Source: an optimization exercise on an open RTL-to-GDS flow (aim: small area). Production flows keep margins and buffers that such runs may drop.
At most, simulation tests tie the RTL to the original design; equivalence was not proved.
Not every run is shown, and edits may drop behaviour that the tests do not exercise.
The RTL of run 2 was laid out without a check of its function.
Power is estimated from default activity; no workload was simulated.

==> design.v <==
module frequency_divider(clk_1KHz,rst,en_100Hz,en2,en2_dd);
	input clk_1KHz,rst;
	output en_100Hz,en2,en2_dd;
	reg [3:0] u;  
	reg [3:0] t;  
	assign en_100Hz = (u==4'd4);
	assign en2      = (t==4'd4) && (u==4'd9);
	assign en2_dd   = (t==4'd5) && (u==4'd1);
	always @ (posedge clk_1KHz)
		if (!rst) begin u<=4'd0; t<=4'd0; end
		else if (u==4'd9) begin
			u<=4'd0;
			t<=(t==4'd9) ? 4'd0 : t+1'b1;
		end
		else u<=u+1'b1;
endmodule
module keyboard_shake(clk,rst_n,en,F_IN,F_OUT);
input clk,rst_n,en,F_IN;
output reg F_OUT;
parameter S0=0,S1=1,S2=2,S3=3;
reg [1:0]state;
always @ (state)
begin
	if (state==S3) F_OUT=1'b0;
	else F_OUT=1'b1;
end
always @ (posedge clk)
begin
	if (!rst_n) state<=S0;
	else if (en)
	begin
	if (F_IN == 1'b0)
		begin
		case (state)
			S0:state<=S1;
			S1:state<=S2;
			S2:state<=S3;
			S3:state<=S3;
			default:state<=S0;
		endcase
		end
	else
		begin
		case (state)
			S0:state<=S0;
			S1:state<=S0;
			S2:state<=S0;
			S3:state<=S0;
			default:state<=S0;
		endcase
		end
	end
end
endmodule
module floor(Fin_1up,Fin_2up,Fin_3up,Fin_2dn,Fin_3dn,Fin_4dn,
Fin_1,Fin_2,Fin_3,Fin_4,clk_1KHz,rst_n,c_floor,drc,Fout_1up,Fout_2up,Fout_3up,Fout_2dn,Fout_3dn,Fout_4dn,
Fout_1,Fout_2,Fout_3,Fout_4,arrival,door,lock,err,full);
input lock,err,full;
input Fin_1up,Fin_2up,Fin_3up;
input Fin_2dn,Fin_3dn,Fin_4dn;
input Fin_1,Fin_2,Fin_3,Fin_4;
input clk_1KHz,rst_n;
input [1:0]c_floor,drc;
output reg Fout_1up,Fout_2up,Fout_3up,Fout_2dn,Fout_3dn,Fout_4dn,Fout_1,Fout_2,Fout_3,Fout_4;
output reg arrival,door;
reg [12:0]cnt_0;
reg [9:0]cnt_1;
reg [9:0]cnt_2;
reg [9:0]cnt_3;
reg [9:0]cnt_4;
reg [12:0]c0; 
always @ (posedge clk_1KHz)
begin
c0=cnt_0;
if (!rst_n)
	begin
	Fout_1up<=1;Fout_2up<=1;Fout_3up<=1;Fout_2dn<=1;Fout_3dn<=1;Fout_4dn<=1;Fout_1<=1;Fout_2<=1;Fout_3<=1;Fout_4<=1;
	arrival<=1;door<=1;
	cnt_0<=0;cnt_1<=0;cnt_2<=0;cnt_3<=0;cnt_4<=0;
	end
else if (err) 
	begin
	Fout_1up<=1;Fout_2up<=1;Fout_3up<=1;Fout_2dn<=1;Fout_3dn<=1;Fout_4dn<=1;Fout_1<=0;Fout_2<=1;Fout_3<=1;Fout_4<=1;
	if (c_floor==2'b00) door<=0;else begin arrival<=1; door<=1;end
	end
else if (full) 
	begin
	if (lock) 
		case (c_floor)
		2'b00:begin if (Fout_1==1'b0) begin arrival<=0;Fout_1<=1'b1;end end
		2'b01:begin if (Fout_2==1'b0) begin arrival<=0;Fout_2<=1'b1;end end
		2'b10:begin if (Fout_3==1'b0) begin arrival<=0;Fout_3<=1'b1;end end
		2'b11:begin if (Fout_4==1'b0) begin arrival<=0;Fout_4<=1'b1;end end
		endcase
	if (Fin_1up==0) Fout_1up<=0; 
	if (Fin_2up==0) Fout_2up<=0;
	if (Fin_3up==0) Fout_3up<=0;
	if (Fin_2dn==0) Fout_2dn<=0;
	if (Fin_3dn==0) Fout_3dn<=0;
	if (Fin_4dn==0) Fout_4dn<=0;
	if (Fin_1==0) begin if (cnt_1!=10'd1001) cnt_1<=cnt_1+1'b1; if (cnt_1!=10'd1001) Fout_1<=0;else Fout_1<=1;end else cnt_1<=0; 
	if (Fin_2==0) begin if (cnt_2!=10'd1001) cnt_2<=cnt_2+1'b1; if (cnt_2!=10'd1001) Fout_2<=0;else Fout_2<=1;end else cnt_2<=0;
	if (Fin_3==0) begin if (cnt_3!=10'd1001) cnt_3<=cnt_3+1'b1; if (cnt_3!=10'd1001) Fout_3<=0;else Fout_3<=1;end else cnt_3<=0;
	if (Fin_4==0) begin if (cnt_4!=10'd1001) cnt_4<=cnt_4+1'b1; if (cnt_4!=10'd1001) Fout_4<=0;else Fout_4<=1;end else cnt_4<=0;
		if (arrival==0) 
		begin
		if ((c0<=6000))
		begin
		case (c_floor) 
		2'b00:begin if (Fout_1==1'b0) begin begin if (c0>1000)c0=1000;end Fout_1<=1'b1;end end
		2'b01:begin if (Fout_2==1'b0) begin begin if (c0>1000)c0=1000;end Fout_2<=1'b1;end end
		2'b10:begin if (Fout_3==1'b0) begin begin if (c0>1000)c0=1000;end Fout_3<=1'b1;end end
		2'b11:begin if (Fout_4==1'b0) begin begin if (c0>1000)c0=1000;end Fout_4<=1'b1;end end
		endcase
			if (c0<=1000)
				cnt_0<=c0+1'b1;
			else begin 
				door<=0;
				cnt_0<=c0+1'b1;
				end
		end
		else 
		begin
			door<=1; 
			arrival<=1;
			cnt_0<=0;
		end
		end
	end
else if (lock||(drc==2'b00||arrival==0)) 
	begin
	if (arrival==1) 
	begin
	case ({c_floor,drc}) 
		4'b0000:begin if ((Fout_1up==1'b0)||(Fout_1==1'b0))begin arrival<=0;Fout_1up<=1'b1;Fout_1<=1'b1;end end
		4'b0001:begin if ((Fout_1up==1'b0)||(Fout_1==1'b0))begin arrival<=0;Fout_1up<=1'b1;Fout_1<=1'b1;end end
		4'b0010:begin if ((Fout_1up==1'b0)||(Fout_1==1'b0))begin arrival<=0;Fout_1up<=1'b1;Fout_1<=1'b1;end end
		4'b0100:begin if ((Fout_2up==1'b0)||(Fout_2dn==1'b0)||(Fout_2==1'b0))
			begin arrival<=0;Fout_2up<=1'b1;Fout_2dn<=1'b1;Fout_2<=1'b1;end end
		4'b0101:begin if ((Fout_2up==1'b0)||(Fout_2==1'b0))begin arrival<=0;Fout_2up<=1'b1;Fout_2<=1'b1;end end
		4'b0110:begin if ((Fout_2dn==1'b0)||(Fout_2==1'b0))begin arrival<=0;Fout_2dn<=1'b1;Fout_2<=1'b1;end end
		4'b1000:begin if ((Fout_3up==1'b0)||(Fout_3dn==1'b0)||(Fout_3==1'b0))
			begin arrival<=0;Fout_3up<=1'b1;Fout_3dn<=1'b1;Fout_3<=1'b1;end end
		4'b1001:begin if ((Fout_3up==1'b0)||(Fout_3==1'b0))begin arrival<=0;Fout_3up<=1'b1;Fout_3<=1'b1;end end
		4'b1010:begin if ((Fout_3dn==1'b0)||(Fout_3==1'b0))begin arrival<=0;Fout_3dn<=1'b1;Fout_3<=1'b1;end end
		4'b1100:begin if ((Fout_4dn==1'b0)||(Fout_4==1'b0))begin arrival<=0;Fout_4dn<=1'b1;Fout_4<=1'b1;end end
		4'b1101:begin if ((Fout_4dn==1'b0)||(Fout_4==1'b0))begin arrival<=0;Fout_4dn<=1'b1;Fout_4<=1'b1;end end
		4'b1110:begin if ((Fout_4dn==1'b0)||(Fout_4==1'b0))begin arrival<=0;Fout_4dn<=1'b1;Fout_4<=1'b1;end end
		default:arrival<=1;
	endcase
	if (Fin_1up==0) Fout_1up<=0; 
	if (Fin_2up==0) Fout_2up<=0;
	if (Fin_3up==0) Fout_3up<=0;
	if (Fin_2dn==0) Fout_2dn<=0;
	if (Fin_3dn==0) Fout_3dn<=0;
	if (Fin_4dn==0) Fout_4dn<=0;
	if (Fin_1==0) begin if (cnt_1!=10'd1001) cnt_1<=cnt_1+1'b1; if (cnt_1!=10'd1001) Fout_1<=0;else Fout_1<=1;end else cnt_1<=0;
	if (Fin_2==0) begin if (cnt_2!=10'd1001) cnt_2<=cnt_2+1'b1; if (cnt_2!=10'd1001) Fout_2<=0;else Fout_2<=1;end else cnt_2<=0;
	if (Fin_3==0) begin if (cnt_3!=10'd1001) cnt_3<=cnt_3+1'b1; if (cnt_3!=10'd1001) Fout_3<=0;else Fout_3<=1;end else cnt_3<=0;
	if (Fin_4==0) begin if (cnt_4!=10'd1001) cnt_4<=cnt_4+1'b1; if (cnt_4!=10'd1001) Fout_4<=0;else Fout_4<=1;end else cnt_4<=0;
	end
	else begin 
	if (Fin_1up==0) Fout_1up<=0; 
	if (Fin_2up==0) Fout_2up<=0;
	if (Fin_3up==0) Fout_3up<=0;
	if (Fin_2dn==0) Fout_2dn<=0;
	if (Fin_3dn==0) Fout_3dn<=0;
	if (Fin_4dn==0) Fout_4dn<=0;
	if (Fin_1==0) begin if (cnt_1!=10'd1001) cnt_1<=cnt_1+1'b1; if (cnt_1!=10'd1001) Fout_1<=0;else Fout_1<=1;end else cnt_1<=0;
	if (Fin_2==0) begin if (cnt_2!=10'd1001) cnt_2<=cnt_2+1'b1; if (cnt_2!=10'd1001) Fout_2<=0;else Fout_2<=1;end else cnt_2<=0;
	if (Fin_3==0) begin if (cnt_3!=10'd1001) cnt_3<=cnt_3+1'b1; if (cnt_3!=10'd1001) Fout_3<=0;else Fout_3<=1;end else cnt_3<=0;
	if (Fin_4==0) begin if (cnt_4!=10'd1001) cnt_4<=cnt_4+1'b1; if (cnt_4!=10'd1001) Fout_4<=0;else Fout_4<=1;end else cnt_4<=0;
		if (c0<=6000)
		begin
			case ({c_floor,drc}) 
		4'b0000:begin if ((Fout_1up==1'b0)||(Fout_1==1'b0))begin Fout_1up<=1'b1;Fout_1<=1'b1;begin if (c0>1000)c0=1000;end end end
		4'b0001:begin if ((Fout_1up==1'b0)||(Fout_1==1'b0))begin Fout_1up<=1'b1;Fout_1<=1'b1;begin if (c0>1000)c0=1000;end end end
		4'b0010:begin if ((Fout_1up==1'b0)||(Fout_1==1'b0))begin Fout_1up<=1'b1;Fout_1<=1'b1;begin if (c0>1000)c0=1000;end end end
		4'b0100:begin if ((Fout_2up==1'b0)||(Fout_2dn==1'b0)||(Fout_2==1'b0))
			begin Fout_2up<=1'b1;Fout_2dn<=1'b1;Fout_2<=1'b1;begin if (c0>1000)c0=1000;end end end
		4'b0101:begin if ((Fout_2up==1'b0)||(Fout_2==1'b0))begin Fout_2up<=1'b1;Fout_2<=1'b1;begin if (c0>1000)c0=1000;end end end
		4'b0110:begin if ((Fout_2dn==1'b0)||(Fout_2==1'b0))begin Fout_2dn<=1'b1;Fout_2<=1'b1;begin if (c0>1000)c0=1000;end end end
		4'b1000:begin if ((Fout_3up==1'b0)||(Fout_3dn==1'b0)||(Fout_3==1'b0))
			begin Fout_3up<=1'b1;Fout_3dn<=1'b1;Fout_3<=1'b1;begin if (c0>1000)c0=1000;end end end
		4'b1001:begin if ((Fout_3up==1'b0)||(Fout_3==1'b0))begin Fout_3up<=1'b1;Fout_3<=1'b1;begin if (c0>1000)c0=1000;end end end
		4'b1010:begin if ((Fout_3dn==1'b0)||(Fout_3==1'b0))begin Fout_3dn<=1'b1;Fout_3<=1'b1;begin if (c0>1000)c0=1000;end end end
		4'b1100:begin if ((Fout_4dn==1'b0)||(Fout_4==1'b0))begin Fout_4dn<=1'b1;Fout_4<=1'b1;begin if (c0>1000)c0=1000;end end end
		4'b1101:begin if ((Fout_4dn==1'b0)||(Fout_4==1'b0))begin Fout_4dn<=1'b1;Fout_4<=1'b1;begin if (c0>1000)c0=1000;end end end
		4'b1110:begin if ((Fout_4dn==1'b0)||(Fout_4==1'b0))begin Fout_4dn<=1'b1;Fout_4<=1'b1;begin if (c0>1000)c0=1000;end end end
		default:arrival<=1;
		endcase
			if (c0<=1000)
				cnt_0<=c0+1'b1;
			else begin 
				door<=0;
				cnt_0<=c0+1'b1;
				end
		end
		else begin 
			door<=1;
			arrival<=1;
			cnt_0<=0;
		end
		end
	end
else 
	begin
	if (Fin_1up==0) Fout_1up<=0;
	if (Fin_2up==0) Fout_2up<=0;
	if (Fin_3up==0) Fout_3up<=0;
	if (Fin_2dn==0) Fout_2dn<=0;
	if (Fin_3dn==0) Fout_3dn<=0;
	if (Fin_4dn==0) Fout_4dn<=0;
	if (Fin_1==0) begin if (cnt_1!=10'd1001) cnt_1<=cnt_1+1'b1; if (cnt_1!=10'd1001) Fout_1<=0;else Fout_1<=1;end else cnt_1<=0;
	if (Fin_2==0) begin if (cnt_2!=10'd1001) cnt_2<=cnt_2+1'b1; if (cnt_2!=10'd1001) Fout_2<=0;else Fout_2<=1;end else cnt_2<=0;
	if (Fin_3==0) begin if (cnt_3!=10'd1001) cnt_3<=cnt_3+1'b1; if (cnt_3!=10'd1001) Fout_3<=0;else Fout_3<=1;end else cnt_3<=0;
	if (Fin_4==0) begin if (cnt_4!=10'd1001) cnt_4<=cnt_4+1'b1; if (cnt_4!=10'd1001) Fout_4<=0;else Fout_4<=1;end else cnt_4<=0;
	end
end
endmodule
module state(Fin_1up,Fin_2up,Fin_3up,Fin_2dn,Fin_3dn,Fin_4dn,Fin_1,Fin_2,Fin_3,Fin_4,clk_1KHz,rst_n,c_floor,drc,t_floor,full,arrival);
input full,arrival;
input Fin_1up,Fin_2up,Fin_3up;
input Fin_2dn,Fin_3dn,Fin_4dn;
input Fin_1,Fin_2,Fin_3,Fin_4;
input [1:0]c_floor;
input clk_1KHz,rst_n;
output reg [1:0]drc; 
output reg [1:0]t_floor; 
always @ (posedge clk_1KHz)
begin
if (!rst_n) begin drc<=2'b00; t_floor<=2'b00; end
else if (full) 
	begin
		if (drc==2'b00) 
		case (c_floor)
		2'b00:
			begin
				if (Fin_1==0) drc<=2'b00;
				if (Fin_2==0) drc<=2'b01;
				if (Fin_3==0) drc<=2'b01;
				if (Fin_4==0) drc<=2'b01;
			end
		2'b01:
			begin
				if (Fin_1==0) drc<=2'b10;
				if (Fin_2==0) drc<=2'b00;
				if (Fin_3==0) drc<=2'b01;
				if (Fin_4==0) drc<=2'b01;
			end
		2'b10:
			begin
				if (Fin_1==0) drc<=2'b10;
				if (Fin_2==0) drc<=2'b10;
				if (Fin_3==0) drc<=2'b00;
				if (Fin_4==0) drc<=2'b01;
			end
		2'b11:
			begin
				if (Fin_1==0) drc<=2'b10;
				if (Fin_2==0) drc<=2'b10;
				if (Fin_3==0) drc<=2'b10;
				if (Fin_4==0) drc<=2'b00;
			end
		default:drc<=2'b00;
		endcase
		else if (drc==2'b01) 
			case (c_floor)
			2'b00:begin  
						if (Fin_2==0) t_floor<=2'b01; 
						else if (Fin_3==0) t_floor<=2'b10; 
						else if (Fin_4==0) t_floor<=2'b11; 
						else begin t_floor<=2'b00; drc<=2'b00;end 
					end
			2'b01:begin  
						if (Fin_3==0) t_floor<=2'b10;
						else if (Fin_4==0) t_floor<=2'b11;
						else begin t_floor<=2'b01; drc<=2'b00;end
					end	
			2'b10:begin  
						if (Fin_4==0) t_floor<=2'b11;
						else begin t_floor<=2'b10; drc<=2'b00;end
					end	
			2'b11:begin  
						begin t_floor<=2'b11; drc<=2'b00;end
					end	
			default:;
			endcase
		else if (drc==2'b10) 
			case (c_floor)
			2'b11:begin 
						if (Fin_3==0) t_floor<=2'b10;
						else if (Fin_2==0) t_floor<=2'b01;
						else if (Fin_1==0) t_floor<=2'b00;
						else begin t_floor<=2'b11; drc<=2'b00;end
					end
			2'b10:begin 
						if (Fin_2==0) t_floor<=2'b01;
						else if (Fin_1==0) t_floor<=2'b00;
						else begin t_floor<=2'b10; drc<=2'b00;end
					end	
			2'b01:begin 
						if (Fin_1==0) t_floor<=2'b00;
						else begin t_floor<=2'b01; drc<=2'b00;end
					end	
			2'b00:begin 
						begin t_floor<=2'b00; drc<=2'b00;end
					end	
			default:;
			endcase
		else drc<=2'b00;
	end
else 
	begin
		if (drc==2'b00) 
		case (c_floor)
		2'b00: 
			begin
				if (Fin_1up==0) drc<=2'b01;
				if (Fin_2up==0) drc<=2'b01;
				if (Fin_3up==0) drc<=2'b01;
				if (Fin_2dn==0) drc<=2'b01;
				if (Fin_3dn==0) drc<=2'b01;
				if (Fin_4dn==0) drc<=2'b01;
				if (Fin_1==0) drc<=2'b00;
				if (Fin_2==0) drc<=2'b01;
				if (Fin_3==0) drc<=2'b01;
				if (Fin_4==0) drc<=2'b01;
			end
		2'b01: 
			begin
			if (Fin_1up==0) drc<=2'b10;	 
				if (Fin_2up==0) drc<=2'b01; 
				if (Fin_3up==0) drc<=2'b01; 
				if (Fin_2dn==0) drc<=2'b10; 
				if (Fin_3dn==0) drc<=2'b01; 
				if (Fin_4dn==0) drc<=2'b01; 
				if (Fin_1==0) drc<=2'b10;	 
				if (Fin_2==0) drc<=2'b00;	 
				if (Fin_3==0) drc<=2'b01;	 
				if (Fin_4==0) drc<=2'b01;	 
			end
		2'b10: 
			begin
				if (Fin_1up==0) drc<=2'b10;
				if (Fin_2up==0) drc<=2'b10;
				if (Fin_3up==0) drc<=2'b01;
				if (Fin_2dn==0) drc<=2'b10;
				if (Fin_3dn==0) drc<=2'b10;
				if (Fin_4dn==0) drc<=2'b01;
				if (Fin_1==0) drc<=2'b10;
				if (Fin_2==0) drc<=2'b10;
				if (Fin_3==0) drc<=2'b00;
				if (Fin_4==0) drc<=2'b01;
			end
		2'b11: 
			begin
				if (Fin_1up==0) drc<=2'b10;
				if (Fin_2up==0) drc<=2'b10;
				if (Fin_3up==0) drc<=2'b10;
				if (Fin_2dn==0) drc<=2'b10;
				if (Fin_3dn==0) drc<=2'b10;
				if (Fin_4dn==0) drc<=2'b10;
				if (Fin_1==0) drc<=2'b10;
				if (Fin_2==0) drc<=2'b10;
				if (Fin_3==0) drc<=2'b10;
				if (Fin_4==0) drc<=2'b00;
			end
		default:drc<=2'b00;
		endcase
		else if (drc==2'b01) 
			case (c_floor)
			2'b00:begin 
						if ((Fin_2==0)|(Fin_2dn==0)|(Fin_2up==0)) t_floor<=2'b01;
						else if ((Fin_3==0)|(Fin_3dn==0)|(Fin_3up==0)) t_floor<=2'b10;
						else if ((Fin_4==0)|(Fin_4dn==0)) t_floor<=2'b11;
						else begin if (arrival==1)begin t_floor<=2'b00; drc<=2'b00;end else t_floor<=2'b00; end
					end
			2'b01:begin 
						if ((Fin_3==0)|(Fin_3dn==0)|(Fin_3up==0)) t_floor<=2'b10;
						else if ((Fin_4==0)|(Fin_4dn==0)) t_floor<=2'b11;
						else begin if (arrival==1)begin t_floor<=2'b01; drc<=2'b00;end else t_floor<=2'b01; end
					end	
			2'b10:begin 
						if ((Fin_4==0)|(Fin_4dn==0)) t_floor<=2'b11;
						else begin if (arrival)begin t_floor<=2'b10; drc<=2'b00;end else t_floor<=2'b10; end
					end	
			2'b11:begin 
						begin if (arrival)begin t_floor<=2'b11; drc<=2'b00;end else t_floor<=2'b11;end
					end	
			default:;
			endcase
		else if (drc==2'b10) 
			case (c_floor)
			2'b11:begin 
						if ((Fin_3==0)|(Fin_3dn==0)|(Fin_3up==0)) t_floor<=2'b10;
						else if ((Fin_2==0)|(Fin_2dn==0)|(Fin_2up==0)) t_floor<=2'b01;
						else if ((Fin_1==0)|(Fin_1up==0)) t_floor<=2'b00;
						else begin if (arrival)begin t_floor<=2'b11; drc<=2'b00;end else t_floor<=2'b11;end
					end
			2'b10:begin 
						if ((Fin_2==0)|(Fin_2dn==0)|(Fin_2up==0)) t_floor<=2'b01;
						else if ((Fin_1==0)|(Fin_1up==0)) t_floor<=2'b00;
						else begin if (arrival)begin t_floor<=2'b10; drc<=2'b00;end else t_floor<=2'b10; end
					end	
			2'b01:begin 
						if ((Fin_1==0)|(Fin_1up==0)) t_floor<=2'b00;
						else begin if (arrival)begin t_floor<=2'b01; drc<=2'b00;end else t_floor<=2'b01; end
					end	
			2'b00:begin 
						begin if (arrival)begin t_floor<=2'b00; drc<=2'b00;end else t_floor<=2'b00; end
					end	
			default:;
			endcase
		else drc<=2'b00;
	end
end	
endmodule
module motor_12(t_floor,clk_1KHz,rst_n,arrival,c_floor,lock,c_floor_delay,c_floor_dd);
input [1:0]t_floor;
output reg [1:0]c_floor;
output lock;
output reg [1:0]c_floor_delay;
output reg [1:0]c_floor_dd;
input clk_1KHz,rst_n,arrival;
reg [11:0]cnt_3;
wire step;
assign step = (arrival==1) && (c_floor!=t_floor) && (cnt_3==12'd3000);
always @ (posedge clk_1KHz)
begin
if (!rst_n) cnt_3<=0;
else if (arrival==1 && c_floor!=t_floor && cnt_3!=12'd3000) cnt_3<=cnt_3+1'b1;
else cnt_3<=0;
end
always @ (posedge clk_1KHz)
	begin
	if (!rst_n) c_floor<=2'b00;
	else if (step)
	begin
	if (c_floor<t_floor)c_floor<=c_floor+1'b1;
	else c_floor<=c_floor-1'b1;
	end
	end
assign lock = (c_floor_delay!=c_floor_dd);
always @ (posedge clk_1KHz)
begin
	if (!rst_n) begin c_floor_delay<=2'b00; c_floor_dd<=2'b00; end
	else begin
	c_floor_delay <= c_floor;
	c_floor_dd <= c_floor_delay;
	end
end
endmodule
module dot_matrix_ev(Fin_1up,Fin_2up,Fin_3up,Fin_2dn,Fin_3dn,Fin_4dn,Fin_1,Fin_2,Fin_3,Fin_4,drc,clk,rst_n,row,col,door,c_floor_dd,err,en2,en2_dd);
input door,err,en2,en2_dd;
input Fin_1up,Fin_2up,Fin_3up;
input Fin_2dn,Fin_3dn,Fin_4dn;
input Fin_1,Fin_2,Fin_3,Fin_4;
input [1:0]drc,c_floor_dd;
input clk,rst_n;
output reg [15:0] row;
output reg [3:0] col;
reg rst_d;           
reg [1:0] m_d,m_dd;  
reg [1:0] cnt_d;     
reg door_s;          
reg [9:0] lamps;     
wire [1:0] m = err ? 2'd3 : drc;
always @(posedge clk)
begin
	rst_d <= !rst_n;
	m_d <= m;
	m_dd <= m_d;
	if (en2) door_s <= door;
end
always @(posedge clk)
begin
	if (!rst_n) begin lamps<=10'b0; cnt_d<=2'b00; end
	else begin
	if (en2) lamps<={!Fin_4dn,!Fin_3up,!Fin_3dn,!Fin_2up,!Fin_2dn,!Fin_1up,!Fin_4,!Fin_3,!Fin_2,!Fin_1};
	if (en2_dd) begin
	if (door_s==0)
		case (cnt_d)
		2'b00:cnt_d<=2'b01;
		2'b01:cnt_d<=2'b10;
		default:cnt_d<=2'b11;
		endcase
	else
		case (cnt_d)
		2'b11:cnt_d<=2'b10;
		2'b10:cnt_d<=2'b01;
		default:cnt_d<=2'b00;
		endcase
	end
	end
end
always @(posedge clk)
	if (!rst_n) col<=4'b1111;
	else col<=col+1'b1;
reg [7:0] sym, dig;
reg open;
wire [3:0] c = col - 1'b1;  
always @*
begin
	case ({m_dd, c[2:0]})
	5'b00_000,5'b00_001,5'b00_010,5'b00_011,5'b00_100,5'b00_101: sym=8'b0001_1000;
	5'b01_000: sym=8'b0001_0000; 5'b01_001: sym=8'b0010_0000; 5'b01_010: sym=8'b0100_0000;
	5'b01_011: sym=8'b1111_1111; 5'b01_100: sym=8'b0100_0000; 5'b01_101: sym=8'b0010_0000;
	5'b01_110: sym=8'b0001_0000;
	5'b10_000: sym=8'b0000_1000; 5'b10_001: sym=8'b0000_0100; 5'b10_010: sym=8'b0000_0010;
	5'b10_011: sym=8'b1111_1111; 5'b10_100: sym=8'b0000_0010; 5'b10_101: sym=8'b0000_0100;
	5'b10_110: sym=8'b0000_1000;
	5'b11_000: sym=8'b0100_0010; 5'b11_001: sym=8'b0010_0100; 5'b11_010: sym=8'b0001_1000;
	5'b11_011: sym=8'b0001_1000; 5'b11_100: sym=8'b0010_0100; 5'b11_101: sym=8'b0100_0010;
	5'b11_110: sym=8'b1000_0001;
	default: sym=8'b0000_0000;
	endcase
	case ({c_floor_dd, c[2:0]})
	5'b00_001: dig=8'b0010_0010; 5'b00_010: dig=8'b0111_1110; 5'b00_011: dig=8'b0000_0010;
	5'b01_001: dig=8'b0010_0010; 5'b01_010: dig=8'b0100_0110; 5'b01_011: dig=8'b0100_1010;
	5'b01_100: dig=8'b0101_0010; 5'b01_101: dig=8'b0010_0010;
	5'b10_001: dig=8'b0010_0010; 5'b10_010: dig=8'b0100_0001; 5'b10_011: dig=8'b0100_1001;
	5'b10_100: dig=8'b0100_1001; 5'b10_101: dig=8'b0011_0110;
	5'b11_000: dig=8'b0000_0100; 5'b11_001: dig=8'b0000_1100; 5'b11_010: dig=8'b0001_0100;
	5'b11_011: dig=8'b0010_0100; 5'b11_100: dig=8'b0111_1111; 5'b11_101: dig=8'b0000_0100;
	default: dig=8'b0000_0000;
	endcase
	case (cnt_d)
	2'b00: open = 1'b0;
	2'b01: open = (c==4'd10)||(c==4'd11);
	2'b10: open = (c>=4'd9)&&(c<=4'd12);
	default: open = (c>=4'd8)&&(c<=4'd13);
	endcase
	if (col==4'd0) row = {2'b00,lamps[9:4],4'b0000,lamps[3:0]};
	else if (col==4'd15) row = {16{!rst_d}};
	else if (col[3]) row = {1'b1,{14{!open}},1'b1};
	else row = {dig,sym};
end
endmodule
module elevator(
  input  clk,
  input  rst_n,
  input  Fin_1up, Fin_2up, Fin_3up,
  input  Fin_2dn, Fin_3dn, Fin_4dn,
  input  Fin_1, Fin_2, Fin_3, Fin_4,
  input  full,
  input  err,
  output [15:0] row,
  output [3:0]  col,
  output [1:0]  c_floor,
  output [1:0]  drc,
  output        door,
  output [9:0]  req_n
);
  wire en_100Hz, en2, en2_dd;
  wire [1:0] c_floor_delay, c_floor_dd;
  wire [9:0] key_n;
  wire [1:0] t_floor;
  wire lock, arrival;
  wire Fout_1up, Fout_2up, Fout_3up, Fout_2dn, Fout_3dn, Fout_4dn, Fout_1, Fout_2, Fout_3, Fout_4;
  frequency_divider inst13(.clk_1KHz(clk), .rst(rst_n), .en_100Hz(en_100Hz), .en2(en2), .en2_dd(en2_dd));
  keyboard_shake sh0(.clk(clk), .rst_n(rst_n), .en(en_100Hz), .F_IN(Fin_1up), .F_OUT(key_n[0]));
  keyboard_shake sh1(.clk(clk), .rst_n(rst_n), .en(en_100Hz), .F_IN(Fin_2up), .F_OUT(key_n[1]));
  keyboard_shake sh2(.clk(clk), .rst_n(rst_n), .en(en_100Hz), .F_IN(Fin_3up), .F_OUT(key_n[2]));
  keyboard_shake sh3(.clk(clk), .rst_n(rst_n), .en(en_100Hz), .F_IN(Fin_2dn), .F_OUT(key_n[3]));
  keyboard_shake sh4(.clk(clk), .rst_n(rst_n), .en(en_100Hz), .F_IN(Fin_3dn), .F_OUT(key_n[4]));
  keyboard_shake sh5(.clk(clk), .rst_n(rst_n), .en(en_100Hz), .F_IN(Fin_4dn), .F_OUT(key_n[5]));
  keyboard_shake sh6(.clk(clk), .rst_n(rst_n), .en(en_100Hz), .F_IN(Fin_1),   .F_OUT(key_n[6]));
  keyboard_shake sh7(.clk(clk), .rst_n(rst_n), .en(en_100Hz), .F_IN(Fin_2),   .F_OUT(key_n[7]));
  keyboard_shake sh8(.clk(clk), .rst_n(rst_n), .en(en_100Hz), .F_IN(Fin_3),   .F_OUT(key_n[8]));
  keyboard_shake sh9(.clk(clk), .rst_n(rst_n), .en(en_100Hz), .F_IN(Fin_4),   .F_OUT(key_n[9]));
  floor inst(.Fin_1up(key_n[0]), .Fin_2up(key_n[1]), .Fin_3up(key_n[2]),
             .Fin_2dn(key_n[3]), .Fin_3dn(key_n[4]), .Fin_4dn(key_n[5]),
             .Fin_1(key_n[6]), .Fin_2(key_n[7]), .Fin_3(key_n[8]), .Fin_4(key_n[9]),
             .clk_1KHz(clk), .rst_n(rst_n), .c_floor(c_floor), .drc(drc),
             .Fout_1up(Fout_1up), .Fout_2up(Fout_2up), .Fout_3up(Fout_3up),
             .Fout_2dn(Fout_2dn), .Fout_3dn(Fout_3dn), .Fout_4dn(Fout_4dn),
             .Fout_1(Fout_1), .Fout_2(Fout_2), .Fout_3(Fout_3), .Fout_4(Fout_4),
             .arrival(arrival), .door(door), .lock(lock), .err(err), .full(full));
  state inst2(.Fin_1up(Fout_1up), .Fin_2up(Fout_2up), .Fin_3up(Fout_3up),
              .Fin_2dn(Fout_2dn), .Fin_3dn(Fout_3dn), .Fin_4dn(Fout_4dn),
              .Fin_1(Fout_1), .Fin_2(Fout_2), .Fin_3(Fout_3), .Fin_4(Fout_4),
              .clk_1KHz(clk), .rst_n(rst_n), .c_floor(c_floor), .drc(drc), .t_floor(t_floor),
              .full(full), .arrival(arrival));
  motor_12 inst1(.t_floor(t_floor), .clk_1KHz(clk), .rst_n(rst_n), .arrival(arrival),
                 .c_floor(c_floor), .lock(lock),
                 .c_floor_delay(c_floor_delay), .c_floor_dd(c_floor_dd));
  dot_matrix_ev inst4(.Fin_1up(Fout_1up), .Fin_2up(Fout_2up), .Fin_3up(Fout_3up),
                      .Fin_2dn(Fout_2dn), .Fin_3dn(Fout_3dn), .Fin_4dn(Fout_4dn),
                      .Fin_1(Fout_1), .Fin_2(Fout_2), .Fin_3(Fout_3), .Fin_4(Fout_4),
                      .drc(drc), .clk(clk), .rst_n(rst_n), .row(row), .col(col),
                      .door(door), .c_floor_dd(c_floor_dd), .err(err), .en2(en2), .en2_dd(en2_dd));
  assign req_n = {Fout_4, Fout_3, Fout_2, Fout_1, Fout_4dn, Fout_3dn, Fout_2dn, Fout_3up, Fout_2up, Fout_1up};
endmodule
==> run.sh <==
#!/bin/bash
# synth_recipe.tcl (not shown) runs the flow's synth.tcl, then flattens the netlist and writes it again
# the make line also repeats each setting of config.mk as NAME=value (left out here)
make -C /OpenROAD-flow-scripts/flow DESIGN_CONFIG=/design/flow/config.mk WORK_HOME=/design/flow/orfs CLKGATE_MAP_FILE= SYNTH_SCRIPT=/design/flow/synth_recipe.tcl finish
==> config.mk <==
export PLATFORM = sky130hd
export DESIGN_NAME = elevator
export DESIGN_NICKNAME = elevator
export VERILOG_FILES = /design/flow/design.v
export SDC_FILE = /design/flow/constraint.sdc
export NUM_CORES = 4
export LEC_CHECK = 0
export CAP_MARGIN = 20
export CORE_MARGIN = 2
export CORE_UTILIZATION = 40
export PLACE_DENSITY = 0.6
export SLEW_MARGIN = 20
==> constraint.sdc <==
create_clock -name core_clock -period 10.0 [get_ports {clk}]
set_input_delay 2.0000 -clock core_clock [delete_from_list [all_inputs] [get_ports {clk}]]
set_output_delay 2.0000 -clock core_clock [all_outputs]
set_load 0.01 [all_outputs]
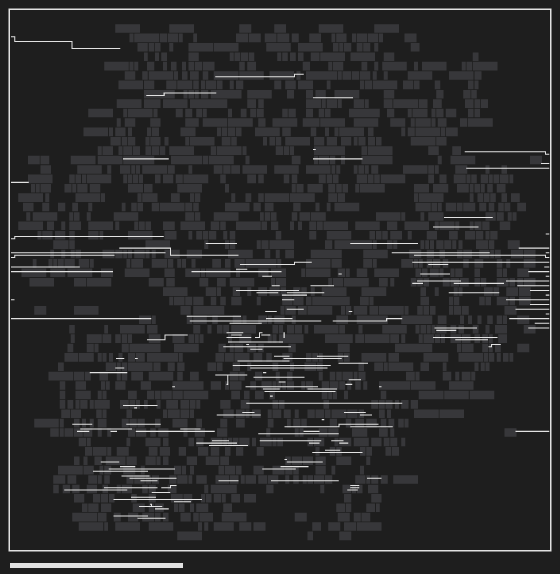
Run 1: met3 routing
Bar = 50 um.
The layer carries 1800 um of wire. The layer holds 6.9% of the routed length. The longest straight run is 44.9 um. 115 nets have wire on it. The wires run mostly horizontal.
GR met3 Demand/Resource: 4.15%
Final Routed Wirelength: 26100 um
routed vias: 8957

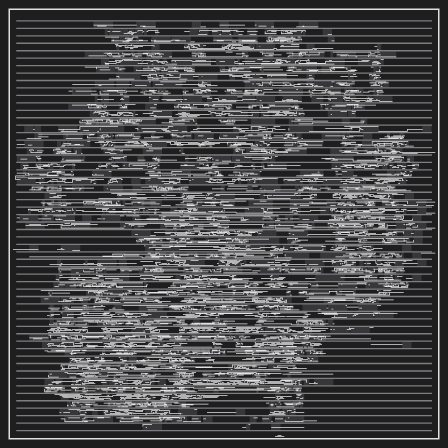
Run 1: M1 wires
Supply wires on this layer in grey.
1176 nets have wire on it. The layer carries 11900 um of wire. The wires run mostly horizontal. The layer holds 46% of the routed length.
met1 track demand over resource: 28.8%

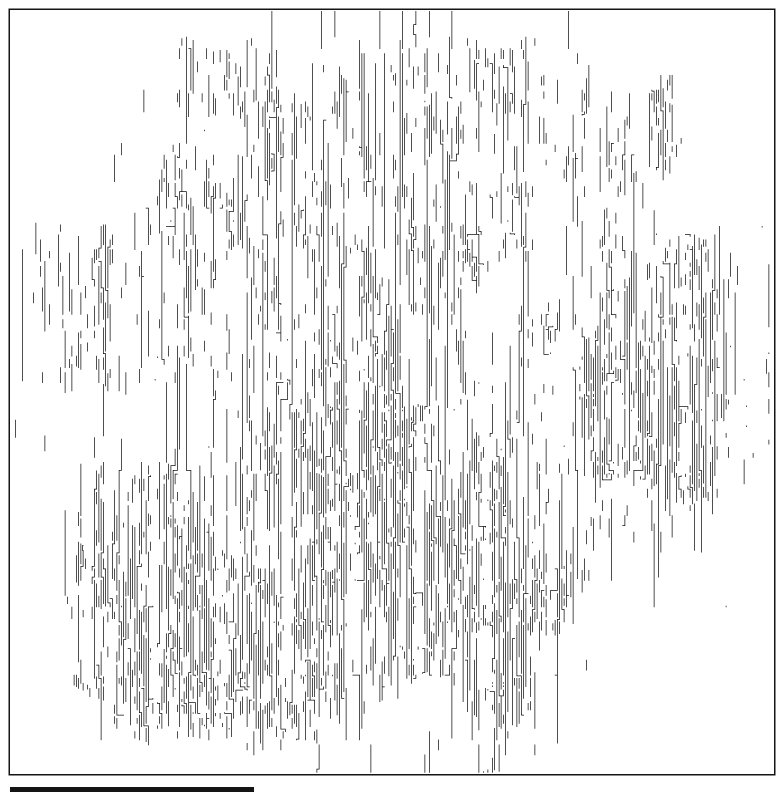
Run 1: signal wires on met2
Bar = 50 um.
The layer holds 46% of the routed length. The longest straight run is 58.5 um. The layer carries 11900 um of wire. The wires run mostly vertical.
GR met2 Demand/Resource: 35.5%

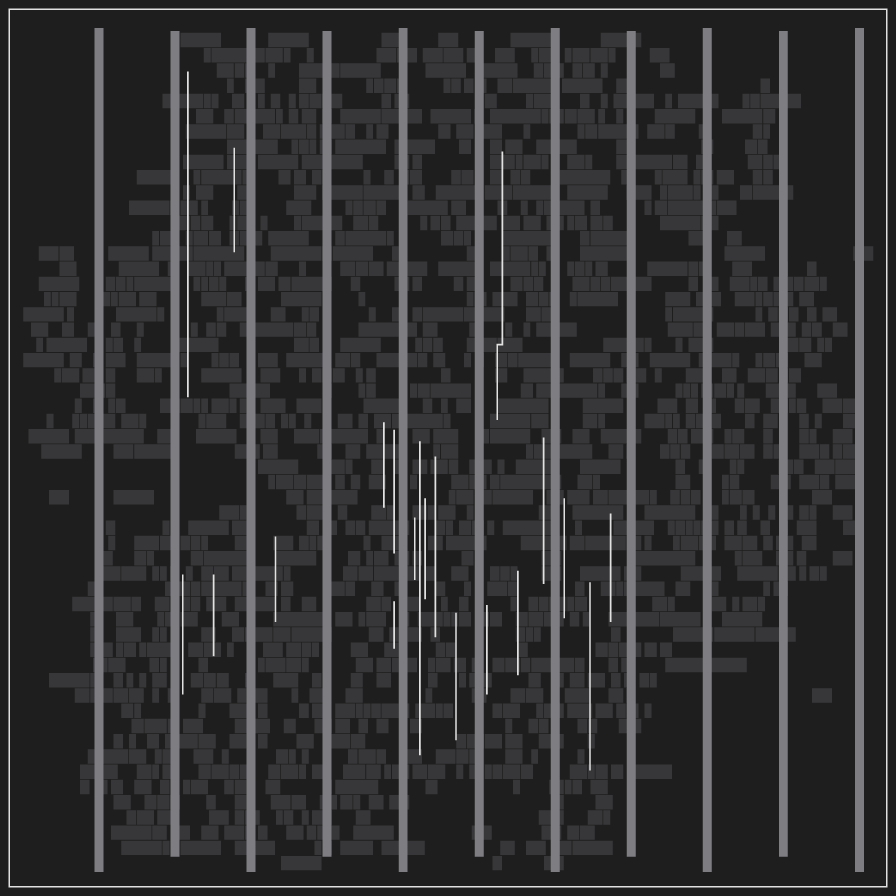
Run 1: the metal 4 layer
Supply wires on this layer in grey.
The layer holds 1.9% of the routed length. The layer carries 492 um of wire. The longest straight run is 57.8 um. The wires run mostly vertical. 15 nets have wire on it.

==> parameters.txt, run 1 <==
Parameter                              Value

Outcome
  Outcome ... finished clean

Power and ir drop
  Comb power ... 207 uW
  Clock power share ... 45.9%
  P per Cell Area ... 139 nW/um2
  LEAKAGE ... 3.75 nW
  Overall power ... 1.44 mW
  Int Pwr ... 1.05 mW
  Combinational cell fraction of total power ... 14.3%
  Share of total power in sequential cells ... 39.8%

Setup path
  CP delay by family, top ... buffers and inverters
  Critical path arrival ... 4.22 ns
  Type of element launching the critical path ... register
  Buffers and inverters on the worst path ... 3
  Biggest fanout along the worst timing path ... 26

Floorplanning
  Height of the chip ... 156 um
  Starting utilization of the core area ... 40.9%

Finish
  Final net count ... 1275
  Largest register FFs ... 13
  Cell Count, Final, Fillers Out ... 1526
  Layout Cell Area excl Fill ... 10400 um2
  Flip-flop and latch share of the layout cell area ... 26.6%
  Fraction of standard cell area in multi-input logic ... 56.9%
  Non-clock buffers ... 60
  Non-clock buffer contribution to total cell area ... 5.46%
  Ant. Diodes ... 0

GRT
  Global routing's busiest layer ... met2
  Global-route wire length before repair ... 43300 um

Placed design
  Post-placement cell count ... 1495
  Final RePlAce weighted congestion ... 0.897

Yosys
  Post-synthesis xor/xnor area fraction ... 5.19%
  Largest area contributor in the synthesized netlist ... sky130_fd_sc_hd__dfxtp_1
  Mux share of post-synthesis cell area ... 1.47%
  Proportion of synthesized chip area in sequential cells ... 29.7%
  Cells after synthesis ... 1239

Route
  Top routing layer in use ... met4
  Via density ... 5.87

Timing
  Number of max-slew violations in the final report ... 0
  Fin. Hold Viols ... 0
  Achievable frequency ... 161 MHz

CTS
  # Post-CTS Setup Buffers ... 0
  Clk pin slew, worst setup/hold paths ... 0.06 ns

Min path
  Number of stages on the worst hold path ... 0
## Run 2: files that changed since run 1, shown whole
==> design.v <==
module frequency_divider(clk_1KHz,rst,en_100Hz);
	input clk_1KHz,rst;
	output en_100Hz;
	reg clk_100Hz;
	reg [31:0]cnt_100Hz;
	parameter N_100=50000000;parameter N_1000=50000000;
	assign en_100Hz = !(cnt_100Hz < N_100/100/2/(N_1000/1000)-1) && !clk_100Hz;
	always @ (posedge clk_1KHz)
		begin
			if (!rst) 
				begin
				clk_100Hz<=1'b0;
				cnt_100Hz<=1'b0;
				end
			else
			begin
					if (cnt_100Hz < N_100/100/2/(N_1000/1000)-1) cnt_100Hz<=cnt_100Hz+1'b1;
					else
						begin	
							cnt_100Hz<=1'b0;
							clk_100Hz<=~clk_100Hz;
						end
			end
		end
endmodule
module keyboard_shake(clk,rst_n,en,F_IN,F_OUT);
input clk,rst_n,en,F_IN;
output reg F_OUT;
parameter S0=0,S1=1,S2=2,S3=3;
reg [1:0]state;
always @ (state)
begin
	if (state==S3) F_OUT=1'b0;
	else F_OUT=1'b1;
end
always @ (posedge clk)
begin
	if (!rst_n) state<=S0;
	else if (en)
	begin
	if (F_IN == 1'b0)
		begin
		case (state)
			S0:state<=S1;
			S1:state<=S2;
			S2:state<=S3;
			S3:state<=S3;
			default:state<=S0;
		endcase
		end
	else
		begin
		case (state)
			S0:state<=S0;
			S1:state<=S0;
			S2:state<=S0;
			S3:state<=S0;
			default:state<=S0;
		endcase
		end
	end
end
endmodule
module floor(Fin_1up,Fin_2up,Fin_3up,Fin_2dn,Fin_3dn,Fin_4dn,
Fin_1,Fin_2,Fin_3,Fin_4,clk_1KHz,rst_n,c_floor,drc,Fout_1up,Fout_2up,Fout_3up,Fout_2dn,Fout_3dn,Fout_4dn,
Fout_1,Fout_2,Fout_3,Fout_4,arrival,door,lock,err,full);
input lock,err,full;
input Fin_1up,Fin_2up,Fin_3up;
input Fin_2dn,Fin_3dn,Fin_4dn;
input Fin_1,Fin_2,Fin_3,Fin_4;
input clk_1KHz,rst_n;
input [1:0]c_floor,drc;
output reg Fout_1up,Fout_2up,Fout_3up,Fout_2dn,Fout_3dn,Fout_4dn,Fout_1,Fout_2,Fout_3,Fout_4;
output reg arrival,door;
reg [15:0]cnt_0;
reg [31:0]cnt_1;
reg [31:0]cnt_2;
reg [31:0]cnt_3;
reg [31:0]cnt_4;
reg [15:0]c0; 
always @ (posedge clk_1KHz)
begin
c0=cnt_0;
if (!rst_n)
	begin
	Fout_1up<=1;Fout_2up<=1;Fout_3up<=1;Fout_2dn<=1;Fout_3dn<=1;Fout_4dn<=1;Fout_1<=1;Fout_2<=1;Fout_3<=1;Fout_4<=1;
	arrival<=1;door<=1;
	cnt_0<=0;cnt_1<=0;cnt_2<=0;cnt_3<=0;cnt_4<=0;
	end
else if (err) 
	begin
	Fout_1up<=1;Fout_2up<=1;Fout_3up<=1;Fout_2dn<=1;Fout_3dn<=1;Fout_4dn<=1;Fout_1<=0;Fout_2<=1;Fout_3<=1;Fout_4<=1;
	if (c_floor==2'b00) door<=0;else begin arrival<=1; door<=1;end
	end
else if (full) 
	begin
	if (lock) 
		case (c_floor)
		2'b00:begin if (Fout_1==1'b0) begin arrival<=0;Fout_1<=1'b1;end end
		2'b01:begin if (Fout_2==1'b0) begin arrival<=0;Fout_2<=1'b1;end end
		2'b10:begin if (Fout_3==1'b0) begin arrival<=0;Fout_3<=1'b1;end end
		2'b11:begin if (Fout_4==1'b0) begin arrival<=0;Fout_4<=1'b1;end end
		endcase
	if (Fin_1up==0) Fout_1up<=0; 
	if (Fin_2up==0) Fout_2up<=0;
	if (Fin_3up==0) Fout_3up<=0;
	if (Fin_2dn==0) Fout_2dn<=0;
	if (Fin_3dn==0) Fout_3dn<=0;
	if (Fin_4dn==0) Fout_4dn<=0;
	if (Fin_1==0) begin cnt_1<=cnt_1+1'b1; if (cnt_1<=1000) Fout_1<=0;else Fout_1<=1;end else cnt_1<=0; 
	if (Fin_2==0) begin cnt_2<=cnt_2+1'b1; if (cnt_2<=1000) Fout_2<=0;else Fout_2<=1;end else cnt_2<=0;
	if (Fin_3==0) begin cnt_3<=cnt_3+1'b1; if (cnt_3<=1000) Fout_3<=0;else Fout_3<=1;end else cnt_3<=0;
	if (Fin_4==0) begin cnt_4<=cnt_4+1'b1; if (cnt_4<=1000) Fout_4<=0;else Fout_4<=1;end else cnt_4<=0;
		if (arrival==0) 
		begin
		if ((c0<=6000))
		begin
		case (c_floor) 
		2'b00:begin if (Fout_1==1'b0) begin begin if (c0>1000)c0=1000;end Fout_1<=1'b1;end end
		2'b01:begin if (Fout_2==1'b0) begin begin if (c0>1000)c0=1000;end Fout_2<=1'b1;end end
		2'b10:begin if (Fout_3==1'b0) begin begin if (c0>1000)c0=1000;end Fout_3<=1'b1;end end
		2'b11:begin if (Fout_4==1'b0) begin begin if (c0>1000)c0=1000;end Fout_4<=1'b1;end end
		endcase
			if (c0<=1000)
				cnt_0<=c0+1'b1;
			else begin 
				door<=0;
				cnt_0<=c0+1'b1;
				end
		end
		else 
		begin
			door<=1; 
			arrival<=1;
			cnt_0<=0;
		end
		end
	end
else if (lock||(drc==2'b00||arrival==0)) 
	begin
	if (arrival==1) 
	begin
	case ({c_floor,drc}) 
		4'b0000:begin if ((Fout_1up==1'b0)||(Fout_1==1'b0))begin arrival<=0;Fout_1up<=1'b1;Fout_1<=1'b1;end end
		4'b0001:begin if ((Fout_1up==1'b0)||(Fout_1==1'b0))begin arrival<=0;Fout_1up<=1'b1;Fout_1<=1'b1;end end
		4'b0010:begin if ((Fout_1up==1'b0)||(Fout_1==1'b0))begin arrival<=0;Fout_1up<=1'b1;Fout_1<=1'b1;end end
		4'b0100:begin if ((Fout_2up==1'b0)||(Fout_2dn==1'b0)||(Fout_2==1'b0))
			begin arrival<=0;Fout_2up<=1'b1;Fout_2dn<=1'b1;Fout_2<=1'b1;end end
		4'b0101:begin if ((Fout_2up==1'b0)||(Fout_2==1'b0))begin arrival<=0;Fout_2up<=1'b1;Fout_2<=1'b1;end end
		4'b0110:begin if ((Fout_2dn==1'b0)||(Fout_2==1'b0))begin arrival<=0;Fout_2dn<=1'b1;Fout_2<=1'b1;end end
		4'b1000:begin if ((Fout_3up==1'b0)||(Fout_3dn==1'b0)||(Fout_3==1'b0))
			begin arrival<=0;Fout_3up<=1'b1;Fout_3dn<=1'b1;Fout_3<=1'b1;end end
		4'b1001:begin if ((Fout_3up==1'b0)||(Fout_3==1'b0))begin arrival<=0;Fout_3up<=1'b1;Fout_3<=1'b1;end end
		4'b1010:begin if ((Fout_3dn==1'b0)||(Fout_3==1'b0))begin arrival<=0;Fout_3dn<=1'b1;Fout_3<=1'b1;end end
		4'b1100:begin if ((Fout_4dn==1'b0)||(Fout_4==1'b0))begin arrival<=0;Fout_4dn<=1'b1;Fout_4<=1'b1;end end
		4'b1101:begin if ((Fout_4dn==1'b0)||(Fout_4==1'b0))begin arrival<=0;Fout_4dn<=1'b1;Fout_4<=1'b1;end end
		4'b1110:begin if ((Fout_4dn==1'b0)||(Fout_4==1'b0))begin arrival<=0;Fout_4dn<=1'b1;Fout_4<=1'b1;end end
		default:arrival<=1;
	endcase
	if (Fin_1up==0) Fout_1up<=0; 
	if (Fin_2up==0) Fout_2up<=0;
	if (Fin_3up==0) Fout_3up<=0;
	if (Fin_2dn==0) Fout_2dn<=0;
	if (Fin_3dn==0) Fout_3dn<=0;
	if (Fin_4dn==0) Fout_4dn<=0;
	if (Fin_1==0) begin cnt_1<=cnt_1+1'b1; if (cnt_1<=1000) Fout_1<=0;else Fout_1<=1;end else cnt_1<=0;
	if (Fin_2==0) begin cnt_2<=cnt_2+1'b1; if (cnt_2<=1000) Fout_2<=0;else Fout_2<=1;end else cnt_2<=0;
	if (Fin_3==0) begin cnt_3<=cnt_3+1'b1; if (cnt_3<=1000) Fout_3<=0;else Fout_3<=1;end else cnt_3<=0;
	if (Fin_4==0) begin cnt_4<=cnt_4+1'b1; if (cnt_4<=1000) Fout_4<=0;else Fout_4<=1;end else cnt_4<=0;
	end
	else begin 
	if (Fin_1up==0) Fout_1up<=0; 
	if (Fin_2up==0) Fout_2up<=0;
	if (Fin_3up==0) Fout_3up<=0;
	if (Fin_2dn==0) Fout_2dn<=0;
	if (Fin_3dn==0) Fout_3dn<=0;
	if (Fin_4dn==0) Fout_4dn<=0;
	if (Fin_1==0) begin cnt_1<=cnt_1+1'b1; if (cnt_1<=1000) Fout_1<=0;else Fout_1<=1;end else cnt_1<=0;
	if (Fin_2==0) begin cnt_2<=cnt_2+1'b1; if (cnt_2<=1000) Fout_2<=0;else Fout_2<=1;end else cnt_2<=0;
	if (Fin_3==0) begin cnt_3<=cnt_3+1'b1; if (cnt_3<=1000) Fout_3<=0;else Fout_3<=1;end else cnt_3<=0;
	if (Fin_4==0) begin cnt_4<=cnt_4+1'b1; if (cnt_4<=1000) Fout_4<=0;else Fout_4<=1;end else cnt_4<=0;
		if (c0<=6000)
		begin
			case ({c_floor,drc}) 
		4'b0000:begin if ((Fout_1up==1'b0)||(Fout_1==1'b0))begin Fout_1up<=1'b1;Fout_1<=1'b1;begin if (c0>1000)c0=1000;end end end
		4'b0001:begin if ((Fout_1up==1'b0)||(Fout_1==1'b0))begin Fout_1up<=1'b1;Fout_1<=1'b1;begin if (c0>1000)c0=1000;end end end
		4'b0010:begin if ((Fout_1up==1'b0)||(Fout_1==1'b0))begin Fout_1up<=1'b1;Fout_1<=1'b1;begin if (c0>1000)c0=1000;end end end
		4'b0100:begin if ((Fout_2up==1'b0)||(Fout_2dn==1'b0)||(Fout_2==1'b0))
			begin Fout_2up<=1'b1;Fout_2dn<=1'b1;Fout_2<=1'b1;begin if (c0>1000)c0=1000;end end end
		4'b0101:begin if ((Fout_2up==1'b0)||(Fout_2==1'b0))begin Fout_2up<=1'b1;Fout_2<=1'b1;begin if (c0>1000)c0=1000;end end end
		4'b0110:begin if ((Fout_2dn==1'b0)||(Fout_2==1'b0))begin Fout_2dn<=1'b1;Fout_2<=1'b1;begin if (c0>1000)c0=1000;end end end
		4'b1000:begin if ((Fout_3up==1'b0)||(Fout_3dn==1'b0)||(Fout_3==1'b0))
			begin Fout_3up<=1'b1;Fout_3dn<=1'b1;Fout_3<=1'b1;begin if (c0>1000)c0=1000;end end end
		4'b1001:begin if ((Fout_3up==1'b0)||(Fout_3==1'b0))begin Fout_3up<=1'b1;Fout_3<=1'b1;begin if (c0>1000)c0=1000;end end end
		4'b1010:begin if ((Fout_3dn==1'b0)||(Fout_3==1'b0))begin Fout_3dn<=1'b1;Fout_3<=1'b1;begin if (c0>1000)c0=1000;end end end
		4'b1100:begin if ((Fout_4dn==1'b0)||(Fout_4==1'b0))begin Fout_4dn<=1'b1;Fout_4<=1'b1;begin if (c0>1000)c0=1000;end end end
		4'b1101:begin if ((Fout_4dn==1'b0)||(Fout_4==1'b0))begin Fout_4dn<=1'b1;Fout_4<=1'b1;begin if (c0>1000)c0=1000;end end end
		4'b1110:begin if ((Fout_4dn==1'b0)||(Fout_4==1'b0))begin Fout_4dn<=1'b1;Fout_4<=1'b1;begin if (c0>1000)c0=1000;end end end
		default:arrival<=1;
		endcase
			if (c0<=1000)
				cnt_0<=c0+1'b1;
			else begin 
				door<=0;
				cnt_0<=c0+1'b1;
				end
		end
		else begin 
			door<=1;
			arrival<=1;
			cnt_0<=0;
		end
		end
	end
else 
	begin
	if (Fin_1up==0) Fout_1up<=0;
	if (Fin_2up==0) Fout_2up<=0;
	if (Fin_3up==0) Fout_3up<=0;
	if (Fin_2dn==0) Fout_2dn<=0;
	if (Fin_3dn==0) Fout_3dn<=0;
	if (Fin_4dn==0) Fout_4dn<=0;
	if (Fin_1==0) begin cnt_1<=cnt_1+1'b1; if (cnt_1<=1000) Fout_1<=0;else Fout_1<=1;end else cnt_1<=0;
	if (Fin_2==0) begin cnt_2<=cnt_2+1'b1; if (cnt_2<=1000) Fout_2<=0;else Fout_2<=1;end else cnt_2<=0;
	if (Fin_3==0) begin cnt_3<=cnt_3+1'b1; if (cnt_3<=1000) Fout_3<=0;else Fout_3<=1;end else cnt_3<=0;
	if (Fin_4==0) begin cnt_4<=cnt_4+1'b1; if (cnt_4<=1000) Fout_4<=0;else Fout_4<=1;end else cnt_4<=0;
	end
end
endmodule
module state(Fin_1up,Fin_2up,Fin_3up,Fin_2dn,Fin_3dn,Fin_4dn,Fin_1,Fin_2,Fin_3,Fin_4,clk_1KHz,rst_n,c_floor,drc,t_floor,full,arrival);
input full,arrival;
input Fin_1up,Fin_2up,Fin_3up;
input Fin_2dn,Fin_3dn,Fin_4dn;
input Fin_1,Fin_2,Fin_3,Fin_4;
input [1:0]c_floor;
input clk_1KHz,rst_n;
output reg [1:0]drc; 
output reg [1:0]t_floor; 
always @ (posedge clk_1KHz)
begin
if (!rst_n) begin drc<=2'b00; t_floor<=2'b00; end
else if (full) 
	begin
		if (drc==2'b00) 
		case (c_floor)
		2'b00:
			begin
				if (Fin_1==0) drc<=2'b00;
				if (Fin_2==0) drc<=2'b01;
				if (Fin_3==0) drc<=2'b01;
				if (Fin_4==0) drc<=2'b01;
			end
		2'b01:
			begin
				if (Fin_1==0) drc<=2'b10;
				if (Fin_2==0) drc<=2'b00;
				if (Fin_3==0) drc<=2'b01;
				if (Fin_4==0) drc<=2'b01;
			end
		2'b10:
			begin
				if (Fin_1==0) drc<=2'b10;
				if (Fin_2==0) drc<=2'b10;
				if (Fin_3==0) drc<=2'b00;
				if (Fin_4==0) drc<=2'b01;
			end
		2'b11:
			begin
				if (Fin_1==0) drc<=2'b10;
				if (Fin_2==0) drc<=2'b10;
				if (Fin_3==0) drc<=2'b10;
				if (Fin_4==0) drc<=2'b00;
			end
		default:drc<=2'b00;
		endcase
		else if (drc==2'b01) 
			case (c_floor)
			2'b00:begin  
						if (Fin_2==0) t_floor<=2'b01; 
						else if (Fin_3==0) t_floor<=2'b10; 
						else if (Fin_4==0) t_floor<=2'b11; 
						else begin t_floor<=2'b00; drc<=2'b00;end 
					end
			2'b01:begin  
						if (Fin_3==0) t_floor<=2'b10;
						else if (Fin_4==0) t_floor<=2'b11;
						else begin t_floor<=2'b01; drc<=2'b00;end
					end	
			2'b10:begin  
						if (Fin_4==0) t_floor<=2'b11;
						else begin t_floor<=2'b10; drc<=2'b00;end
					end	
			2'b11:begin  
						begin t_floor<=2'b11; drc<=2'b00;end
					end	
			default:;
			endcase
		else if (drc==2'b10) 
			case (c_floor)
			2'b11:begin 
						if (Fin_3==0) t_floor<=2'b10;
						else if (Fin_2==0) t_floor<=2'b01;
						else if (Fin_1==0) t_floor<=2'b00;
						else begin t_floor<=2'b11; drc<=2'b00;end
					end
			2'b10:begin 
						if (Fin_2==0) t_floor<=2'b01;
						else if (Fin_1==0) t_floor<=2'b00;
						else begin t_floor<=2'b10; drc<=2'b00;end
					end	
			2'b01:begin 
						if (Fin_1==0) t_floor<=2'b00;
						else begin t_floor<=2'b01; drc<=2'b00;end
					end	
			2'b00:begin 
						begin t_floor<=2'b00; drc<=2'b00;end
					end	
			default:;
			endcase
		else drc<=2'b00;
	end
else 
	begin
		if (drc==2'b00) 
		case (c_floor)
		2'b00: 
			begin
				if (Fin_1up==0) drc<=2'b01;
				if (Fin_2up==0) drc<=2'b01;
				if (Fin_3up==0) drc<=2'b01;
				if (Fin_2dn==0) drc<=2'b01;
				if (Fin_3dn==0) drc<=2'b01;
				if (Fin_4dn==0) drc<=2'b01;
				if (Fin_1==0) drc<=2'b00;
				if (Fin_2==0) drc<=2'b01;
				if (Fin_3==0) drc<=2'b01;
				if (Fin_4==0) drc<=2'b01;
			end
		2'b01: 
			begin
			if (Fin_1up==0) drc<=2'b10;	 
				if (Fin_2up==0) drc<=2'b01; 
				if (Fin_3up==0) drc<=2'b01; 
				if (Fin_2dn==0) drc<=2'b10; 
				if (Fin_3dn==0) drc<=2'b01; 
				if (Fin_4dn==0) drc<=2'b01; 
				if (Fin_1==0) drc<=2'b10;	 
				if (Fin_2==0) drc<=2'b00;	 
				if (Fin_3==0) drc<=2'b01;	 
				if (Fin_4==0) drc<=2'b01;	 
			end
		2'b10: 
			begin
				if (Fin_1up==0) drc<=2'b10;
				if (Fin_2up==0) drc<=2'b10;
				if (Fin_3up==0) drc<=2'b01;
				if (Fin_2dn==0) drc<=2'b10;
				if (Fin_3dn==0) drc<=2'b10;
				if (Fin_4dn==0) drc<=2'b01;
				if (Fin_1==0) drc<=2'b10;
				if (Fin_2==0) drc<=2'b10;
				if (Fin_3==0) drc<=2'b00;
				if (Fin_4==0) drc<=2'b01;
			end
		2'b11: 
			begin
				if (Fin_1up==0) drc<=2'b10;
				if (Fin_2up==0) drc<=2'b10;
				if (Fin_3up==0) drc<=2'b10;
				if (Fin_2dn==0) drc<=2'b10;
				if (Fin_3dn==0) drc<=2'b10;
				if (Fin_4dn==0) drc<=2'b10;
				if (Fin_1==0) drc<=2'b10;
				if (Fin_2==0) drc<=2'b10;
				if (Fin_3==0) drc<=2'b10;
				if (Fin_4==0) drc<=2'b00;
			end
		default:drc<=2'b00;
		endcase
		else if (drc==2'b01) 
			case (c_floor)
			2'b00:begin 
						if ((Fin_2==0)|(Fin_2dn==0)|(Fin_2up==0)) t_floor<=2'b01;
						else if ((Fin_3==0)|(Fin_3dn==0)|(Fin_3up==0)) t_floor<=2'b10;
						else if ((Fin_4==0)|(Fin_4dn==0)) t_floor<=2'b11;
						else begin if (arrival==1)begin t_floor<=2'b00; drc<=2'b00;end else t_floor<=2'b00; end
					end
			2'b01:begin 
						if ((Fin_3==0)|(Fin_3dn==0)|(Fin_3up==0)) t_floor<=2'b10;
						else if ((Fin_4==0)|(Fin_4dn==0)) t_floor<=2'b11;
						else begin if (arrival==1)begin t_floor<=2'b01; drc<=2'b00;end else t_floor<=2'b01; end
					end	
			2'b10:begin 
						if ((Fin_4==0)|(Fin_4dn==0)) t_floor<=2'b11;
						else begin if (arrival)begin t_floor<=2'b10; drc<=2'b00;end else t_floor<=2'b10; end
					end	
			2'b11:begin 
						begin if (arrival)begin t_floor<=2'b11; drc<=2'b00;end else t_floor<=2'b11;end
					end	
			default:;
			endcase
		else if (drc==2'b10) 
			case (c_floor)
			2'b11:begin 
						if ((Fin_3==0)|(Fin_3dn==0)|(Fin_3up==0)) t_floor<=2'b10;
						else if ((Fin_2==0)|(Fin_2dn==0)|(Fin_2up==0)) t_floor<=2'b01;
						else if ((Fin_1==0)|(Fin_1up==0)) t_floor<=2'b00;
						else begin if (arrival)begin t_floor<=2'b11; drc<=2'b00;end else t_floor<=2'b11;end
					end
			2'b10:begin 
						if ((Fin_2==0)|(Fin_2dn==0)|(Fin_2up==0)) t_floor<=2'b01;
						else if ((Fin_1==0)|(Fin_1up==0)) t_floor<=2'b00;
						else begin if (arrival)begin t_floor<=2'b10; drc<=2'b00;end else t_floor<=2'b10; end
					end	
			2'b01:begin 
						if ((Fin_1==0)|(Fin_1up==0)) t_floor<=2'b00;
						else begin if (arrival)begin t_floor<=2'b01; drc<=2'b00;end else t_floor<=2'b01; end
					end	
			2'b00:begin 
						begin if (arrival)begin t_floor<=2'b00; drc<=2'b00;end else t_floor<=2'b00; end
					end	
			default:;
			endcase
		else drc<=2'b00;
	end
end	
endmodule
module motor_12(t_floor,clk_1KHz,rst_n,arrival,c_floor,lock);
input [1:0]t_floor;
output reg [1:0]c_floor;
output reg lock;
reg [1:0]c_floor_delay;
input clk_1KHz,rst_n,arrival;
reg [15:0]cnt_3;
reg clk_3Hz;
wire step;
assign step = (arrival==1) && (c_floor!=t_floor) && !(cnt_3<3000) && !clk_3Hz;
always @ (posedge clk_1KHz)
begin
if (!rst_n) begin cnt_3<=0; clk_3Hz<=0; end
else if (arrival==1)
	begin
	if (c_floor==t_floor) cnt_3<=0;
	else
		begin 
			if (cnt_3<3000)
				begin
				cnt_3<=cnt_3+1'b1;
				clk_3Hz<=0;
				end
			else
				begin
				cnt_3<=0;
				clk_3Hz<=1;
				end
		end
	end
	else cnt_3<=0;
end
always @ (posedge clk_1KHz)
	begin
	if (!rst_n) c_floor<=2'b00;
	else if (step)
	begin
	if (c_floor<t_floor)c_floor<=c_floor+1'b1;
	else if (c_floor>t_floor)c_floor<=c_floor-1'b1;
	else c_floor<=c_floor;
	end
	end
always @ (posedge clk_1KHz)
begin
	if (!rst_n) begin lock<=0; c_floor_delay<=2'b00; end
	else begin
	lock <= (c_floor[1]^c_floor_delay[1])|(c_floor[0]^c_floor_delay[0]);
	c_floor_delay <= c_floor;
	end
end
endmodule
module dot_matrix_ev(Fin_1up,Fin_2up,Fin_3up,Fin_2dn,Fin_3dn,Fin_4dn,Fin_1,Fin_2,Fin_3,Fin_4,drc,clk,rst_n,row,col,door,c_floor,err);
input door,err;
input Fin_1up,Fin_2up,Fin_3up;
input Fin_2dn,Fin_3dn,Fin_4dn;
input Fin_1,Fin_2,Fin_3,Fin_4;
input [1:0]drc,c_floor;
input clk,rst_n;
output reg [15:0] row; 
output reg [3:0] col; 
reg clk2;
reg [1:0]cnt_d;
integer j,k;
(* mem2reg *) reg [15:0]    r[0:15];
reg [7:0]    R[0:99];
wire en2;
always @* 
   begin
      for (k=0;k<100;k=k+1) R[k]=8'b0000_0000;
      R[0]=8'b0001_0000;R[1]=8'b0010_0000;R[2]=8'b0100_0000;
		R[3]=8'b1111_1111;R[4]=8'b0100_0000;R[5]=8'b0010_0000;
		R[6]=8'b0001_0000;R[7]=8'b0000_0000; 
		R[8]=8'b0000_1000;R[9]=8'b0000_0100;R[10]=8'b0000_0010;
		R[11]=8'b1111_1111;R[12]=8'b0000_0010;R[13]=8'b0000_0100;
		R[14]=8'b0000_1000;R[15]=8'b0000_0000; 
		R[16]=8'b0001_1000; 
		R[17]=8'b0000_0000;R[18]=8'b0010_0010;R[19]=8'b0111_1110;
		R[20]=8'b0000_0010;R[21]=8'b0000_0000;R[22]=8'b0000_0000;
		R[23]=8'b0000_0000;R[24]=8'b0000_0000; 
		R[25]=8'b0000_0000;R[26]=8'b0010_0010;R[27]=8'b0100_0110;
		R[28]=8'b0100_1010;R[29]=8'b0101_0010;R[30]=8'b0010_0010;
		R[31]=8'b0000_0000;R[32]=8'b0000_0000; 
		R[33]=8'b0000_0000;R[34]=8'b0010_0010;R[35]=8'b0100_0001;
		R[36]=8'b0100_1001;R[37]=8'b0100_1001;R[38]=8'b0011_0110;
		R[39]=8'b0000_0000;R[40]=8'b0000_0000; 
		R[41]=8'b0000_0100;R[42]=8'b0000_1100;R[43]=8'b0001_0100;
		R[44]=8'b0010_0100;R[45]=8'b0111_1111;R[46]=8'b0000_0100;
		R[47]=8'b0000_0000;R[48]=8'b0000_0000; 
		R[49]=8'b0100_0010;R[50]=8'b0010_0100;R[51]=8'b0001_1000;
		R[52]=8'b0001_1000;R[53]=8'b0010_0100;R[54]=8'b0100_0010;
		R[55]=8'b1000_0001;R[56]=8'b0000_0000; 
		R[99]=8'b0000_0000; 
	end
localparam [15:0] R97=16'b1000_0000_0000_0001; 
localparam [15:0] R98=16'b1111_1111_1111_1111; 
assign en2 = (j==100/2-1) && !clk2; 
always @(posedge clk) 
begin
	if (!rst_n) begin r[15]<=16'b0; cnt_d<=2'b00; end
	else if (en2)
	begin
	r[15]<={!Fin_4dn,!Fin_3up,!Fin_3dn,!Fin_2up,!Fin_2dn,!Fin_1up,4'b0000,!Fin_4,!Fin_3,!Fin_2,!Fin_1}; 
	if (door==0) 
		case (cnt_d)
		2'b00:cnt_d<=2'b01;
		2'b01:cnt_d<=2'b10;
		2'b10:cnt_d<=2'b11;
		2'b11:cnt_d<=2'b11;
		default:cnt_d<=2'b11;
		endcase
	else 
		case (cnt_d) 
		2'b00:cnt_d<=2'b00;
		2'b01:cnt_d<=2'b00;
		2'b10:cnt_d<=2'b01;
		2'b11:cnt_d<=2'b10;
		default:cnt_d<=2'b00;
		endcase
	end
end
always @(posedge clk) 
begin
	if (!rst_n)
	begin
	r[0]<=16'b0;r[1]<=16'b0;r[2]<=16'b0;r[3]<=16'b0;r[4]<=16'b0;r[5]<=16'b0;r[6]<=16'b0;
	r[7]<=16'b0;r[8]<=16'b0;r[9]<=16'b0;r[10]<=16'b0;r[11]<=16'b0;r[12]<=16'b0;r[13]<=16'b0;r[14]<=16'b0;
	end
	else
	begin
	begin
	if (err) 
	begin r[0][7:0]<=R[49];r[1][7:0]<=R[50];r[2][7:0]<=R[51];r[3][7:0]<=R[52];r[4][7:0]<=R[53];r[5][7:0]<=R[54];r[6][7:0]<=R[55];end
	else
	case (drc) 
	2'b00:begin r[0][7:0]<=R[16];r[1][7:0]<=R[16];r[2][7:0]<=R[16];r[3][7:0]<=R[16];r[4][7:0]<=R[16];r[5][7:0]<=R[16];r[6][7:0]<=R[99];end
	2'b01:begin r[0][7:0]<=R[0];r[1][7:0]<=R[1];r[2][7:0]<=R[2];r[3][7:0]<=R[3];r[4][7:0]<=R[4];r[5][7:0]<=R[5];r[6][7:0]<=R[6];end
	2'b10:begin r[0][7:0]<=R[8];r[1][7:0]<=R[9];r[2][7:0]<=R[10];r[3][7:0]<=R[11];r[4][7:0]<=R[12];r[5][7:0]<=R[13];r[6][7:0]<=R[14];end
	default:;
	endcase
	end
	case (c_floor) 
	2'b00:begin r[0][15:8]<=R[17];r[1][15:8]<=R[18];r[2][15:8]<=R[19];r[3][15:8]<=R[20];r[4][15:8]<=R[21];r[5][15:8]<=R[22];r[6][15:8]<=R[23];end
	2'b01:begin r[0][15:8]<=R[25];r[1][15:8]<=R[26];r[2][15:8]<=R[27];r[3][15:8]<=R[28];r[4][15:8]<=R[29];r[5][15:8]<=R[30];r[6][15:8]<=R[31];end
	2'b10:begin r[0][15:8]<=R[33];r[1][15:8]<=R[34];r[2][15:8]<=R[35];r[3][15:8]<=R[36];r[4][15:8]<=R[37];r[5][15:8]<=R[38];r[6][15:8]<=R[39];end
	2'b11:begin r[0][15:8]<=R[41];r[1][15:8]<=R[42];r[2][15:8]<=R[43];r[3][15:8]<=R[44];r[4][15:8]<=R[45];r[5][15:8]<=R[46];r[6][15:8]<=R[47];end
	default:;
	endcase
	case (cnt_d) 
	2'b00:begin r[7]<=R98; r[8]<=R98; r[9]<=R98; r[10]<=R98; r[11]<=R98; r[12]<=R98; r[13]<=R98; r[14]<=R98;end
	2'b01:begin r[7]<=R98; r[8]<=R98; r[9]<=R98; r[10]<=R97; r[11]<=R97; r[12]<=R98; r[13]<=R98; r[14]<=R98;end
	2'b10:begin r[7]<=R98; r[8]<=R98; r[9]<=R97; r[10]<=R97; r[11]<=R97; r[12]<=R97; r[13]<=R98; r[14]<=R98;end
	2'b11:begin r[7]<=R98; r[8]<=R97; r[9]<=R97; r[10]<=R97; r[11]<=R97; r[12]<=R97; r[13]<=R97; r[14]<=R98;end
	default:;
	endcase
	end
end
always @(posedge clk) 
	begin
	if (!rst_n) begin col<=4'b1111; row<=16'b0; end
	else
	begin
	col<=col+1'b1;
	row<=r[col];
	end
	end
always @(posedge clk) 
begin
	if (!rst_n) begin j<=0; clk2<=1'b0; end
        else if (j==100/2-1)  
           begin
             j<=0; clk2<=~clk2;
           end
        else  j<=j+1;
end
endmodule
module elevator(
  input  clk,
  input  rst_n,
  input  Fin_1up, Fin_2up, Fin_3up,
  input  Fin_2dn, Fin_3dn, Fin_4dn,
  input  Fin_1, Fin_2, Fin_3, Fin_4,
  input  full,
  input  err,
  output [15:0] row,
  output [3:0]  col,
  output [1:0]  c_floor,
  output [1:0]  drc,
  output        door,
  output [9:0]  req_n
);
  wire en_100Hz;
  wire [9:0] key_n;
  wire [1:0] t_floor;
  wire lock, arrival;
  wire Fout_1up, Fout_2up, Fout_3up, Fout_2dn, Fout_3dn, Fout_4dn, Fout_1, Fout_2, Fout_3, Fout_4;
  frequency_divider inst13(.clk_1KHz(clk), .rst(rst_n), .en_100Hz(en_100Hz));
  keyboard_shake sh0(.clk(clk), .rst_n(rst_n), .en(en_100Hz), .F_IN(Fin_1up), .F_OUT(key_n[0]));
  keyboard_shake sh1(.clk(clk), .rst_n(rst_n), .en(en_100Hz), .F_IN(Fin_2up), .F_OUT(key_n[1]));
  keyboard_shake sh2(.clk(clk), .rst_n(rst_n), .en(en_100Hz), .F_IN(Fin_3up), .F_OUT(key_n[2]));
  keyboard_shake sh3(.clk(clk), .rst_n(rst_n), .en(en_100Hz), .F_IN(Fin_2dn), .F_OUT(key_n[3]));
  keyboard_shake sh4(.clk(clk), .rst_n(rst_n), .en(en_100Hz), .F_IN(Fin_3dn), .F_OUT(key_n[4]));
  keyboard_shake sh5(.clk(clk), .rst_n(rst_n), .en(en_100Hz), .F_IN(Fin_4dn), .F_OUT(key_n[5]));
  keyboard_shake sh6(.clk(clk), .rst_n(rst_n), .en(en_100Hz), .F_IN(Fin_1),   .F_OUT(key_n[6]));
  keyboard_shake sh7(.clk(clk), .rst_n(rst_n), .en(en_100Hz), .F_IN(Fin_2),   .F_OUT(key_n[7]));
  keyboard_shake sh8(.clk(clk), .rst_n(rst_n), .en(en_100Hz), .F_IN(Fin_3),   .F_OUT(key_n[8]));
  keyboard_shake sh9(.clk(clk), .rst_n(rst_n), .en(en_100Hz), .F_IN(Fin_4),   .F_OUT(key_n[9]));
  floor inst(.Fin_1up(key_n[0]), .Fin_2up(key_n[1]), .Fin_3up(key_n[2]),
             .Fin_2dn(key_n[3]), .Fin_3dn(key_n[4]), .Fin_4dn(key_n[5]),
             .Fin_1(key_n[6]), .Fin_2(key_n[7]), .Fin_3(key_n[8]), .Fin_4(key_n[9]),
             .clk_1KHz(clk), .rst_n(rst_n), .c_floor(c_floor), .drc(drc),
             .Fout_1up(Fout_1up), .Fout_2up(Fout_2up), .Fout_3up(Fout_3up),
             .Fout_2dn(Fout_2dn), .Fout_3dn(Fout_3dn), .Fout_4dn(Fout_4dn),
             .Fout_1(Fout_1), .Fout_2(Fout_2), .Fout_3(Fout_3), .Fout_4(Fout_4),
             .arrival(arrival), .door(door), .lock(lock), .err(err), .full(full));
  state inst2(.Fin_1up(Fout_1up), .Fin_2up(Fout_2up), .Fin_3up(Fout_3up),
              .Fin_2dn(Fout_2dn), .Fin_3dn(Fout_3dn), .Fin_4dn(Fout_4dn),
              .Fin_1(Fout_1), .Fin_2(Fout_2), .Fin_3(Fout_3), .Fin_4(Fout_4),
              .clk_1KHz(clk), .rst_n(rst_n), .c_floor(c_floor), .drc(drc), .t_floor(t_floor),
              .full(full), .arrival(arrival));
  motor_12 inst1(.t_floor(t_floor), .clk_1KHz(clk), .rst_n(rst_n), .arrival(arrival),
                 .c_floor(c_floor), .lock(lock));
  dot_matrix_ev inst4(.Fin_1up(Fout_1up), .Fin_2up(Fout_2up), .Fin_3up(Fout_3up),
                      .Fin_2dn(Fout_2dn), .Fin_3dn(Fout_3dn), .Fin_4dn(Fout_4dn),
                      .Fin_1(Fout_1), .Fin_2(Fout_2), .Fin_3(Fout_3), .Fin_4(Fout_4),
                      .drc(drc), .clk(clk), .rst_n(rst_n), .row(row), .col(col),
                      .door(door), .c_floor(c_floor), .err(err));
  assign req_n = {Fout_4, Fout_3, Fout_2, Fout_1, Fout_4dn, Fout_3dn, Fout_2dn, Fout_3up, Fout_2up, Fout_1up};
endmodule
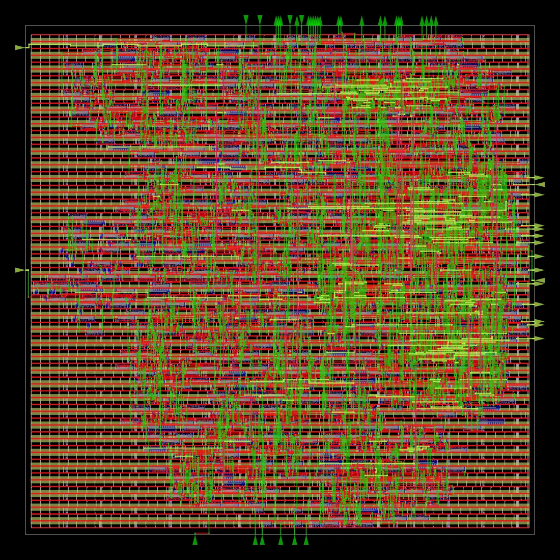
Run 2: routing view
top routing layer in use: met4
combined global-route utilization of all metal layers: 18.8%
met1 routed wirelength after detailed routing: 18100 um

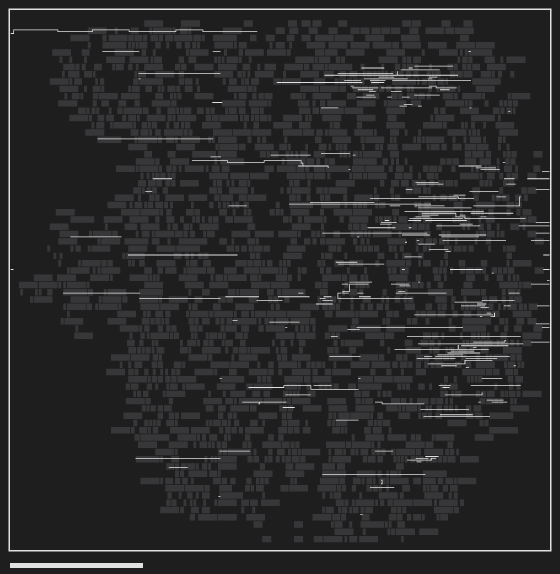
Run 2: met3 routing
Bar = 50 um.
The layer holds 5.9% of the routed length. The wires run mostly horizontal. 124 nets have wire on it.
routed vias: 13500
GR met3 Demand/Resource: 3.47%
Final Routed Wirelength: 38500 um

==> run 2 against run 1 <==
  * Still clean
  * Maximum frequency increased by 45%
  * Sequential share of layout area increased by 9.9 points
  * Synthesized area increased by 69%
  * Die area increased by 67%
  * Sequential power increased by 150%
  * Clock-buffer cell count increased by 32
  * Power increased by 140%
  * Wire length increased by 48%
  * Clock skew increased by 0.0097 ns
  * Worst setup slack improved by 1.9 ns
  * Register-to-register slack got worse by 0.24 ns
  * Critical endpoint is now inst.cnt_0[2]
==> parameters.txt, run 2 <==
Parameter                              Value

Finish
  Final net count ... 1988
  Non-clock buffer contribution to total cell area ... 3.32%
  Largest register FFs ... 37
  Flip-flop and latch share of the layout cell area ... 36.5%
  Layout Cell Area excl Fill ... 18000 um2
  Non-clock buffers ... 64
  Fraction of standard cell area in multi-input logic ... 48.2%
  Ant. Diodes ... 0
  Cell Count, Final, Fillers Out ... 2486

Power and ir drop
  Combinational cell fraction of total power ... 17.8%
  Overall power ... 3.48 mW
  Clock power share ... 41.3%
  Int Pwr ... 2.48 mW
  LEAKAGE ... 6.46 nW
  Share of total power in sequential cells ... 40.9%
  Comb power ... 618 uW

Yosys
  Mux share of post-synthesis cell area ... 1.13%
  Post-synthesis xor/xnor area fraction ... 8.36%
  Proportion of synthesized chip area in sequential cells ... 41.6%
  Cells after synthesis ... 1914
  Largest area contributor in the synthesized netlist ... sky130_fd_sc_hd__dfxtp_1

GRT
  Global routing's busiest layer ... met2
  Global-route wire length before repair ... 64800 um
  Met1 track demand over resource ... 25.7%

Route
  Via density ... 5.44
  Per-cell routed wire length ... 15.5 um

Setup path
  Critical path arrival ... 4.65 ns
  Buffers and inverters on the worst path ... 1
  Biggest fanout along the worst timing path ... 21
  CP delay by family, top ... simple AND/OR/NAND/NOR gates

Floorplanning
  Height of the chip ... 202 um

Placed design
  Post-placement cell count ... 2419
  Final RePlAce weighted congestion ... 0.920

Outcome
  Outcome ... finished clean

Timing
  Fin. Hold Viols ... 0
  Achievable frequency ... 234 MHz
  Number of max-slew violations in the final report ... 0

Min path
  End point of the most critical hold path ... inst13.cnt_100Hz[0]
  Number of stages on the worst hold path ... 1

CTS
  # Post-CTS Setup Buffers ... 0
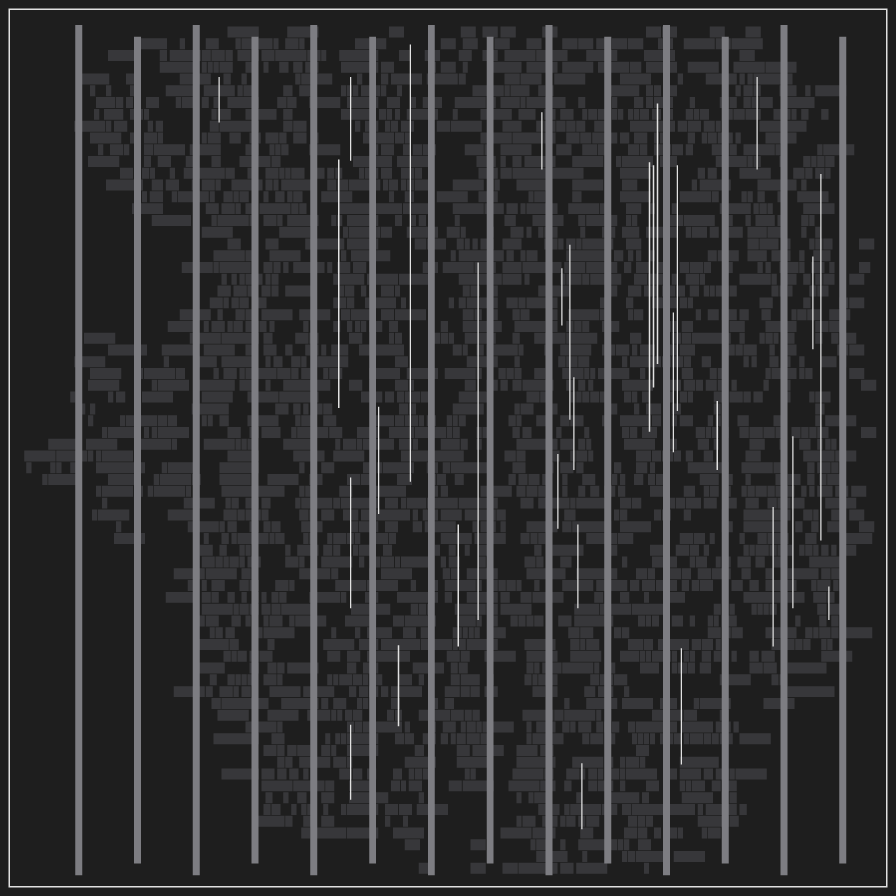
Run 2: the metal 4 layer
Supply wires on this layer in grey.
19 nets have wire on it. The longest straight run is 101 um.

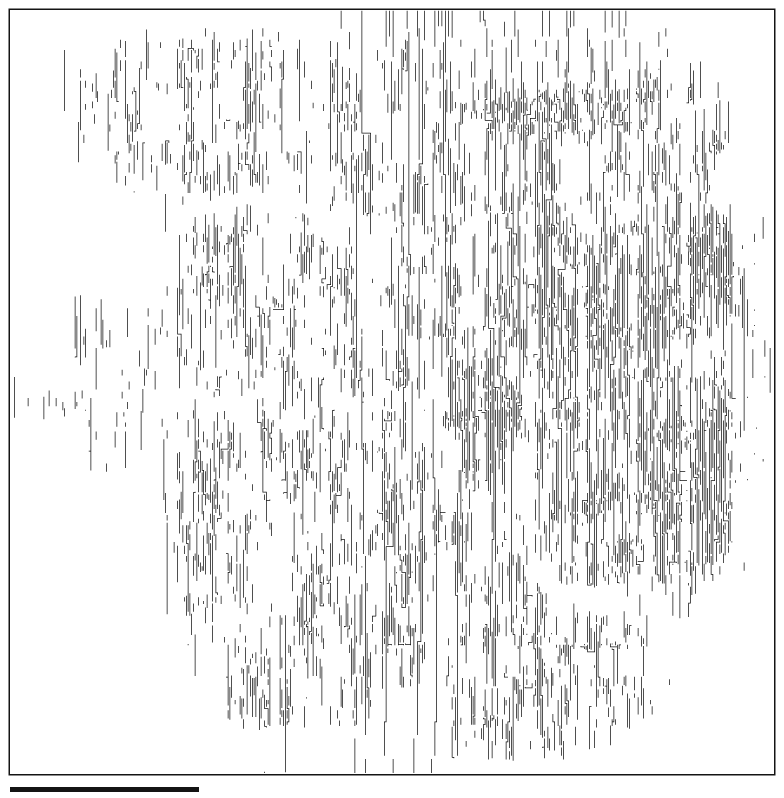
Run 2: signal wires on met2
Bar = 50 um.
The layer carries 17100 um of wire. The layer holds 44% of the routed length. The wires run mostly vertical. 1588 nets have wire on it. The longest straight run is 58.8 um.
GR met2 Demand/Resource: 29.6%

==> run 3: a larger rewrite; changed files in full <==
==> design.v <==
module frequency_divider(clk_1KHz,rst,col,en_100Hz,en2,en2_dd);
	input clk_1KHz,rst;
	input [3:0] col;
	output en_100Hz,en2,en2_dd;
	reg [2:0] a, b;
	function [2:0] inc5;  
		input [2:0] v;
		case (v)
		3'd0: inc5 = 3'd1;
		3'd1: inc5 = 3'd2;
		3'd2: inc5 = 3'd3;
		3'd3: inc5 = 3'd4;
		default: inc5 = 3'd0;
		endcase
	endfunction
	wire a4 = (a==3'd4);
	assign en_100Hz = a4 && col[0];                          
	assign en2      = a4 && (b==3'd4) && (col[1:0]==2'd0);   
	assign en2_dd   = (a==3'd1) && (b==3'd0) && (col[1:0]==2'd2);  
	always @ (posedge clk_1KHz)
		if (!rst) begin a<=3'd0; b<=3'd0; end
		else begin
			a<=inc5(a);
			if (a4) b<=inc5(b);
		end
endmodule
module keyboard_shake(clk,rst_n,en,F_IN,F_OUT);
input clk,rst_n,en,F_IN;
output F_OUT;
reg [1:0]state;
assign F_OUT = !(state[1] && !state[0]);
always @ (posedge clk)
begin
	if (!rst_n) state<=2'b00;
	else if (en)
	begin
		if (F_IN == 1'b0) state<={state[1]|state[0], !state[1]};
		else state<=2'b00;
	end
end
endmodule
module floor(Fin_1up,Fin_2up,Fin_3up,Fin_2dn,Fin_3dn,Fin_4dn,
Fin_1,Fin_2,Fin_3,Fin_4,clk_1KHz,rst_n,c_floor,drc,Fout_1up,Fout_2up,Fout_3up,Fout_2dn,Fout_3dn,Fout_4dn,
Fout_1,Fout_2,Fout_3,Fout_4,arrival,door,lock,err,full);
input lock,err,full;
input Fin_1up,Fin_2up,Fin_3up;
input Fin_2dn,Fin_3dn,Fin_4dn;
input Fin_1,Fin_2,Fin_3,Fin_4;
input clk_1KHz,rst_n;
input [1:0]c_floor,drc;
output Fout_1up,Fout_2up,Fout_3up,Fout_2dn,Fout_3dn,Fout_4dn,Fout_1,Fout_2,Fout_3,Fout_4;
output reg arrival,door;
reg [2:0] up_n;
reg [3:1] dn_n;
reg [3:0] car_n;
assign {Fout_3up,Fout_2up,Fout_1up} = up_n;
assign {Fout_4dn,Fout_3dn,Fout_2dn} = dn_n;
assign {Fout_4,Fout_3,Fout_2,Fout_1} = car_n;
wire [2:0] kup = ~{Fin_3up,Fin_2up,Fin_1up};
wire [3:1] kdn = ~{Fin_4dn,Fin_3dn,Fin_2dn};
wire [3:0] kcar = ~{Fin_4,Fin_3,Fin_2,Fin_1};
localparam [12:0] X0 = 13'd586;
reg [12:0] x;
reg c0_open;
wire x_1000 = x[0] & !x[2] & !x[5] & !x[6] & !x[7] & !x[8] & !x[9];                             
wire x_5000 = !x[0] & x[1] & x[3] & !x[4] & x[5] & !x[6] & x[8] & !x[9] & !x[11] & !x[12];  
wire [12:0] x_next = {x[11:0], !(x[12]^x[9])};
localparam [9:0] K0 = 10'd761;
reg [9:0] cnt_k [0:3];
wire [3:0] expd;  
genvar g;
generate for (g=0; g<4; g=g+1) begin : ck
	wire low9 = &cnt_k[g][8:0];
	assign expd[g] = low9 & cnt_k[g][9];
	always @ (posedge clk_1KHz)
		if (!rst_n) cnt_k[g] <= K0;
		else if (!err) begin
			if (!kcar[g]) cnt_k[g] <= K0;
			else cnt_k[g] <= {cnt_k[g][8:0], !(cnt_k[g][9]^cnt_k[g][6]) | low9};
		end
end endgenerate
wire [3:0] at = 4'b0001 << c_floor;
wire [2:0] sup = at[2:0] & {3{drc!=2'b10}};
wire [3:1] sdn = at[3:1] & {3{drc!=2'b01}};
wire [3:0] scar = at;
wire any_s = |(sup & ~up_n) | |(sdn & ~dn_n) | |(scar & ~car_n);
wire car_here = |(at & ~car_n);
wire c0_run = !(c0_open && x_5000);
reg [2:0] clr_up_hi, clr_up_lo;
reg [3:1] clr_dn_hi, clr_dn_lo;
reg [3:0] clr_car_hi, clr_car_lo;  
reg cond;
always @*
begin
	clr_up_hi = 0; clr_up_lo = 0; clr_dn_hi = 0; clr_dn_lo = 0; clr_car_hi = 0; clr_car_lo = 0;
	cond = lock || drc==2'b00 || !arrival;
	if (full) begin
		clr_car_lo = (lock && car_here) ? at : 4'b0;
		clr_car_hi = (!arrival && c0_run && car_here) ? at : 4'b0;
	end else if (cond) begin
		if (arrival) begin
			if (any_s) begin clr_up_lo = sup; clr_dn_lo = sdn; clr_car_lo = scar; end
		end else if (c0_run && any_s) begin
			clr_up_hi = sup; clr_dn_hi = sdn; clr_car_hi = scar;
		end
	end
end
wire match = full ? car_here : any_s;
always @ (posedge clk_1KHz)
begin
if (!rst_n)
	begin
	up_n<=3'b111; dn_n<=3'b111; car_n<=4'b1111;
	arrival<=1; door<=1; x<=X0; c0_open<=0;
	end
else if (err)
	begin
	up_n<=3'b111; dn_n<=3'b111; car_n<=4'b1110;
	if (c_floor==2'b00) door<=0; else begin arrival<=1; door<=1; end
	end
else
	begin
	up_n <= clr_up_hi | (~kup & (up_n | clr_up_lo));
	dn_n <= clr_dn_hi | (~kdn & (dn_n | clr_dn_lo));
	car_n <= clr_car_hi | (kcar & expd) | (~kcar & (car_n | clr_car_lo));
	if (!arrival) begin
		if (c0_run) begin
			if ((match && c0_open) || (!c0_open && x_1000)) begin x <= X0; c0_open <= 1; end
			else x <= x_next;
			if (!match && c0_open) door <= 0;
		end else begin
			door <= 1; arrival <= 1; x <= X0; c0_open <= 0;
		end
	end else if (full ? (lock && car_here) : (cond && any_s))
		arrival <= 0;
	end
end
endmodule
module state(Fin_1up,Fin_2up,Fin_3up,Fin_2dn,Fin_3dn,Fin_4dn,Fin_1,Fin_2,Fin_3,Fin_4,clk_1KHz,rst_n,c_floor,drc,t_floor,full,arrival);
input full,arrival;
input Fin_1up,Fin_2up,Fin_3up;
input Fin_2dn,Fin_3dn,Fin_4dn;
input Fin_1,Fin_2,Fin_3,Fin_4;
input [1:0]c_floor;
input clk_1KHz,rst_n;
output reg [1:0]drc; 
output reg [1:0]t_floor; 
wire [3:0] car = ~{Fin_4,Fin_3,Fin_2,Fin_1};
wire [3:0] hup = full ? 4'b0 : ~{1'b1,Fin_3up,Fin_2up,Fin_1up};
wire [3:0] hdn = full ? 4'b0 : ~{Fin_4dn,Fin_3dn,Fin_2dn,1'b1};
wire [3:0] req = car | hup | hdn;
wire [3:0] at = 4'b0001 << c_floor;
wire [3:0] above = {at[2]|at[1]|at[0], at[1]|at[0], at[0], 1'b0};
wire [3:0] below = {1'b0, at[3], at[3]|at[2], at[3]|at[2]|at[1]};
wire car_a = |(car & above), car_h = |(car & at), car_b = |(car & below);
wire dn_a = |(hdn & above), dn_hb = |(hdn & ~above);
wire up_ha = |(hup & ~below), up_b = |(hup & below);
wire go_up = car_a | (!car_h & !car_b & (dn_a | (!dn_hb & up_ha)));
wire go_dn = !car_a & !car_h & (car_b | (!dn_a & (dn_hb | (!up_ha & up_b))));
wire [3:0] ra = req & above, rb = req & below;
wire up_any = |ra, dn_any = |rb;
wire [1:0] up_t = ra[1] ? 2'd1 : ra[2] ? 2'd2 : 2'd3;
wire [1:0] dn_t = rb[2] ? 2'd2 : rb[1] ? 2'd1 : 2'd0;
always @ (posedge clk_1KHz)
begin
if (!rst_n) begin drc<=2'b00; t_floor<=2'b00; end
else case (drc)
	2'b00: drc <= {go_dn, go_up};
	2'b01: if (up_any) t_floor <= up_t;
	       else begin t_floor <= c_floor; if (full || arrival) drc <= 2'b00; end
	2'b10: if (dn_any) t_floor <= dn_t;
	       else begin t_floor <= c_floor; if (full || arrival) drc <= 2'b00; end
	default: drc <= 2'b00;
	endcase
end
endmodule
module motor_12(t_floor,clk_1KHz,rst_n,arrival,c_floor,lock,c_floor_delay,c_floor_dd);
input [1:0]t_floor;
output reg [1:0]c_floor;
output lock;
output reg [1:0]c_floor_delay;
output reg [1:0]c_floor_dd;
input clk_1KHz,rst_n,arrival;
localparam [11:0] S = 12'd3967;
reg [11:0]cnt_3;
wire run = arrival && (c_floor!=t_floor);
wire t_end = cnt_3[0] & !cnt_3[2] & cnt_3[3] & cnt_3[4] & !cnt_3[5] & cnt_3[6] & cnt_3[8] & !cnt_3[9] & !cnt_3[10];
wire step = run && t_end;
always @ (posedge clk_1KHz)
begin
if (!rst_n) cnt_3<=S;
else if (run && !t_end) cnt_3<={cnt_3[10:0], !(cnt_3[11]^cnt_3[10])};
else cnt_3<=S;
end
always @ (posedge clk_1KHz)
	begin
	if (!rst_n) c_floor<=2'b00;
	else if (step)
	begin
	if (c_floor<t_floor) c_floor<={c_floor[1]^c_floor[0], !c_floor[0]};
	else c_floor<={c_floor[1]^!c_floor[0], !c_floor[0]};
	end
	end
assign lock = (c_floor_delay!=c_floor_dd);
always @ (posedge clk_1KHz)
begin
	if (!rst_n) begin c_floor_delay<=2'b00; c_floor_dd<=2'b00; end
	else begin
	c_floor_delay <= c_floor;
	c_floor_dd <= c_floor_delay;
	end
end
endmodule
module dot_matrix_ev(Fin_1up,Fin_2up,Fin_3up,Fin_2dn,Fin_3dn,Fin_4dn,Fin_1,Fin_2,Fin_3,Fin_4,drc,clk,rst_n,row,col,door,c_floor_dd,err,en2,en2_dd);
input door,err,en2,en2_dd;
input Fin_1up,Fin_2up,Fin_3up;
input Fin_2dn,Fin_3dn,Fin_4dn;
input Fin_1,Fin_2,Fin_3,Fin_4;
input [1:0]drc,c_floor_dd;
input clk,rst_n;
output reg [15:0] row;
output reg [3:0] col;
reg rst_d;           
reg [1:0] m_d,m_dd;  
reg [1:0] cnt_d;     
reg door_s;          
reg [9:0] lamps;     
wire [1:0] m = err ? 2'd3 : drc;
always @(posedge clk)
begin
	rst_d <= !rst_n;
	m_d <= m;
	m_dd <= m_d;
	if (en2) door_s <= door;
end
always @(posedge clk)
begin
	if (!rst_n) begin lamps<=10'b0; cnt_d<=2'b00; end
	else begin
	if (en2) lamps<={!Fin_4dn,!Fin_3up,!Fin_3dn,!Fin_2up,!Fin_2dn,!Fin_1up,!Fin_4,!Fin_3,!Fin_2,!Fin_1};
	if (en2_dd) begin
	if (door_s==0)
		case (cnt_d)
		2'b00:cnt_d<=2'b01;
		2'b01:cnt_d<=2'b10;
		default:cnt_d<=2'b11;
		endcase
	else
		case (cnt_d)
		2'b11:cnt_d<=2'b10;
		2'b10:cnt_d<=2'b01;
		default:cnt_d<=2'b00;
		endcase
	end
	end
end
always @(posedge clk)
	if (!rst_n) col<=4'b1111;
	else col<={col[3]^(&col[2:0]), col[2]^(&col[1:0]), col[1]^col[0], !col[0]};
wire [7:0] c_is = 8'b1 << col[2:0];
wire [3:0] m_is = 4'b1 << m_dd;
wire [3:0] f_is = 4'b1 << c_floor_dd;
wire [7:0] sym;
assign sym[0] = (m_is[1] & (c_is[4])) | (m_is[2] & (c_is[4])) | (m_is[3] & (c_is[7]));
assign sym[1] = (m_is[1] & (c_is[4])) | (m_is[2] & (c_is[3] | c_is[4] | c_is[5])) | (m_is[3] & (c_is[1] | c_is[6]));
assign sym[2] = (m_is[1] & (c_is[4])) | (m_is[2] & (c_is[2] | c_is[4] | c_is[6])) | (m_is[3] & (c_is[2] | c_is[5]));
assign sym[3] = (m_is[0] & (c_is[1] | c_is[2] | c_is[3] | c_is[4] | c_is[5] | c_is[6])) | (m_is[1] & (c_is[4])) | (m_is[2] & (c_is[1] | c_is[4] | c_is[7])) | (m_is[3] & (c_is[3] | c_is[4]));
assign sym[4] = (m_is[0] & (c_is[1] | c_is[2] | c_is[3] | c_is[4] | c_is[5] | c_is[6])) | (m_is[1] & (c_is[1] | c_is[4] | c_is[7])) | (m_is[2] & (c_is[4])) | (m_is[3] & (c_is[3] | c_is[4]));
assign sym[5] = (m_is[1] & (c_is[2] | c_is[4] | c_is[6])) | (m_is[2] & (c_is[4])) | (m_is[3] & (c_is[2] | c_is[5]));
assign sym[6] = (m_is[1] & (c_is[3] | c_is[4] | c_is[5])) | (m_is[2] & (c_is[4])) | (m_is[3] & (c_is[1] | c_is[6]));
assign sym[7] = (m_is[1] & (c_is[4])) | (m_is[2] & (c_is[4])) | (m_is[3] & (c_is[7]));
wire [7:0] dig;
assign dig[0] = (f_is[2] & (c_is[3] | c_is[4] | c_is[5])) | (f_is[3] & (c_is[5]));
assign dig[1] = (f_is[0] & (c_is[2] | c_is[3] | c_is[4])) | (f_is[1] & (c_is[2] | c_is[3] | c_is[4] | c_is[5] | c_is[6])) | (f_is[2] & (c_is[2] | c_is[6])) | (f_is[3] & (c_is[5]));
assign dig[2] = (f_is[0] & (c_is[3])) | (f_is[1] & (c_is[3])) | (f_is[2] & (c_is[6])) | (f_is[3] & (c_is[1] | c_is[2] | c_is[3] | c_is[4] | c_is[5] | c_is[6]));
assign dig[3] = (f_is[0] & (c_is[3])) | (f_is[1] & (c_is[4])) | (f_is[2] & (c_is[4] | c_is[5])) | (f_is[3] & (c_is[2] | c_is[5]));
assign dig[4] = (f_is[0] & (c_is[3])) | (f_is[1] & (c_is[5])) | (f_is[2] & (c_is[6])) | (f_is[3] & (c_is[3] | c_is[5]));
assign dig[5] = (f_is[0] & (c_is[2] | c_is[3])) | (f_is[1] & (c_is[2] | c_is[6])) | (f_is[2] & (c_is[2] | c_is[6])) | (f_is[3] & (c_is[4] | c_is[5]));
assign dig[6] = (f_is[0] & (c_is[3])) | (f_is[1] & (c_is[3] | c_is[4] | c_is[5])) | (f_is[2] & (c_is[3] | c_is[4] | c_is[5])) | (f_is[3] & (c_is[5]));
assign dig[7] = 1'b0;
wire [1:0] d = col[2] ? ~col[1:0] : col[1:0];
wire open = (d[1] & cnt_d[1]) | ((d[1] | cnt_d[1]) & d[0] & cnt_d[0]);
wire lit = !rst_d;           
wire mid = lit & !open;
wire c0 = (col[2:0]==3'd0);  
always @*
begin
	if (col[3]) row = {lit,{14{mid}},lit};
	else if (c0) row = {2'b00,lamps[9:4],4'b0000,lamps[3:0]};
	else row = {dig,sym};
end
endmodule
module elevator(
  input  clk,
  input  rst_n,
  input  Fin_1up, Fin_2up, Fin_3up,
  input  Fin_2dn, Fin_3dn, Fin_4dn,
  input  Fin_1, Fin_2, Fin_3, Fin_4,
  input  full,
  input  err,
  output [15:0] row,
  output [3:0]  col,
  output [1:0]  c_floor,
  output [1:0]  drc,
  output        door,
  output [9:0]  req_n
);
  wire en_100Hz, en2, en2_dd;
  wire [1:0] c_floor_delay, c_floor_dd;
  wire [9:0] key_n;
  wire [1:0] t_floor;
  wire lock, arrival;
  wire Fout_1up, Fout_2up, Fout_3up, Fout_2dn, Fout_3dn, Fout_4dn, Fout_1, Fout_2, Fout_3, Fout_4;
  frequency_divider inst13(.clk_1KHz(clk), .rst(rst_n), .col(col), .en_100Hz(en_100Hz), .en2(en2), .en2_dd(en2_dd));
  keyboard_shake sh0(.clk(clk), .rst_n(rst_n), .en(en_100Hz), .F_IN(Fin_1up), .F_OUT(key_n[0]));
  keyboard_shake sh1(.clk(clk), .rst_n(rst_n), .en(en_100Hz), .F_IN(Fin_2up), .F_OUT(key_n[1]));
  keyboard_shake sh2(.clk(clk), .rst_n(rst_n), .en(en_100Hz), .F_IN(Fin_3up), .F_OUT(key_n[2]));
  keyboard_shake sh3(.clk(clk), .rst_n(rst_n), .en(en_100Hz), .F_IN(Fin_2dn), .F_OUT(key_n[3]));
  keyboard_shake sh4(.clk(clk), .rst_n(rst_n), .en(en_100Hz), .F_IN(Fin_3dn), .F_OUT(key_n[4]));
  keyboard_shake sh5(.clk(clk), .rst_n(rst_n), .en(en_100Hz), .F_IN(Fin_4dn), .F_OUT(key_n[5]));
  keyboard_shake sh6(.clk(clk), .rst_n(rst_n), .en(en_100Hz), .F_IN(Fin_1),   .F_OUT(key_n[6]));
  keyboard_shake sh7(.clk(clk), .rst_n(rst_n), .en(en_100Hz), .F_IN(Fin_2),   .F_OUT(key_n[7]));
  keyboard_shake sh8(.clk(clk), .rst_n(rst_n), .en(en_100Hz), .F_IN(Fin_3),   .F_OUT(key_n[8]));
  keyboard_shake sh9(.clk(clk), .rst_n(rst_n), .en(en_100Hz), .F_IN(Fin_4),   .F_OUT(key_n[9]));
  floor inst(.Fin_1up(key_n[0]), .Fin_2up(key_n[1]), .Fin_3up(key_n[2]),
             .Fin_2dn(key_n[3]), .Fin_3dn(key_n[4]), .Fin_4dn(key_n[5]),
             .Fin_1(key_n[6]), .Fin_2(key_n[7]), .Fin_3(key_n[8]), .Fin_4(key_n[9]),
             .clk_1KHz(clk), .rst_n(rst_n), .c_floor(c_floor), .drc(drc),
             .Fout_1up(Fout_1up), .Fout_2up(Fout_2up), .Fout_3up(Fout_3up),
             .Fout_2dn(Fout_2dn), .Fout_3dn(Fout_3dn), .Fout_4dn(Fout_4dn),
             .Fout_1(Fout_1), .Fout_2(Fout_2), .Fout_3(Fout_3), .Fout_4(Fout_4),
             .arrival(arrival), .door(door), .lock(lock), .err(err), .full(full));
  state inst2(.Fin_1up(Fout_1up), .Fin_2up(Fout_2up), .Fin_3up(Fout_3up),
              .Fin_2dn(Fout_2dn), .Fin_3dn(Fout_3dn), .Fin_4dn(Fout_4dn),
              .Fin_1(Fout_1), .Fin_2(Fout_2), .Fin_3(Fout_3), .Fin_4(Fout_4),
              .clk_1KHz(clk), .rst_n(rst_n), .c_floor(c_floor), .drc(drc), .t_floor(t_floor),
              .full(full), .arrival(arrival));
  motor_12 inst1(.t_floor(t_floor), .clk_1KHz(clk), .rst_n(rst_n), .arrival(arrival),
                 .c_floor(c_floor), .lock(lock),
                 .c_floor_delay(c_floor_delay), .c_floor_dd(c_floor_dd));
  dot_matrix_ev inst4(.Fin_1up(Fout_1up), .Fin_2up(Fout_2up), .Fin_3up(Fout_3up),
                      .Fin_2dn(Fout_2dn), .Fin_3dn(Fout_3dn), .Fin_4dn(Fout_4dn),
                      .Fin_1(Fout_1), .Fin_2(Fout_2), .Fin_3(Fout_3), .Fin_4(Fout_4),
                      .drc(drc), .clk(clk), .rst_n(rst_n), .row(row), .col(col),
                      .door(door), .c_floor_dd(c_floor_dd), .err(err), .en2(en2), .en2_dd(en2_dd));
  assign req_n = {Fout_4, Fout_3, Fout_2, Fout_1, Fout_4dn, Fout_3dn, Fout_2dn, Fout_3up, Fout_2up, Fout_1up};
endmodule
==> config.mk <==
export PLATFORM = sky130hd
export DESIGN_NAME = elevator
export DESIGN_NICKNAME = elevator
export VERILOG_FILES = /design/flow/design.v
export SDC_FILE = /design/flow/constraint.sdc
export NUM_CORES = 4
export LEC_CHECK = 0
export CAP_MARGIN = 20
export CORE_MARGIN = 2
export CORE_UTILIZATION = 70
export CTS_BUF_LIST = sky130_fd_sc_hd__clkbuf_4 sky130_fd_sc_hd__clkbuf_8
export PLACE_DENSITY = 0.8
export SLEW_MARGIN = 20
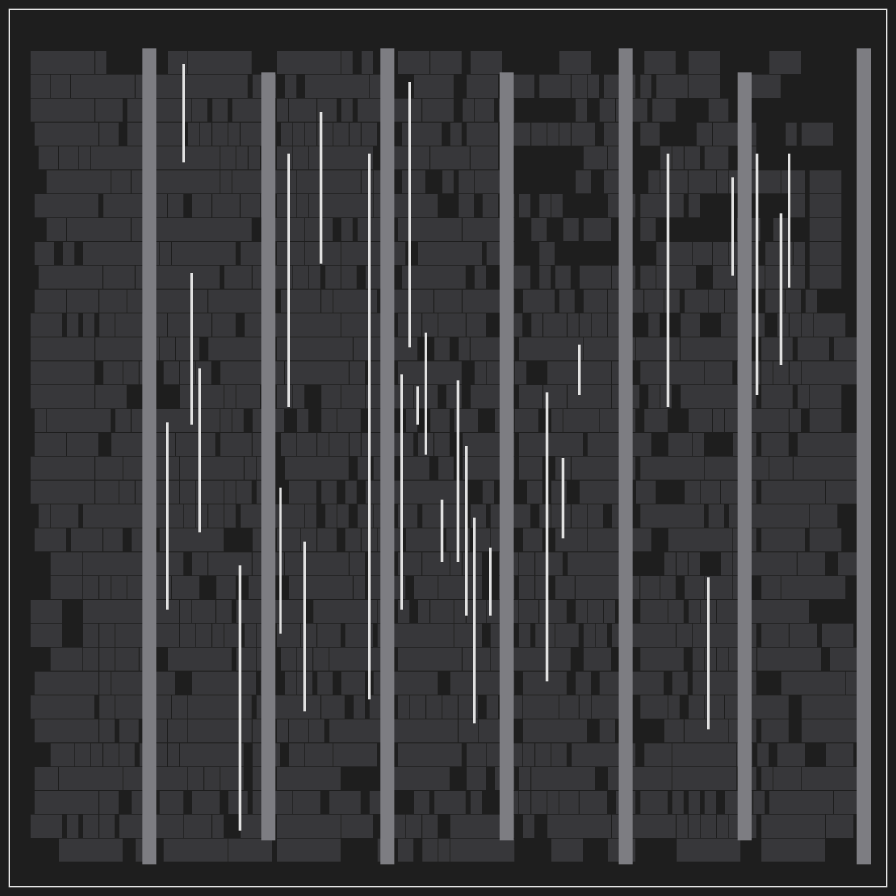
Run 3: the metal 4 layer
Supply wires on this layer in grey.
The layer holds 3.3% of the routed length. 21 nets have wire on it. The wires run mostly vertical.
routed vias: 6125
Final Routed Wirelength: 17100 um

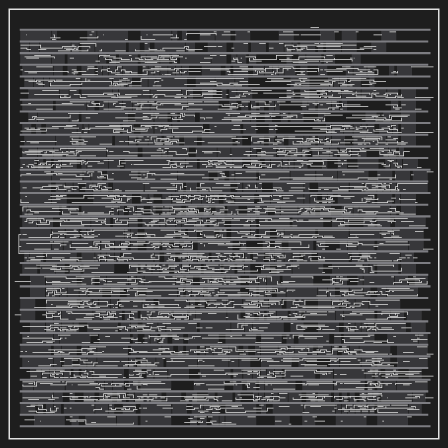
Run 3: M1 wires
Supply wires on this layer in grey.
The wires run mostly horizontal. The layer holds 40% of the routed length. The layer carries 6740 um of wire.
met1 track demand over resource: 44.2%

==> run 3 against run 2 <==
  * Global-route usage increased by 16 points
  * Largest cell class unchanged
  * Design area down 60%
  * Synthesized cell count is 59% lower
  * Worst setup slack got worse by 1.3 ns
  * Critical path depth decreased by 7
  * Utilization grew 36 points
==> parameters.txt, run 3 <==
Parameter                              Value

Placed design
  Post-placement cell count ... 892
  Final RePlAce weighted congestion ... 0.921

Finish
  Highest-count cells in the layout ignoring fill and taps ... 135 x sky130_fd_sc_hd__dfxtp_1, 98 x sky130_fd_sc_hd__nor2_1, 72 x sky130_fd_sc_hd__a21oi_1
  Largest register FFs ... 40
  Registers with the most flip-flops ... inst.cnt_k (40), inst.x (13), inst1.cnt_3 (12)
  Non-clock buffers ... 53
  Non-CTS inverters ... 32
  Layout Cell Area excl Fill ... 7240 um2
  Flip-flop and latch share of the layout cell area ... 37.7%
  Number of filler instances in the final layout ... 547
  Cell Count, Final, Fillers Out ... 924
  Final net count ... 828
  Ant. Diodes ... 0
  Most common cell after layout, fill and taps aside ... sky130_fd_sc_hd__dfxtp_1
  Register ranked first by flip-flop count ... inst.cnt_k
  Non-clock buffer contribution to total cell area ... 7.15%
  Fraction of standard cell area in multi-input logic ... 46.1%

Power and ir drop
  P per Cell Area ... 160 nW/um2
  Combinational cell fraction of total power ... 11.1%
  LEAKAGE ... 2.64 nW
  Comb power ... 129 uW
  Clock power share ... 39.7%
  Int Pwr ... 823 uW
  Overall power ... 1.16 mW
  Share of total power in sequential cells ... 49.2%

Setup path
  Type of element launching the critical path ... register
  Critical path arrival ... 3.56 ns
  CP delay by family, top ... buffers and inverters
  Biggest fanout along the worst timing path ... 25
  Buffers and inverters on the worst path ... 2

Yosys
  Proportion of synthesized chip area in sequential cells ... 42.5%
  Number of warnings printed during yosys synthesis ... 7
  Largest area contributor in the synthesized netlist ... sky130_fd_sc_hd__dfxtp_1
  Mux share of post-synthesis cell area ... 0.974%
  Post-synthesis xor/xnor area fraction ... 2.18%
  Cells after synthesis ... 786

CTS
  TritonCTS clock tree ... done
  Clk pin slew, worst setup/hold paths ... 0.08 ns
  # Post-CTS Setup Buffers ... 0

Floorplanning
  Starting utilization of the core area ... 73.0%
  Top-level port count ... 49
  Height of the chip ... 99.8 um

GRT
  GR met2 Demand/Resource ... 56.7%
  Global routing's busiest layer ... met2
  Global-route wire length before repair ... 27800 um
  Largest net degree at the start of global routing ... 63
  Global route total overflow ... 0

Outcome
  Outcome ... finished clean

Timing
  Setup TNS ... 0 ns
  Fin. Hold Viols ... 0
  Tmin final ... 5.56 ns
  Number of max-slew violations in the final report ... 0
  Achievable frequency ... 180 MHz

Route
  Drt first pass iters ... 6
  Top routing layer in use ... met4
  Via density ... 6.63

Min path
  Number of stages on the worst hold path ... 0
  End point of the most critical hold path ... inst4.m_dd[0]
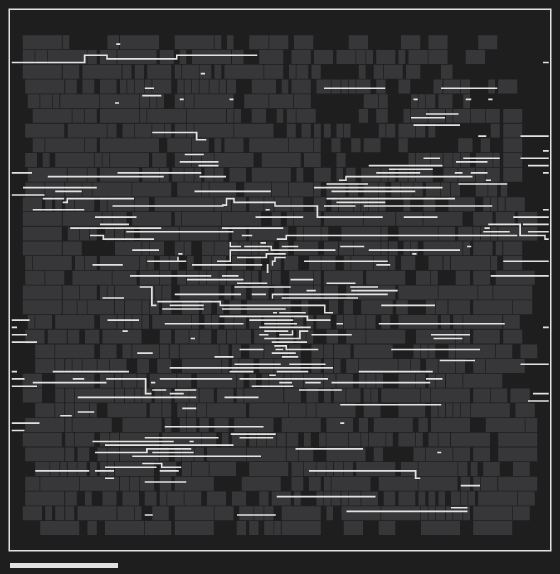
Run 3: met3 routing
Bar = 20 um.
The longest straight run is 42.6 um. The layer carries 1710 um of wire. 147 nets have wire on it. The wires run mostly horizontal. The layer holds 10% of the routed length.
GR met3 Demand/Resource: 7.45%

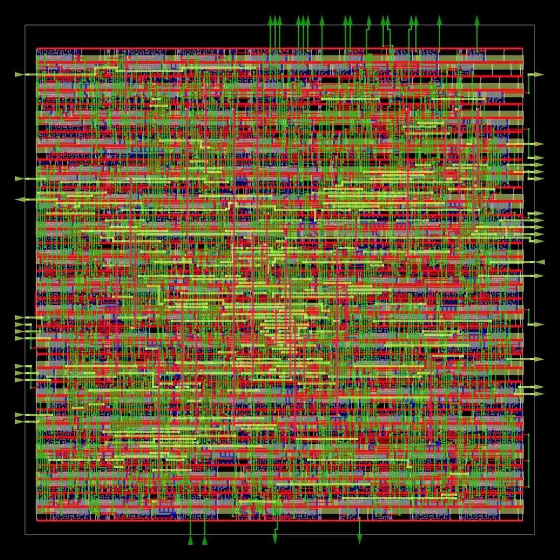
Run 3: routing view
combined global-route utilization of all metal layers: 34.6%
met1 routed wirelength after detailed routing: 6740 um
met2 wire length: 8050 um
per-cell routed wire length: 18.5 um

==> inputs of run 4 (changes only) <==
--- a/config.mk
+++ b/config.mk
@@ -8,6 +8,6 @@
 export CAP_MARGIN = 20
 export CORE_MARGIN = 2
 export CORE_UTILIZATION = 70
-export CTS_BUF_LIST = sky130_fd_sc_hd__clkbuf_4 sky130_fd_sc_hd__clkbuf_8
+export CTS_BUF_LIST = sky130_fd_sc_hd__clkbuf_8
 export PLACE_DENSITY = 0.8
 export SLEW_MARGIN = 20
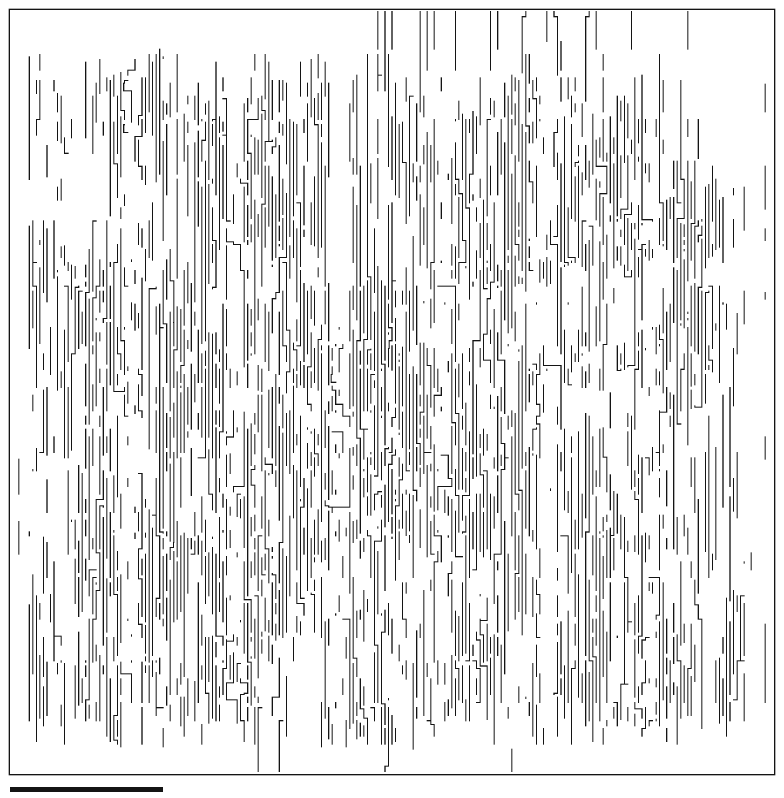
Run 4: signal wires on met2
Bar = 20 um.
The longest straight run is 29.7 um. The layer carries 8050 um of wire.
GR met2 Demand/Resource: 56.7%

==> run 4 against run 3 <==
  * First-iteration DRC count stayed put
  * Flip-flop and latch count unchanged
  * Via count is the same
  * Combinational power barely moved
  * Clock skew unchanged
  * Sequential share of layout area unchanged
  * Final cell count stayed put
==> parameters.txt, run 4 <==
Parameter                              Value

Placed design
  Post-placement cell count ... 892
  Final RePlAce weighted congestion ... 0.921

Min path
  End point of the most critical hold path ... inst4.m_dd[0]
  Number of stages on the worst hold path ... 0

GRT
  GR met3 Demand/Resource ... 7.45%
  Global route total overflow ... 0
  Largest net degree at the start of global routing ... 63
  Met1 track demand over resource ... 44.2%
  Combined global-route utilization of all metal layers ... 34.6%
  Global-route wire length before repair ... 27800 um

Setup path
  Type of element launching the critical path ... register
  Buffers and inverters on the worst path ... 2
  Critical path arrival ... 3.56 ns
  Biggest fanout along the worst timing path ... 25
  CP delay by family, top ... buffers and inverters

Finish
  Final net count ... 828
  Number of filler instances in the final layout ... 547
  Non-CTS inverters ... 32
  Highest-count cells in the layout ignoring fill and taps ... 135 x sky130_fd_sc_hd__dfxtp_1, 98 x sky130_fd_sc_hd__nor2_1, 72 x sky130_fd_sc_hd__a21oi_1
  Non-clock buffer contribution to total cell area ... 7.15%
  Fraction of standard cell area in multi-input logic ... 46.1%
  Cell Count, Final, Fillers Out ... 924
  Layout Cell Area excl Fill ... 7240 um2
  Most common cell after layout, fill and taps aside ... sky130_fd_sc_hd__dfxtp_1
  Registers with the most flip-flops ... inst.cnt_k (40), inst.x (13), inst1.cnt_3 (12)

Timing
  Number of max-slew violations in the final report ... 0
  Tmin final ... 5.56 ns
  Achievable frequency ... 180 MHz
  Fin. Hold Viols ... 0
  Setup TNS ... 0 ns

Yosys
  Mux share of post-synthesis cell area ... 0.974%
  Largest area contributor in the synthesized netlist ... sky130_fd_sc_hd__dfxtp_1
  Post-synthesis xor/xnor area fraction ... 2.18%
  Proportion of synthesized chip area in sequential cells ... 42.5%

Route
  Via density ... 6.63
  Drt first pass iters ... 6
  Met2 wire length ... 8050 um
  Final Routed Wirelength ... 17100 um
  Per-cell routed wire length ... 18.5 um
  Routed vias ... 6125

Floorplanning
  Starting utilization of the core area ... 73.0%
  Height of the chip ... 99.8 um
  Top-level port count ... 49

Power and ir drop
  Combinational cell fraction of total power ... 11.1%
  Overall power ... 1.16 mW
  Comb power ... 129 uW
  P per Cell Area ... 160 nW/um2
  Clock power share ... 39.7%
  LEAKAGE ... 2.64 nW

CTS
  Clk pin slew, worst setup/hold paths ... 0.08 ns
  # Post-CTS Setup Buffers ... 0

Outcome
  Outcome ... finished clean
## Run 5: large edit since run 4, in outline
design.v: 347 -> 375 lines; modules unchanged: 3
  frequency_divider: edited, 26 -> 17 lines
  state: edited, 38 -> 68 lines
  motor_12: edited, 37 -> 37 lines
  dot_matrix_ev: edited, 79 -> 86 lines
==> module dot_matrix_ev as of run 5 <==
module dot_matrix_ev(Fin_1up,Fin_2up,Fin_3up,Fin_2dn,Fin_3dn,Fin_4dn,Fin_1,Fin_2,Fin_3,Fin_4,drc,clk,rst_n,row,col,door,c_floor_dd,err,en2,en2_dd);
input door,err,en2,en2_dd;
input Fin_1up,Fin_2up,Fin_3up;
input Fin_2dn,Fin_3dn,Fin_4dn;
input Fin_1,Fin_2,Fin_3,Fin_4;
input [1:0]drc,c_floor_dd;
input clk,rst_n;
output reg [15:0] row;
output reg [3:0] col;
reg rst_d;           
reg [1:0] m_d,m_dd;  
reg [1:0] cnt_d;     
reg door_s;          
reg [9:0] lamps;     
wire [1:0] m = err ? 2'd3 : drc;
always @(posedge clk)
begin
	rst_d <= !rst_n;
	m_d <= m;
	m_dd <= m_d;
	if (en2) door_s <= door;
end
always @(posedge clk)
begin
	if (!rst_n) begin lamps<=10'b0; cnt_d<=2'b00; end
	else begin
	if (en2) lamps<={!Fin_4dn,!Fin_3up,!Fin_3dn,!Fin_2up,!Fin_2dn,!Fin_1up,!Fin_4,!Fin_3,!Fin_2,!Fin_1};
	if (en2_dd) begin
	if (door_s==0)
		case (cnt_d)
		2'b00:cnt_d<=2'b01;
		2'b01:cnt_d<=2'b10;
		default:cnt_d<=2'b11;
		endcase
	else
		case (cnt_d)
		2'b11:cnt_d<=2'b10;
		2'b10:cnt_d<=2'b01;
		default:cnt_d<=2'b00;
		endcase
	end
	end
end
always @(posedge clk)
	if (!rst_n) col<=4'b1111;
	else col<=col+1'b1;
reg [7:0] sym, dig;
reg open;
wire [3:0] c = col - 1'b1;  
always @*
begin
	case ({m_dd, c[2:0]})
	5'b00_000,5'b00_001,5'b00_010,5'b00_011,5'b00_100,5'b00_101: sym=8'b0001_1000;
	5'b01_000: sym=8'b0001_0000; 5'b01_001: sym=8'b0010_0000; 5'b01_010: sym=8'b0100_0000;
	5'b01_011: sym=8'b1111_1111; 5'b01_100: sym=8'b0100_0000; 5'b01_101: sym=8'b0010_0000;
	5'b01_110: sym=8'b0001_0000;
	5'b10_000: sym=8'b0000_1000; 5'b10_001: sym=8'b0000_0100; 5'b10_010: sym=8'b0000_0010;
	5'b10_011: sym=8'b1111_1111; 5'b10_100: sym=8'b0000_0010; 5'b10_101: sym=8'b0000_0100;
	5'b10_110: sym=8'b0000_1000;
	5'b11_000: sym=8'b0100_0010; 5'b11_001: sym=8'b0010_0100; 5'b11_010: sym=8'b0001_1000;
	5'b11_011: sym=8'b0001_1000; 5'b11_100: sym=8'b0010_0100; 5'b11_101: sym=8'b0100_0010;
	5'b11_110: sym=8'b1000_0001;
	default: sym=8'b0000_0000;
	endcase
	case ({c_floor_dd, c[2:0]})
	5'b00_001: dig=8'b0010_0010; 5'b00_010: dig=8'b0111_1110; 5'b00_011: dig=8'b0000_0010;
	5'b01_001: dig=8'b0010_0010; 5'b01_010: dig=8'b0100_0110; 5'b01_011: dig=8'b0100_1010;
	5'b01_100: dig=8'b0101_0010; 5'b01_101: dig=8'b0010_0010;
	5'b10_001: dig=8'b0010_0010; 5'b10_010: dig=8'b0100_0001; 5'b10_011: dig=8'b0100_1001;
	5'b10_100: dig=8'b0100_1001; 5'b10_101: dig=8'b0011_0110;
	5'b11_000: dig=8'b0000_0100; 5'b11_001: dig=8'b0000_1100; 5'b11_010: dig=8'b0001_0100;
	5'b11_011: dig=8'b0010_0100; 5'b11_100: dig=8'b0111_1111; 5'b11_101: dig=8'b0000_0100;
	default: dig=8'b0000_0000;
	endcase
	case (cnt_d)
	2'b00: open = 1'b0;
	2'b01: open = (c==4'd10)||(c==4'd11);
	2'b10: open = (c>=4'd9)&&(c<=4'd12);
	default: open = (c>=4'd8)&&(c<=4'd13);
	endcase
	if (col==4'd0) row = {2'b00,lamps[9:4],4'b0000,lamps[3:0]};
	else if (col==4'd15) row = {16{!rst_d}};
	else if (col[3]) row = {1'b1,{14{!open}},1'b1};
	else row = {dig,sym};
end
endmodule
==> module frequency_divider as of run 5 <==
module frequency_divider(clk_1KHz,rst,col,en_100Hz,en2,en2_dd);
	input clk_1KHz,rst;
	input [3:0] col;
	output en_100Hz,en2,en2_dd;
	reg [2:0] a, b;
	wire a4 = (a==3'd4);
	assign en_100Hz = a4 && col[0];                          
	assign en2      = a4 && (b==3'd4) && (col[1:0]==2'd0);   
	assign en2_dd   = (a==3'd1) && (b==3'd0) && (col[1:0]==2'd2);  
	always @ (posedge clk_1KHz)
		if (!rst) begin a<=3'd0; b<=3'd0; end
		else if (a4) begin
			a<=3'd0;
			b<=(b==3'd4) ? 3'd0 : b+1'b1;
		end
		else a<=a+1'b1;
endmodule
--- a/config.mk
+++ b/config.mk
@@ -8,6 +8,5 @@
 export CAP_MARGIN = 20
 export CORE_MARGIN = 2
-export CORE_UTILIZATION = 70
-export CTS_BUF_LIST = sky130_fd_sc_hd__clkbuf_8
-export PLACE_DENSITY = 0.8
+export CORE_UTILIZATION = 40
+export PLACE_DENSITY = 0.6
 export SLEW_MARGIN = 20
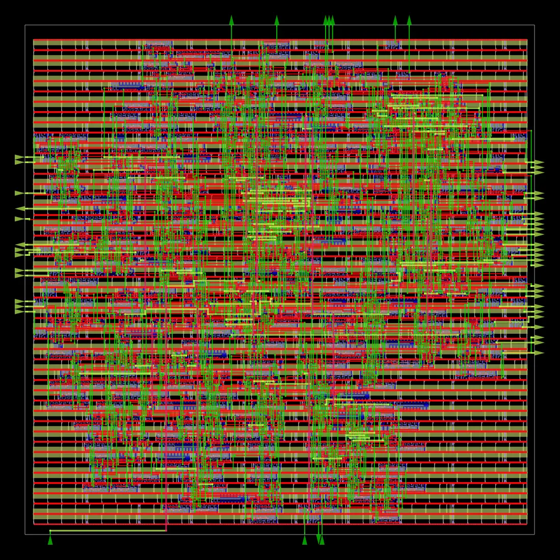
Run 5: routing view
routed vias: 6036
combined global-route utilization of all metal layers: 20.4%

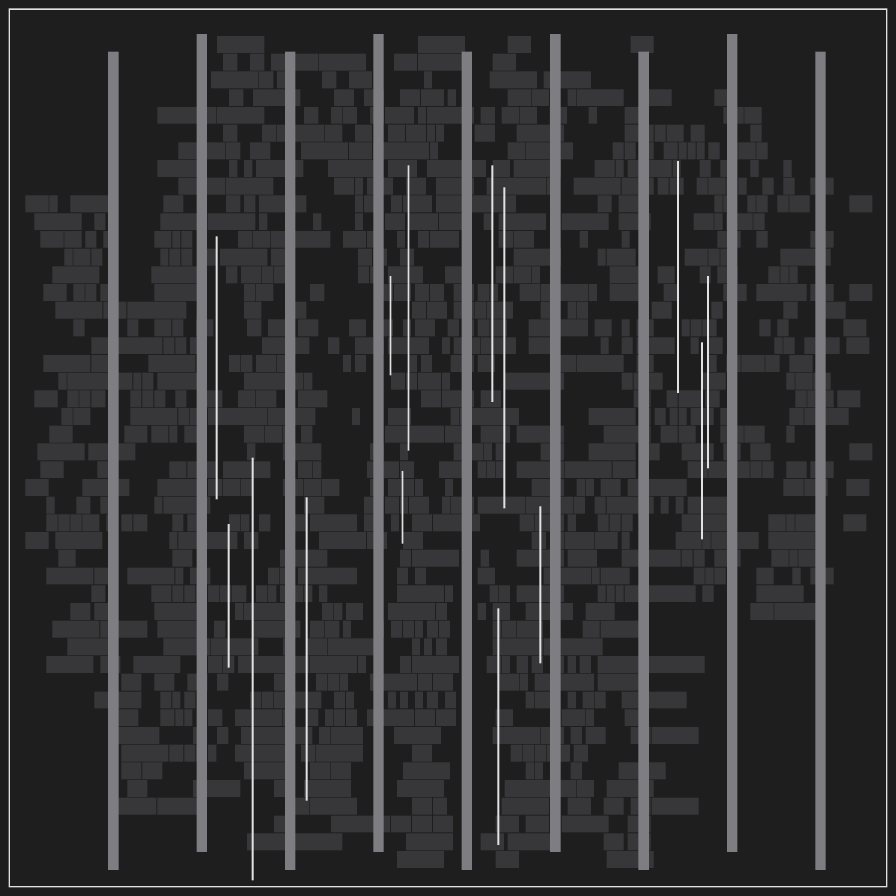
Run 5: the metal 4 layer
Supply wires on this layer in grey.
11 nets have wire on it. The layer holds 2.7% of the routed length. The wires run mostly vertical.
Final Routed Wirelength: 17800 um

==> run 5 against run 4 <==
  * Clock skew down 0.012 ns
  * Worst hold slack better by 0.0067 ns
  * Critical path type unchanged
  * Clock-buffer cell count is 2 higher
  * Wire length rose by 4.7%
  * Final cell count increased by 13%
==> parameters.txt, run 5 <==
Parameter                              Value

Finish
  Non-clock buffers ... 53
  Final net count ... 848
  Ant. Diodes ... 0
  Cell Count, Final, Fillers Out ... 1046
  Non-CTS inverters ... 31
  Largest register FFs ... 40
  Layout Cell Area excl Fill ... 7930 um2
  Register ranked first by flip-flop count ... inst.cnt_k
  Most common cell after layout, fill and taps aside ... sky130_fd_sc_hd__dfxtp_1
  Highest-count cells in the layout ignoring fill and taps ... 135 x sky130_fd_sc_hd__dfxtp_1, 71 x sky130_fd_sc_hd__nand2_1, 64 x sky130_fd_sc_hd__a21oi_1
  Number of filler instances in the final layout ... 1605

Power and ir drop
  LEAKAGE ... 2.84 nW
  Clock power share ... 46.5%
  Int Pwr ... 1.02 mW
  Combinational cell fraction of total power ... 12.3%
  P per Cell Area ... 173 nW/um2
  Share of total power in sequential cells ... 41.2%
  Max rail drop VDD ... 0.120 mV
  Comb power ... 168 uW
  Overall power ... 1.37 mW

Setup path
  CP delay by family, top ... compound AO/OA/AOI/OAI gates
  Critical path arrival ... 3.81 ns
  Buffers and inverters on the worst path ... 2
  Biggest fanout along the worst timing path ... 14

Route
  Via density ... 5.77
  Met2 wire length ... 8440 um
  Met1 routed wirelength after detailed routing ... 7960 um
  Top routing layer in use ... met4
  Per-cell routed wire length ... 17.1 um

CTS
  Clk pin slew, worst setup/hold paths ... 0.06 ns
  TritonCTS clock tree ... done
  # Post-CTS Setup Buffers ... 0

Timing
  Number of max-slew violations in the final report ... 0
  Tmin final ... 5.81 ns
  Fin. Hold Viols ... 0

Min path
  End point of the most critical hold path ... inst4.m_dd[1]
  Number of stages on the worst hold path ... 0

Placed design
  Post-placement cell count ... 1014
  Number of buffer cells added on primary ports ... 48
  Final RePlAce weighted congestion ... 0.896

Yosys
  Post-synthesis xor/xnor area fraction ... 2.04%
  Number of warnings printed during yosys synthesis ... 7
  Mux share of post-synthesis cell area ... 1.18%
  Proportion of synthesized chip area in sequential cells ... 40.1%
  Largest area contributor in the synthesized netlist ... sky130_fd_sc_hd__dfxtp_1
  Cells after synthesis ... 801

Floorplanning
  Starting utilization of the core area ... 40.9%
  Height of the chip ... 134 um
  Top-level port count ... 49

GRT
  Largest net degree at the start of global routing ... 56
  GR met3 Demand/Resource ... 4.13%
  Global-route wire length before repair ... 29600 um

Outcome
  Outcome ... finished clean
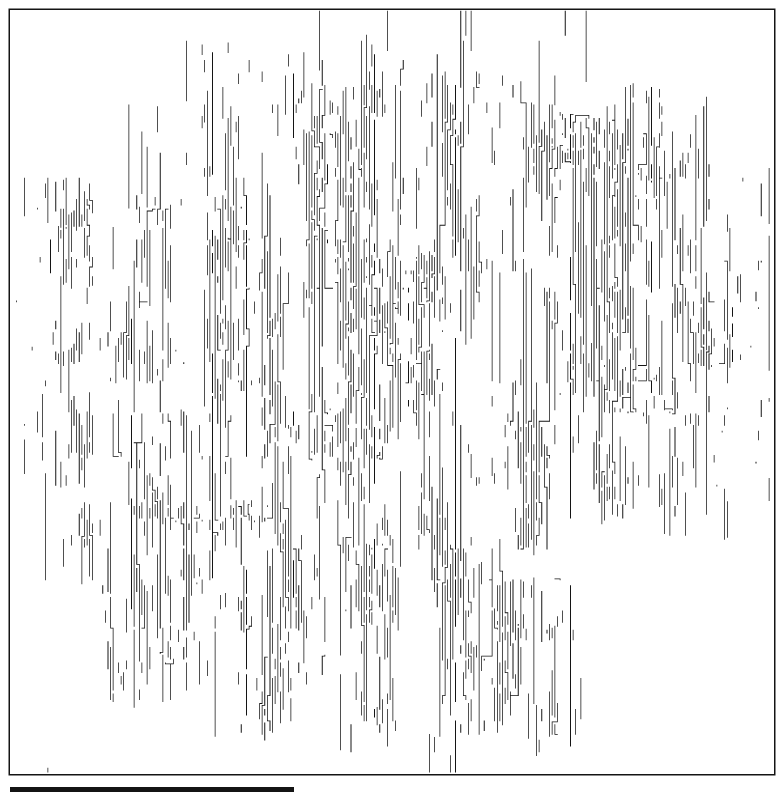
Run 5: signal wires on met2
Bar = 50 um.
The wires run mostly vertical. The longest straight run is 51.0 um. 723 nets have wire on it.
GR met2 Demand/Resource: 34.0%

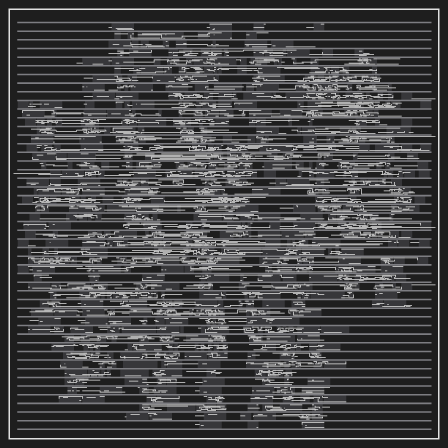
Run 5: M1 wires
Supply wires on this layer in grey.
The layer holds 45% of the routed length. 784 nets have wire on it.
met1 track demand over resource: 25.3%

[afterwards: timing with drivers on the ports]
Ports are ideal in the flow. The routed layouts listed here were re-timed in OpenROAD. Step 1: set_driving_cell puts a clkbuf_16 on clk and a buf_2 on each other input, an assumption about the parent block. Step 2 times the ports against the registers' clock, not the clock port: input delays grow and output delays shrink by t, the midpoint of the rising clock arrivals with the driver on. Three values: no drivers, after step 1, after step 2; two values: the first two.
run	shift t [ns]	slack for setup (ns)	worst data-port slew with drivers (ns)
run 1	0.465	3.780 / 3.735 / 4.200	0.06
run 2	0.583	5.718 / 5.718 / 5.280	0.09
run 3	0.473	4.436 / 4.402 / 4.875	0.03
run 4	0.473	4.436 / 4.402 / 4.875	0.03
run 5	0.463	4.192 / 4.152 / 4.615	0.05
After both steps every run listed still meets setup and hold. For run 2, which loses most, drivers alone change the setup slack by 0.000 ns; drivers and shift together by -0.438 ns.
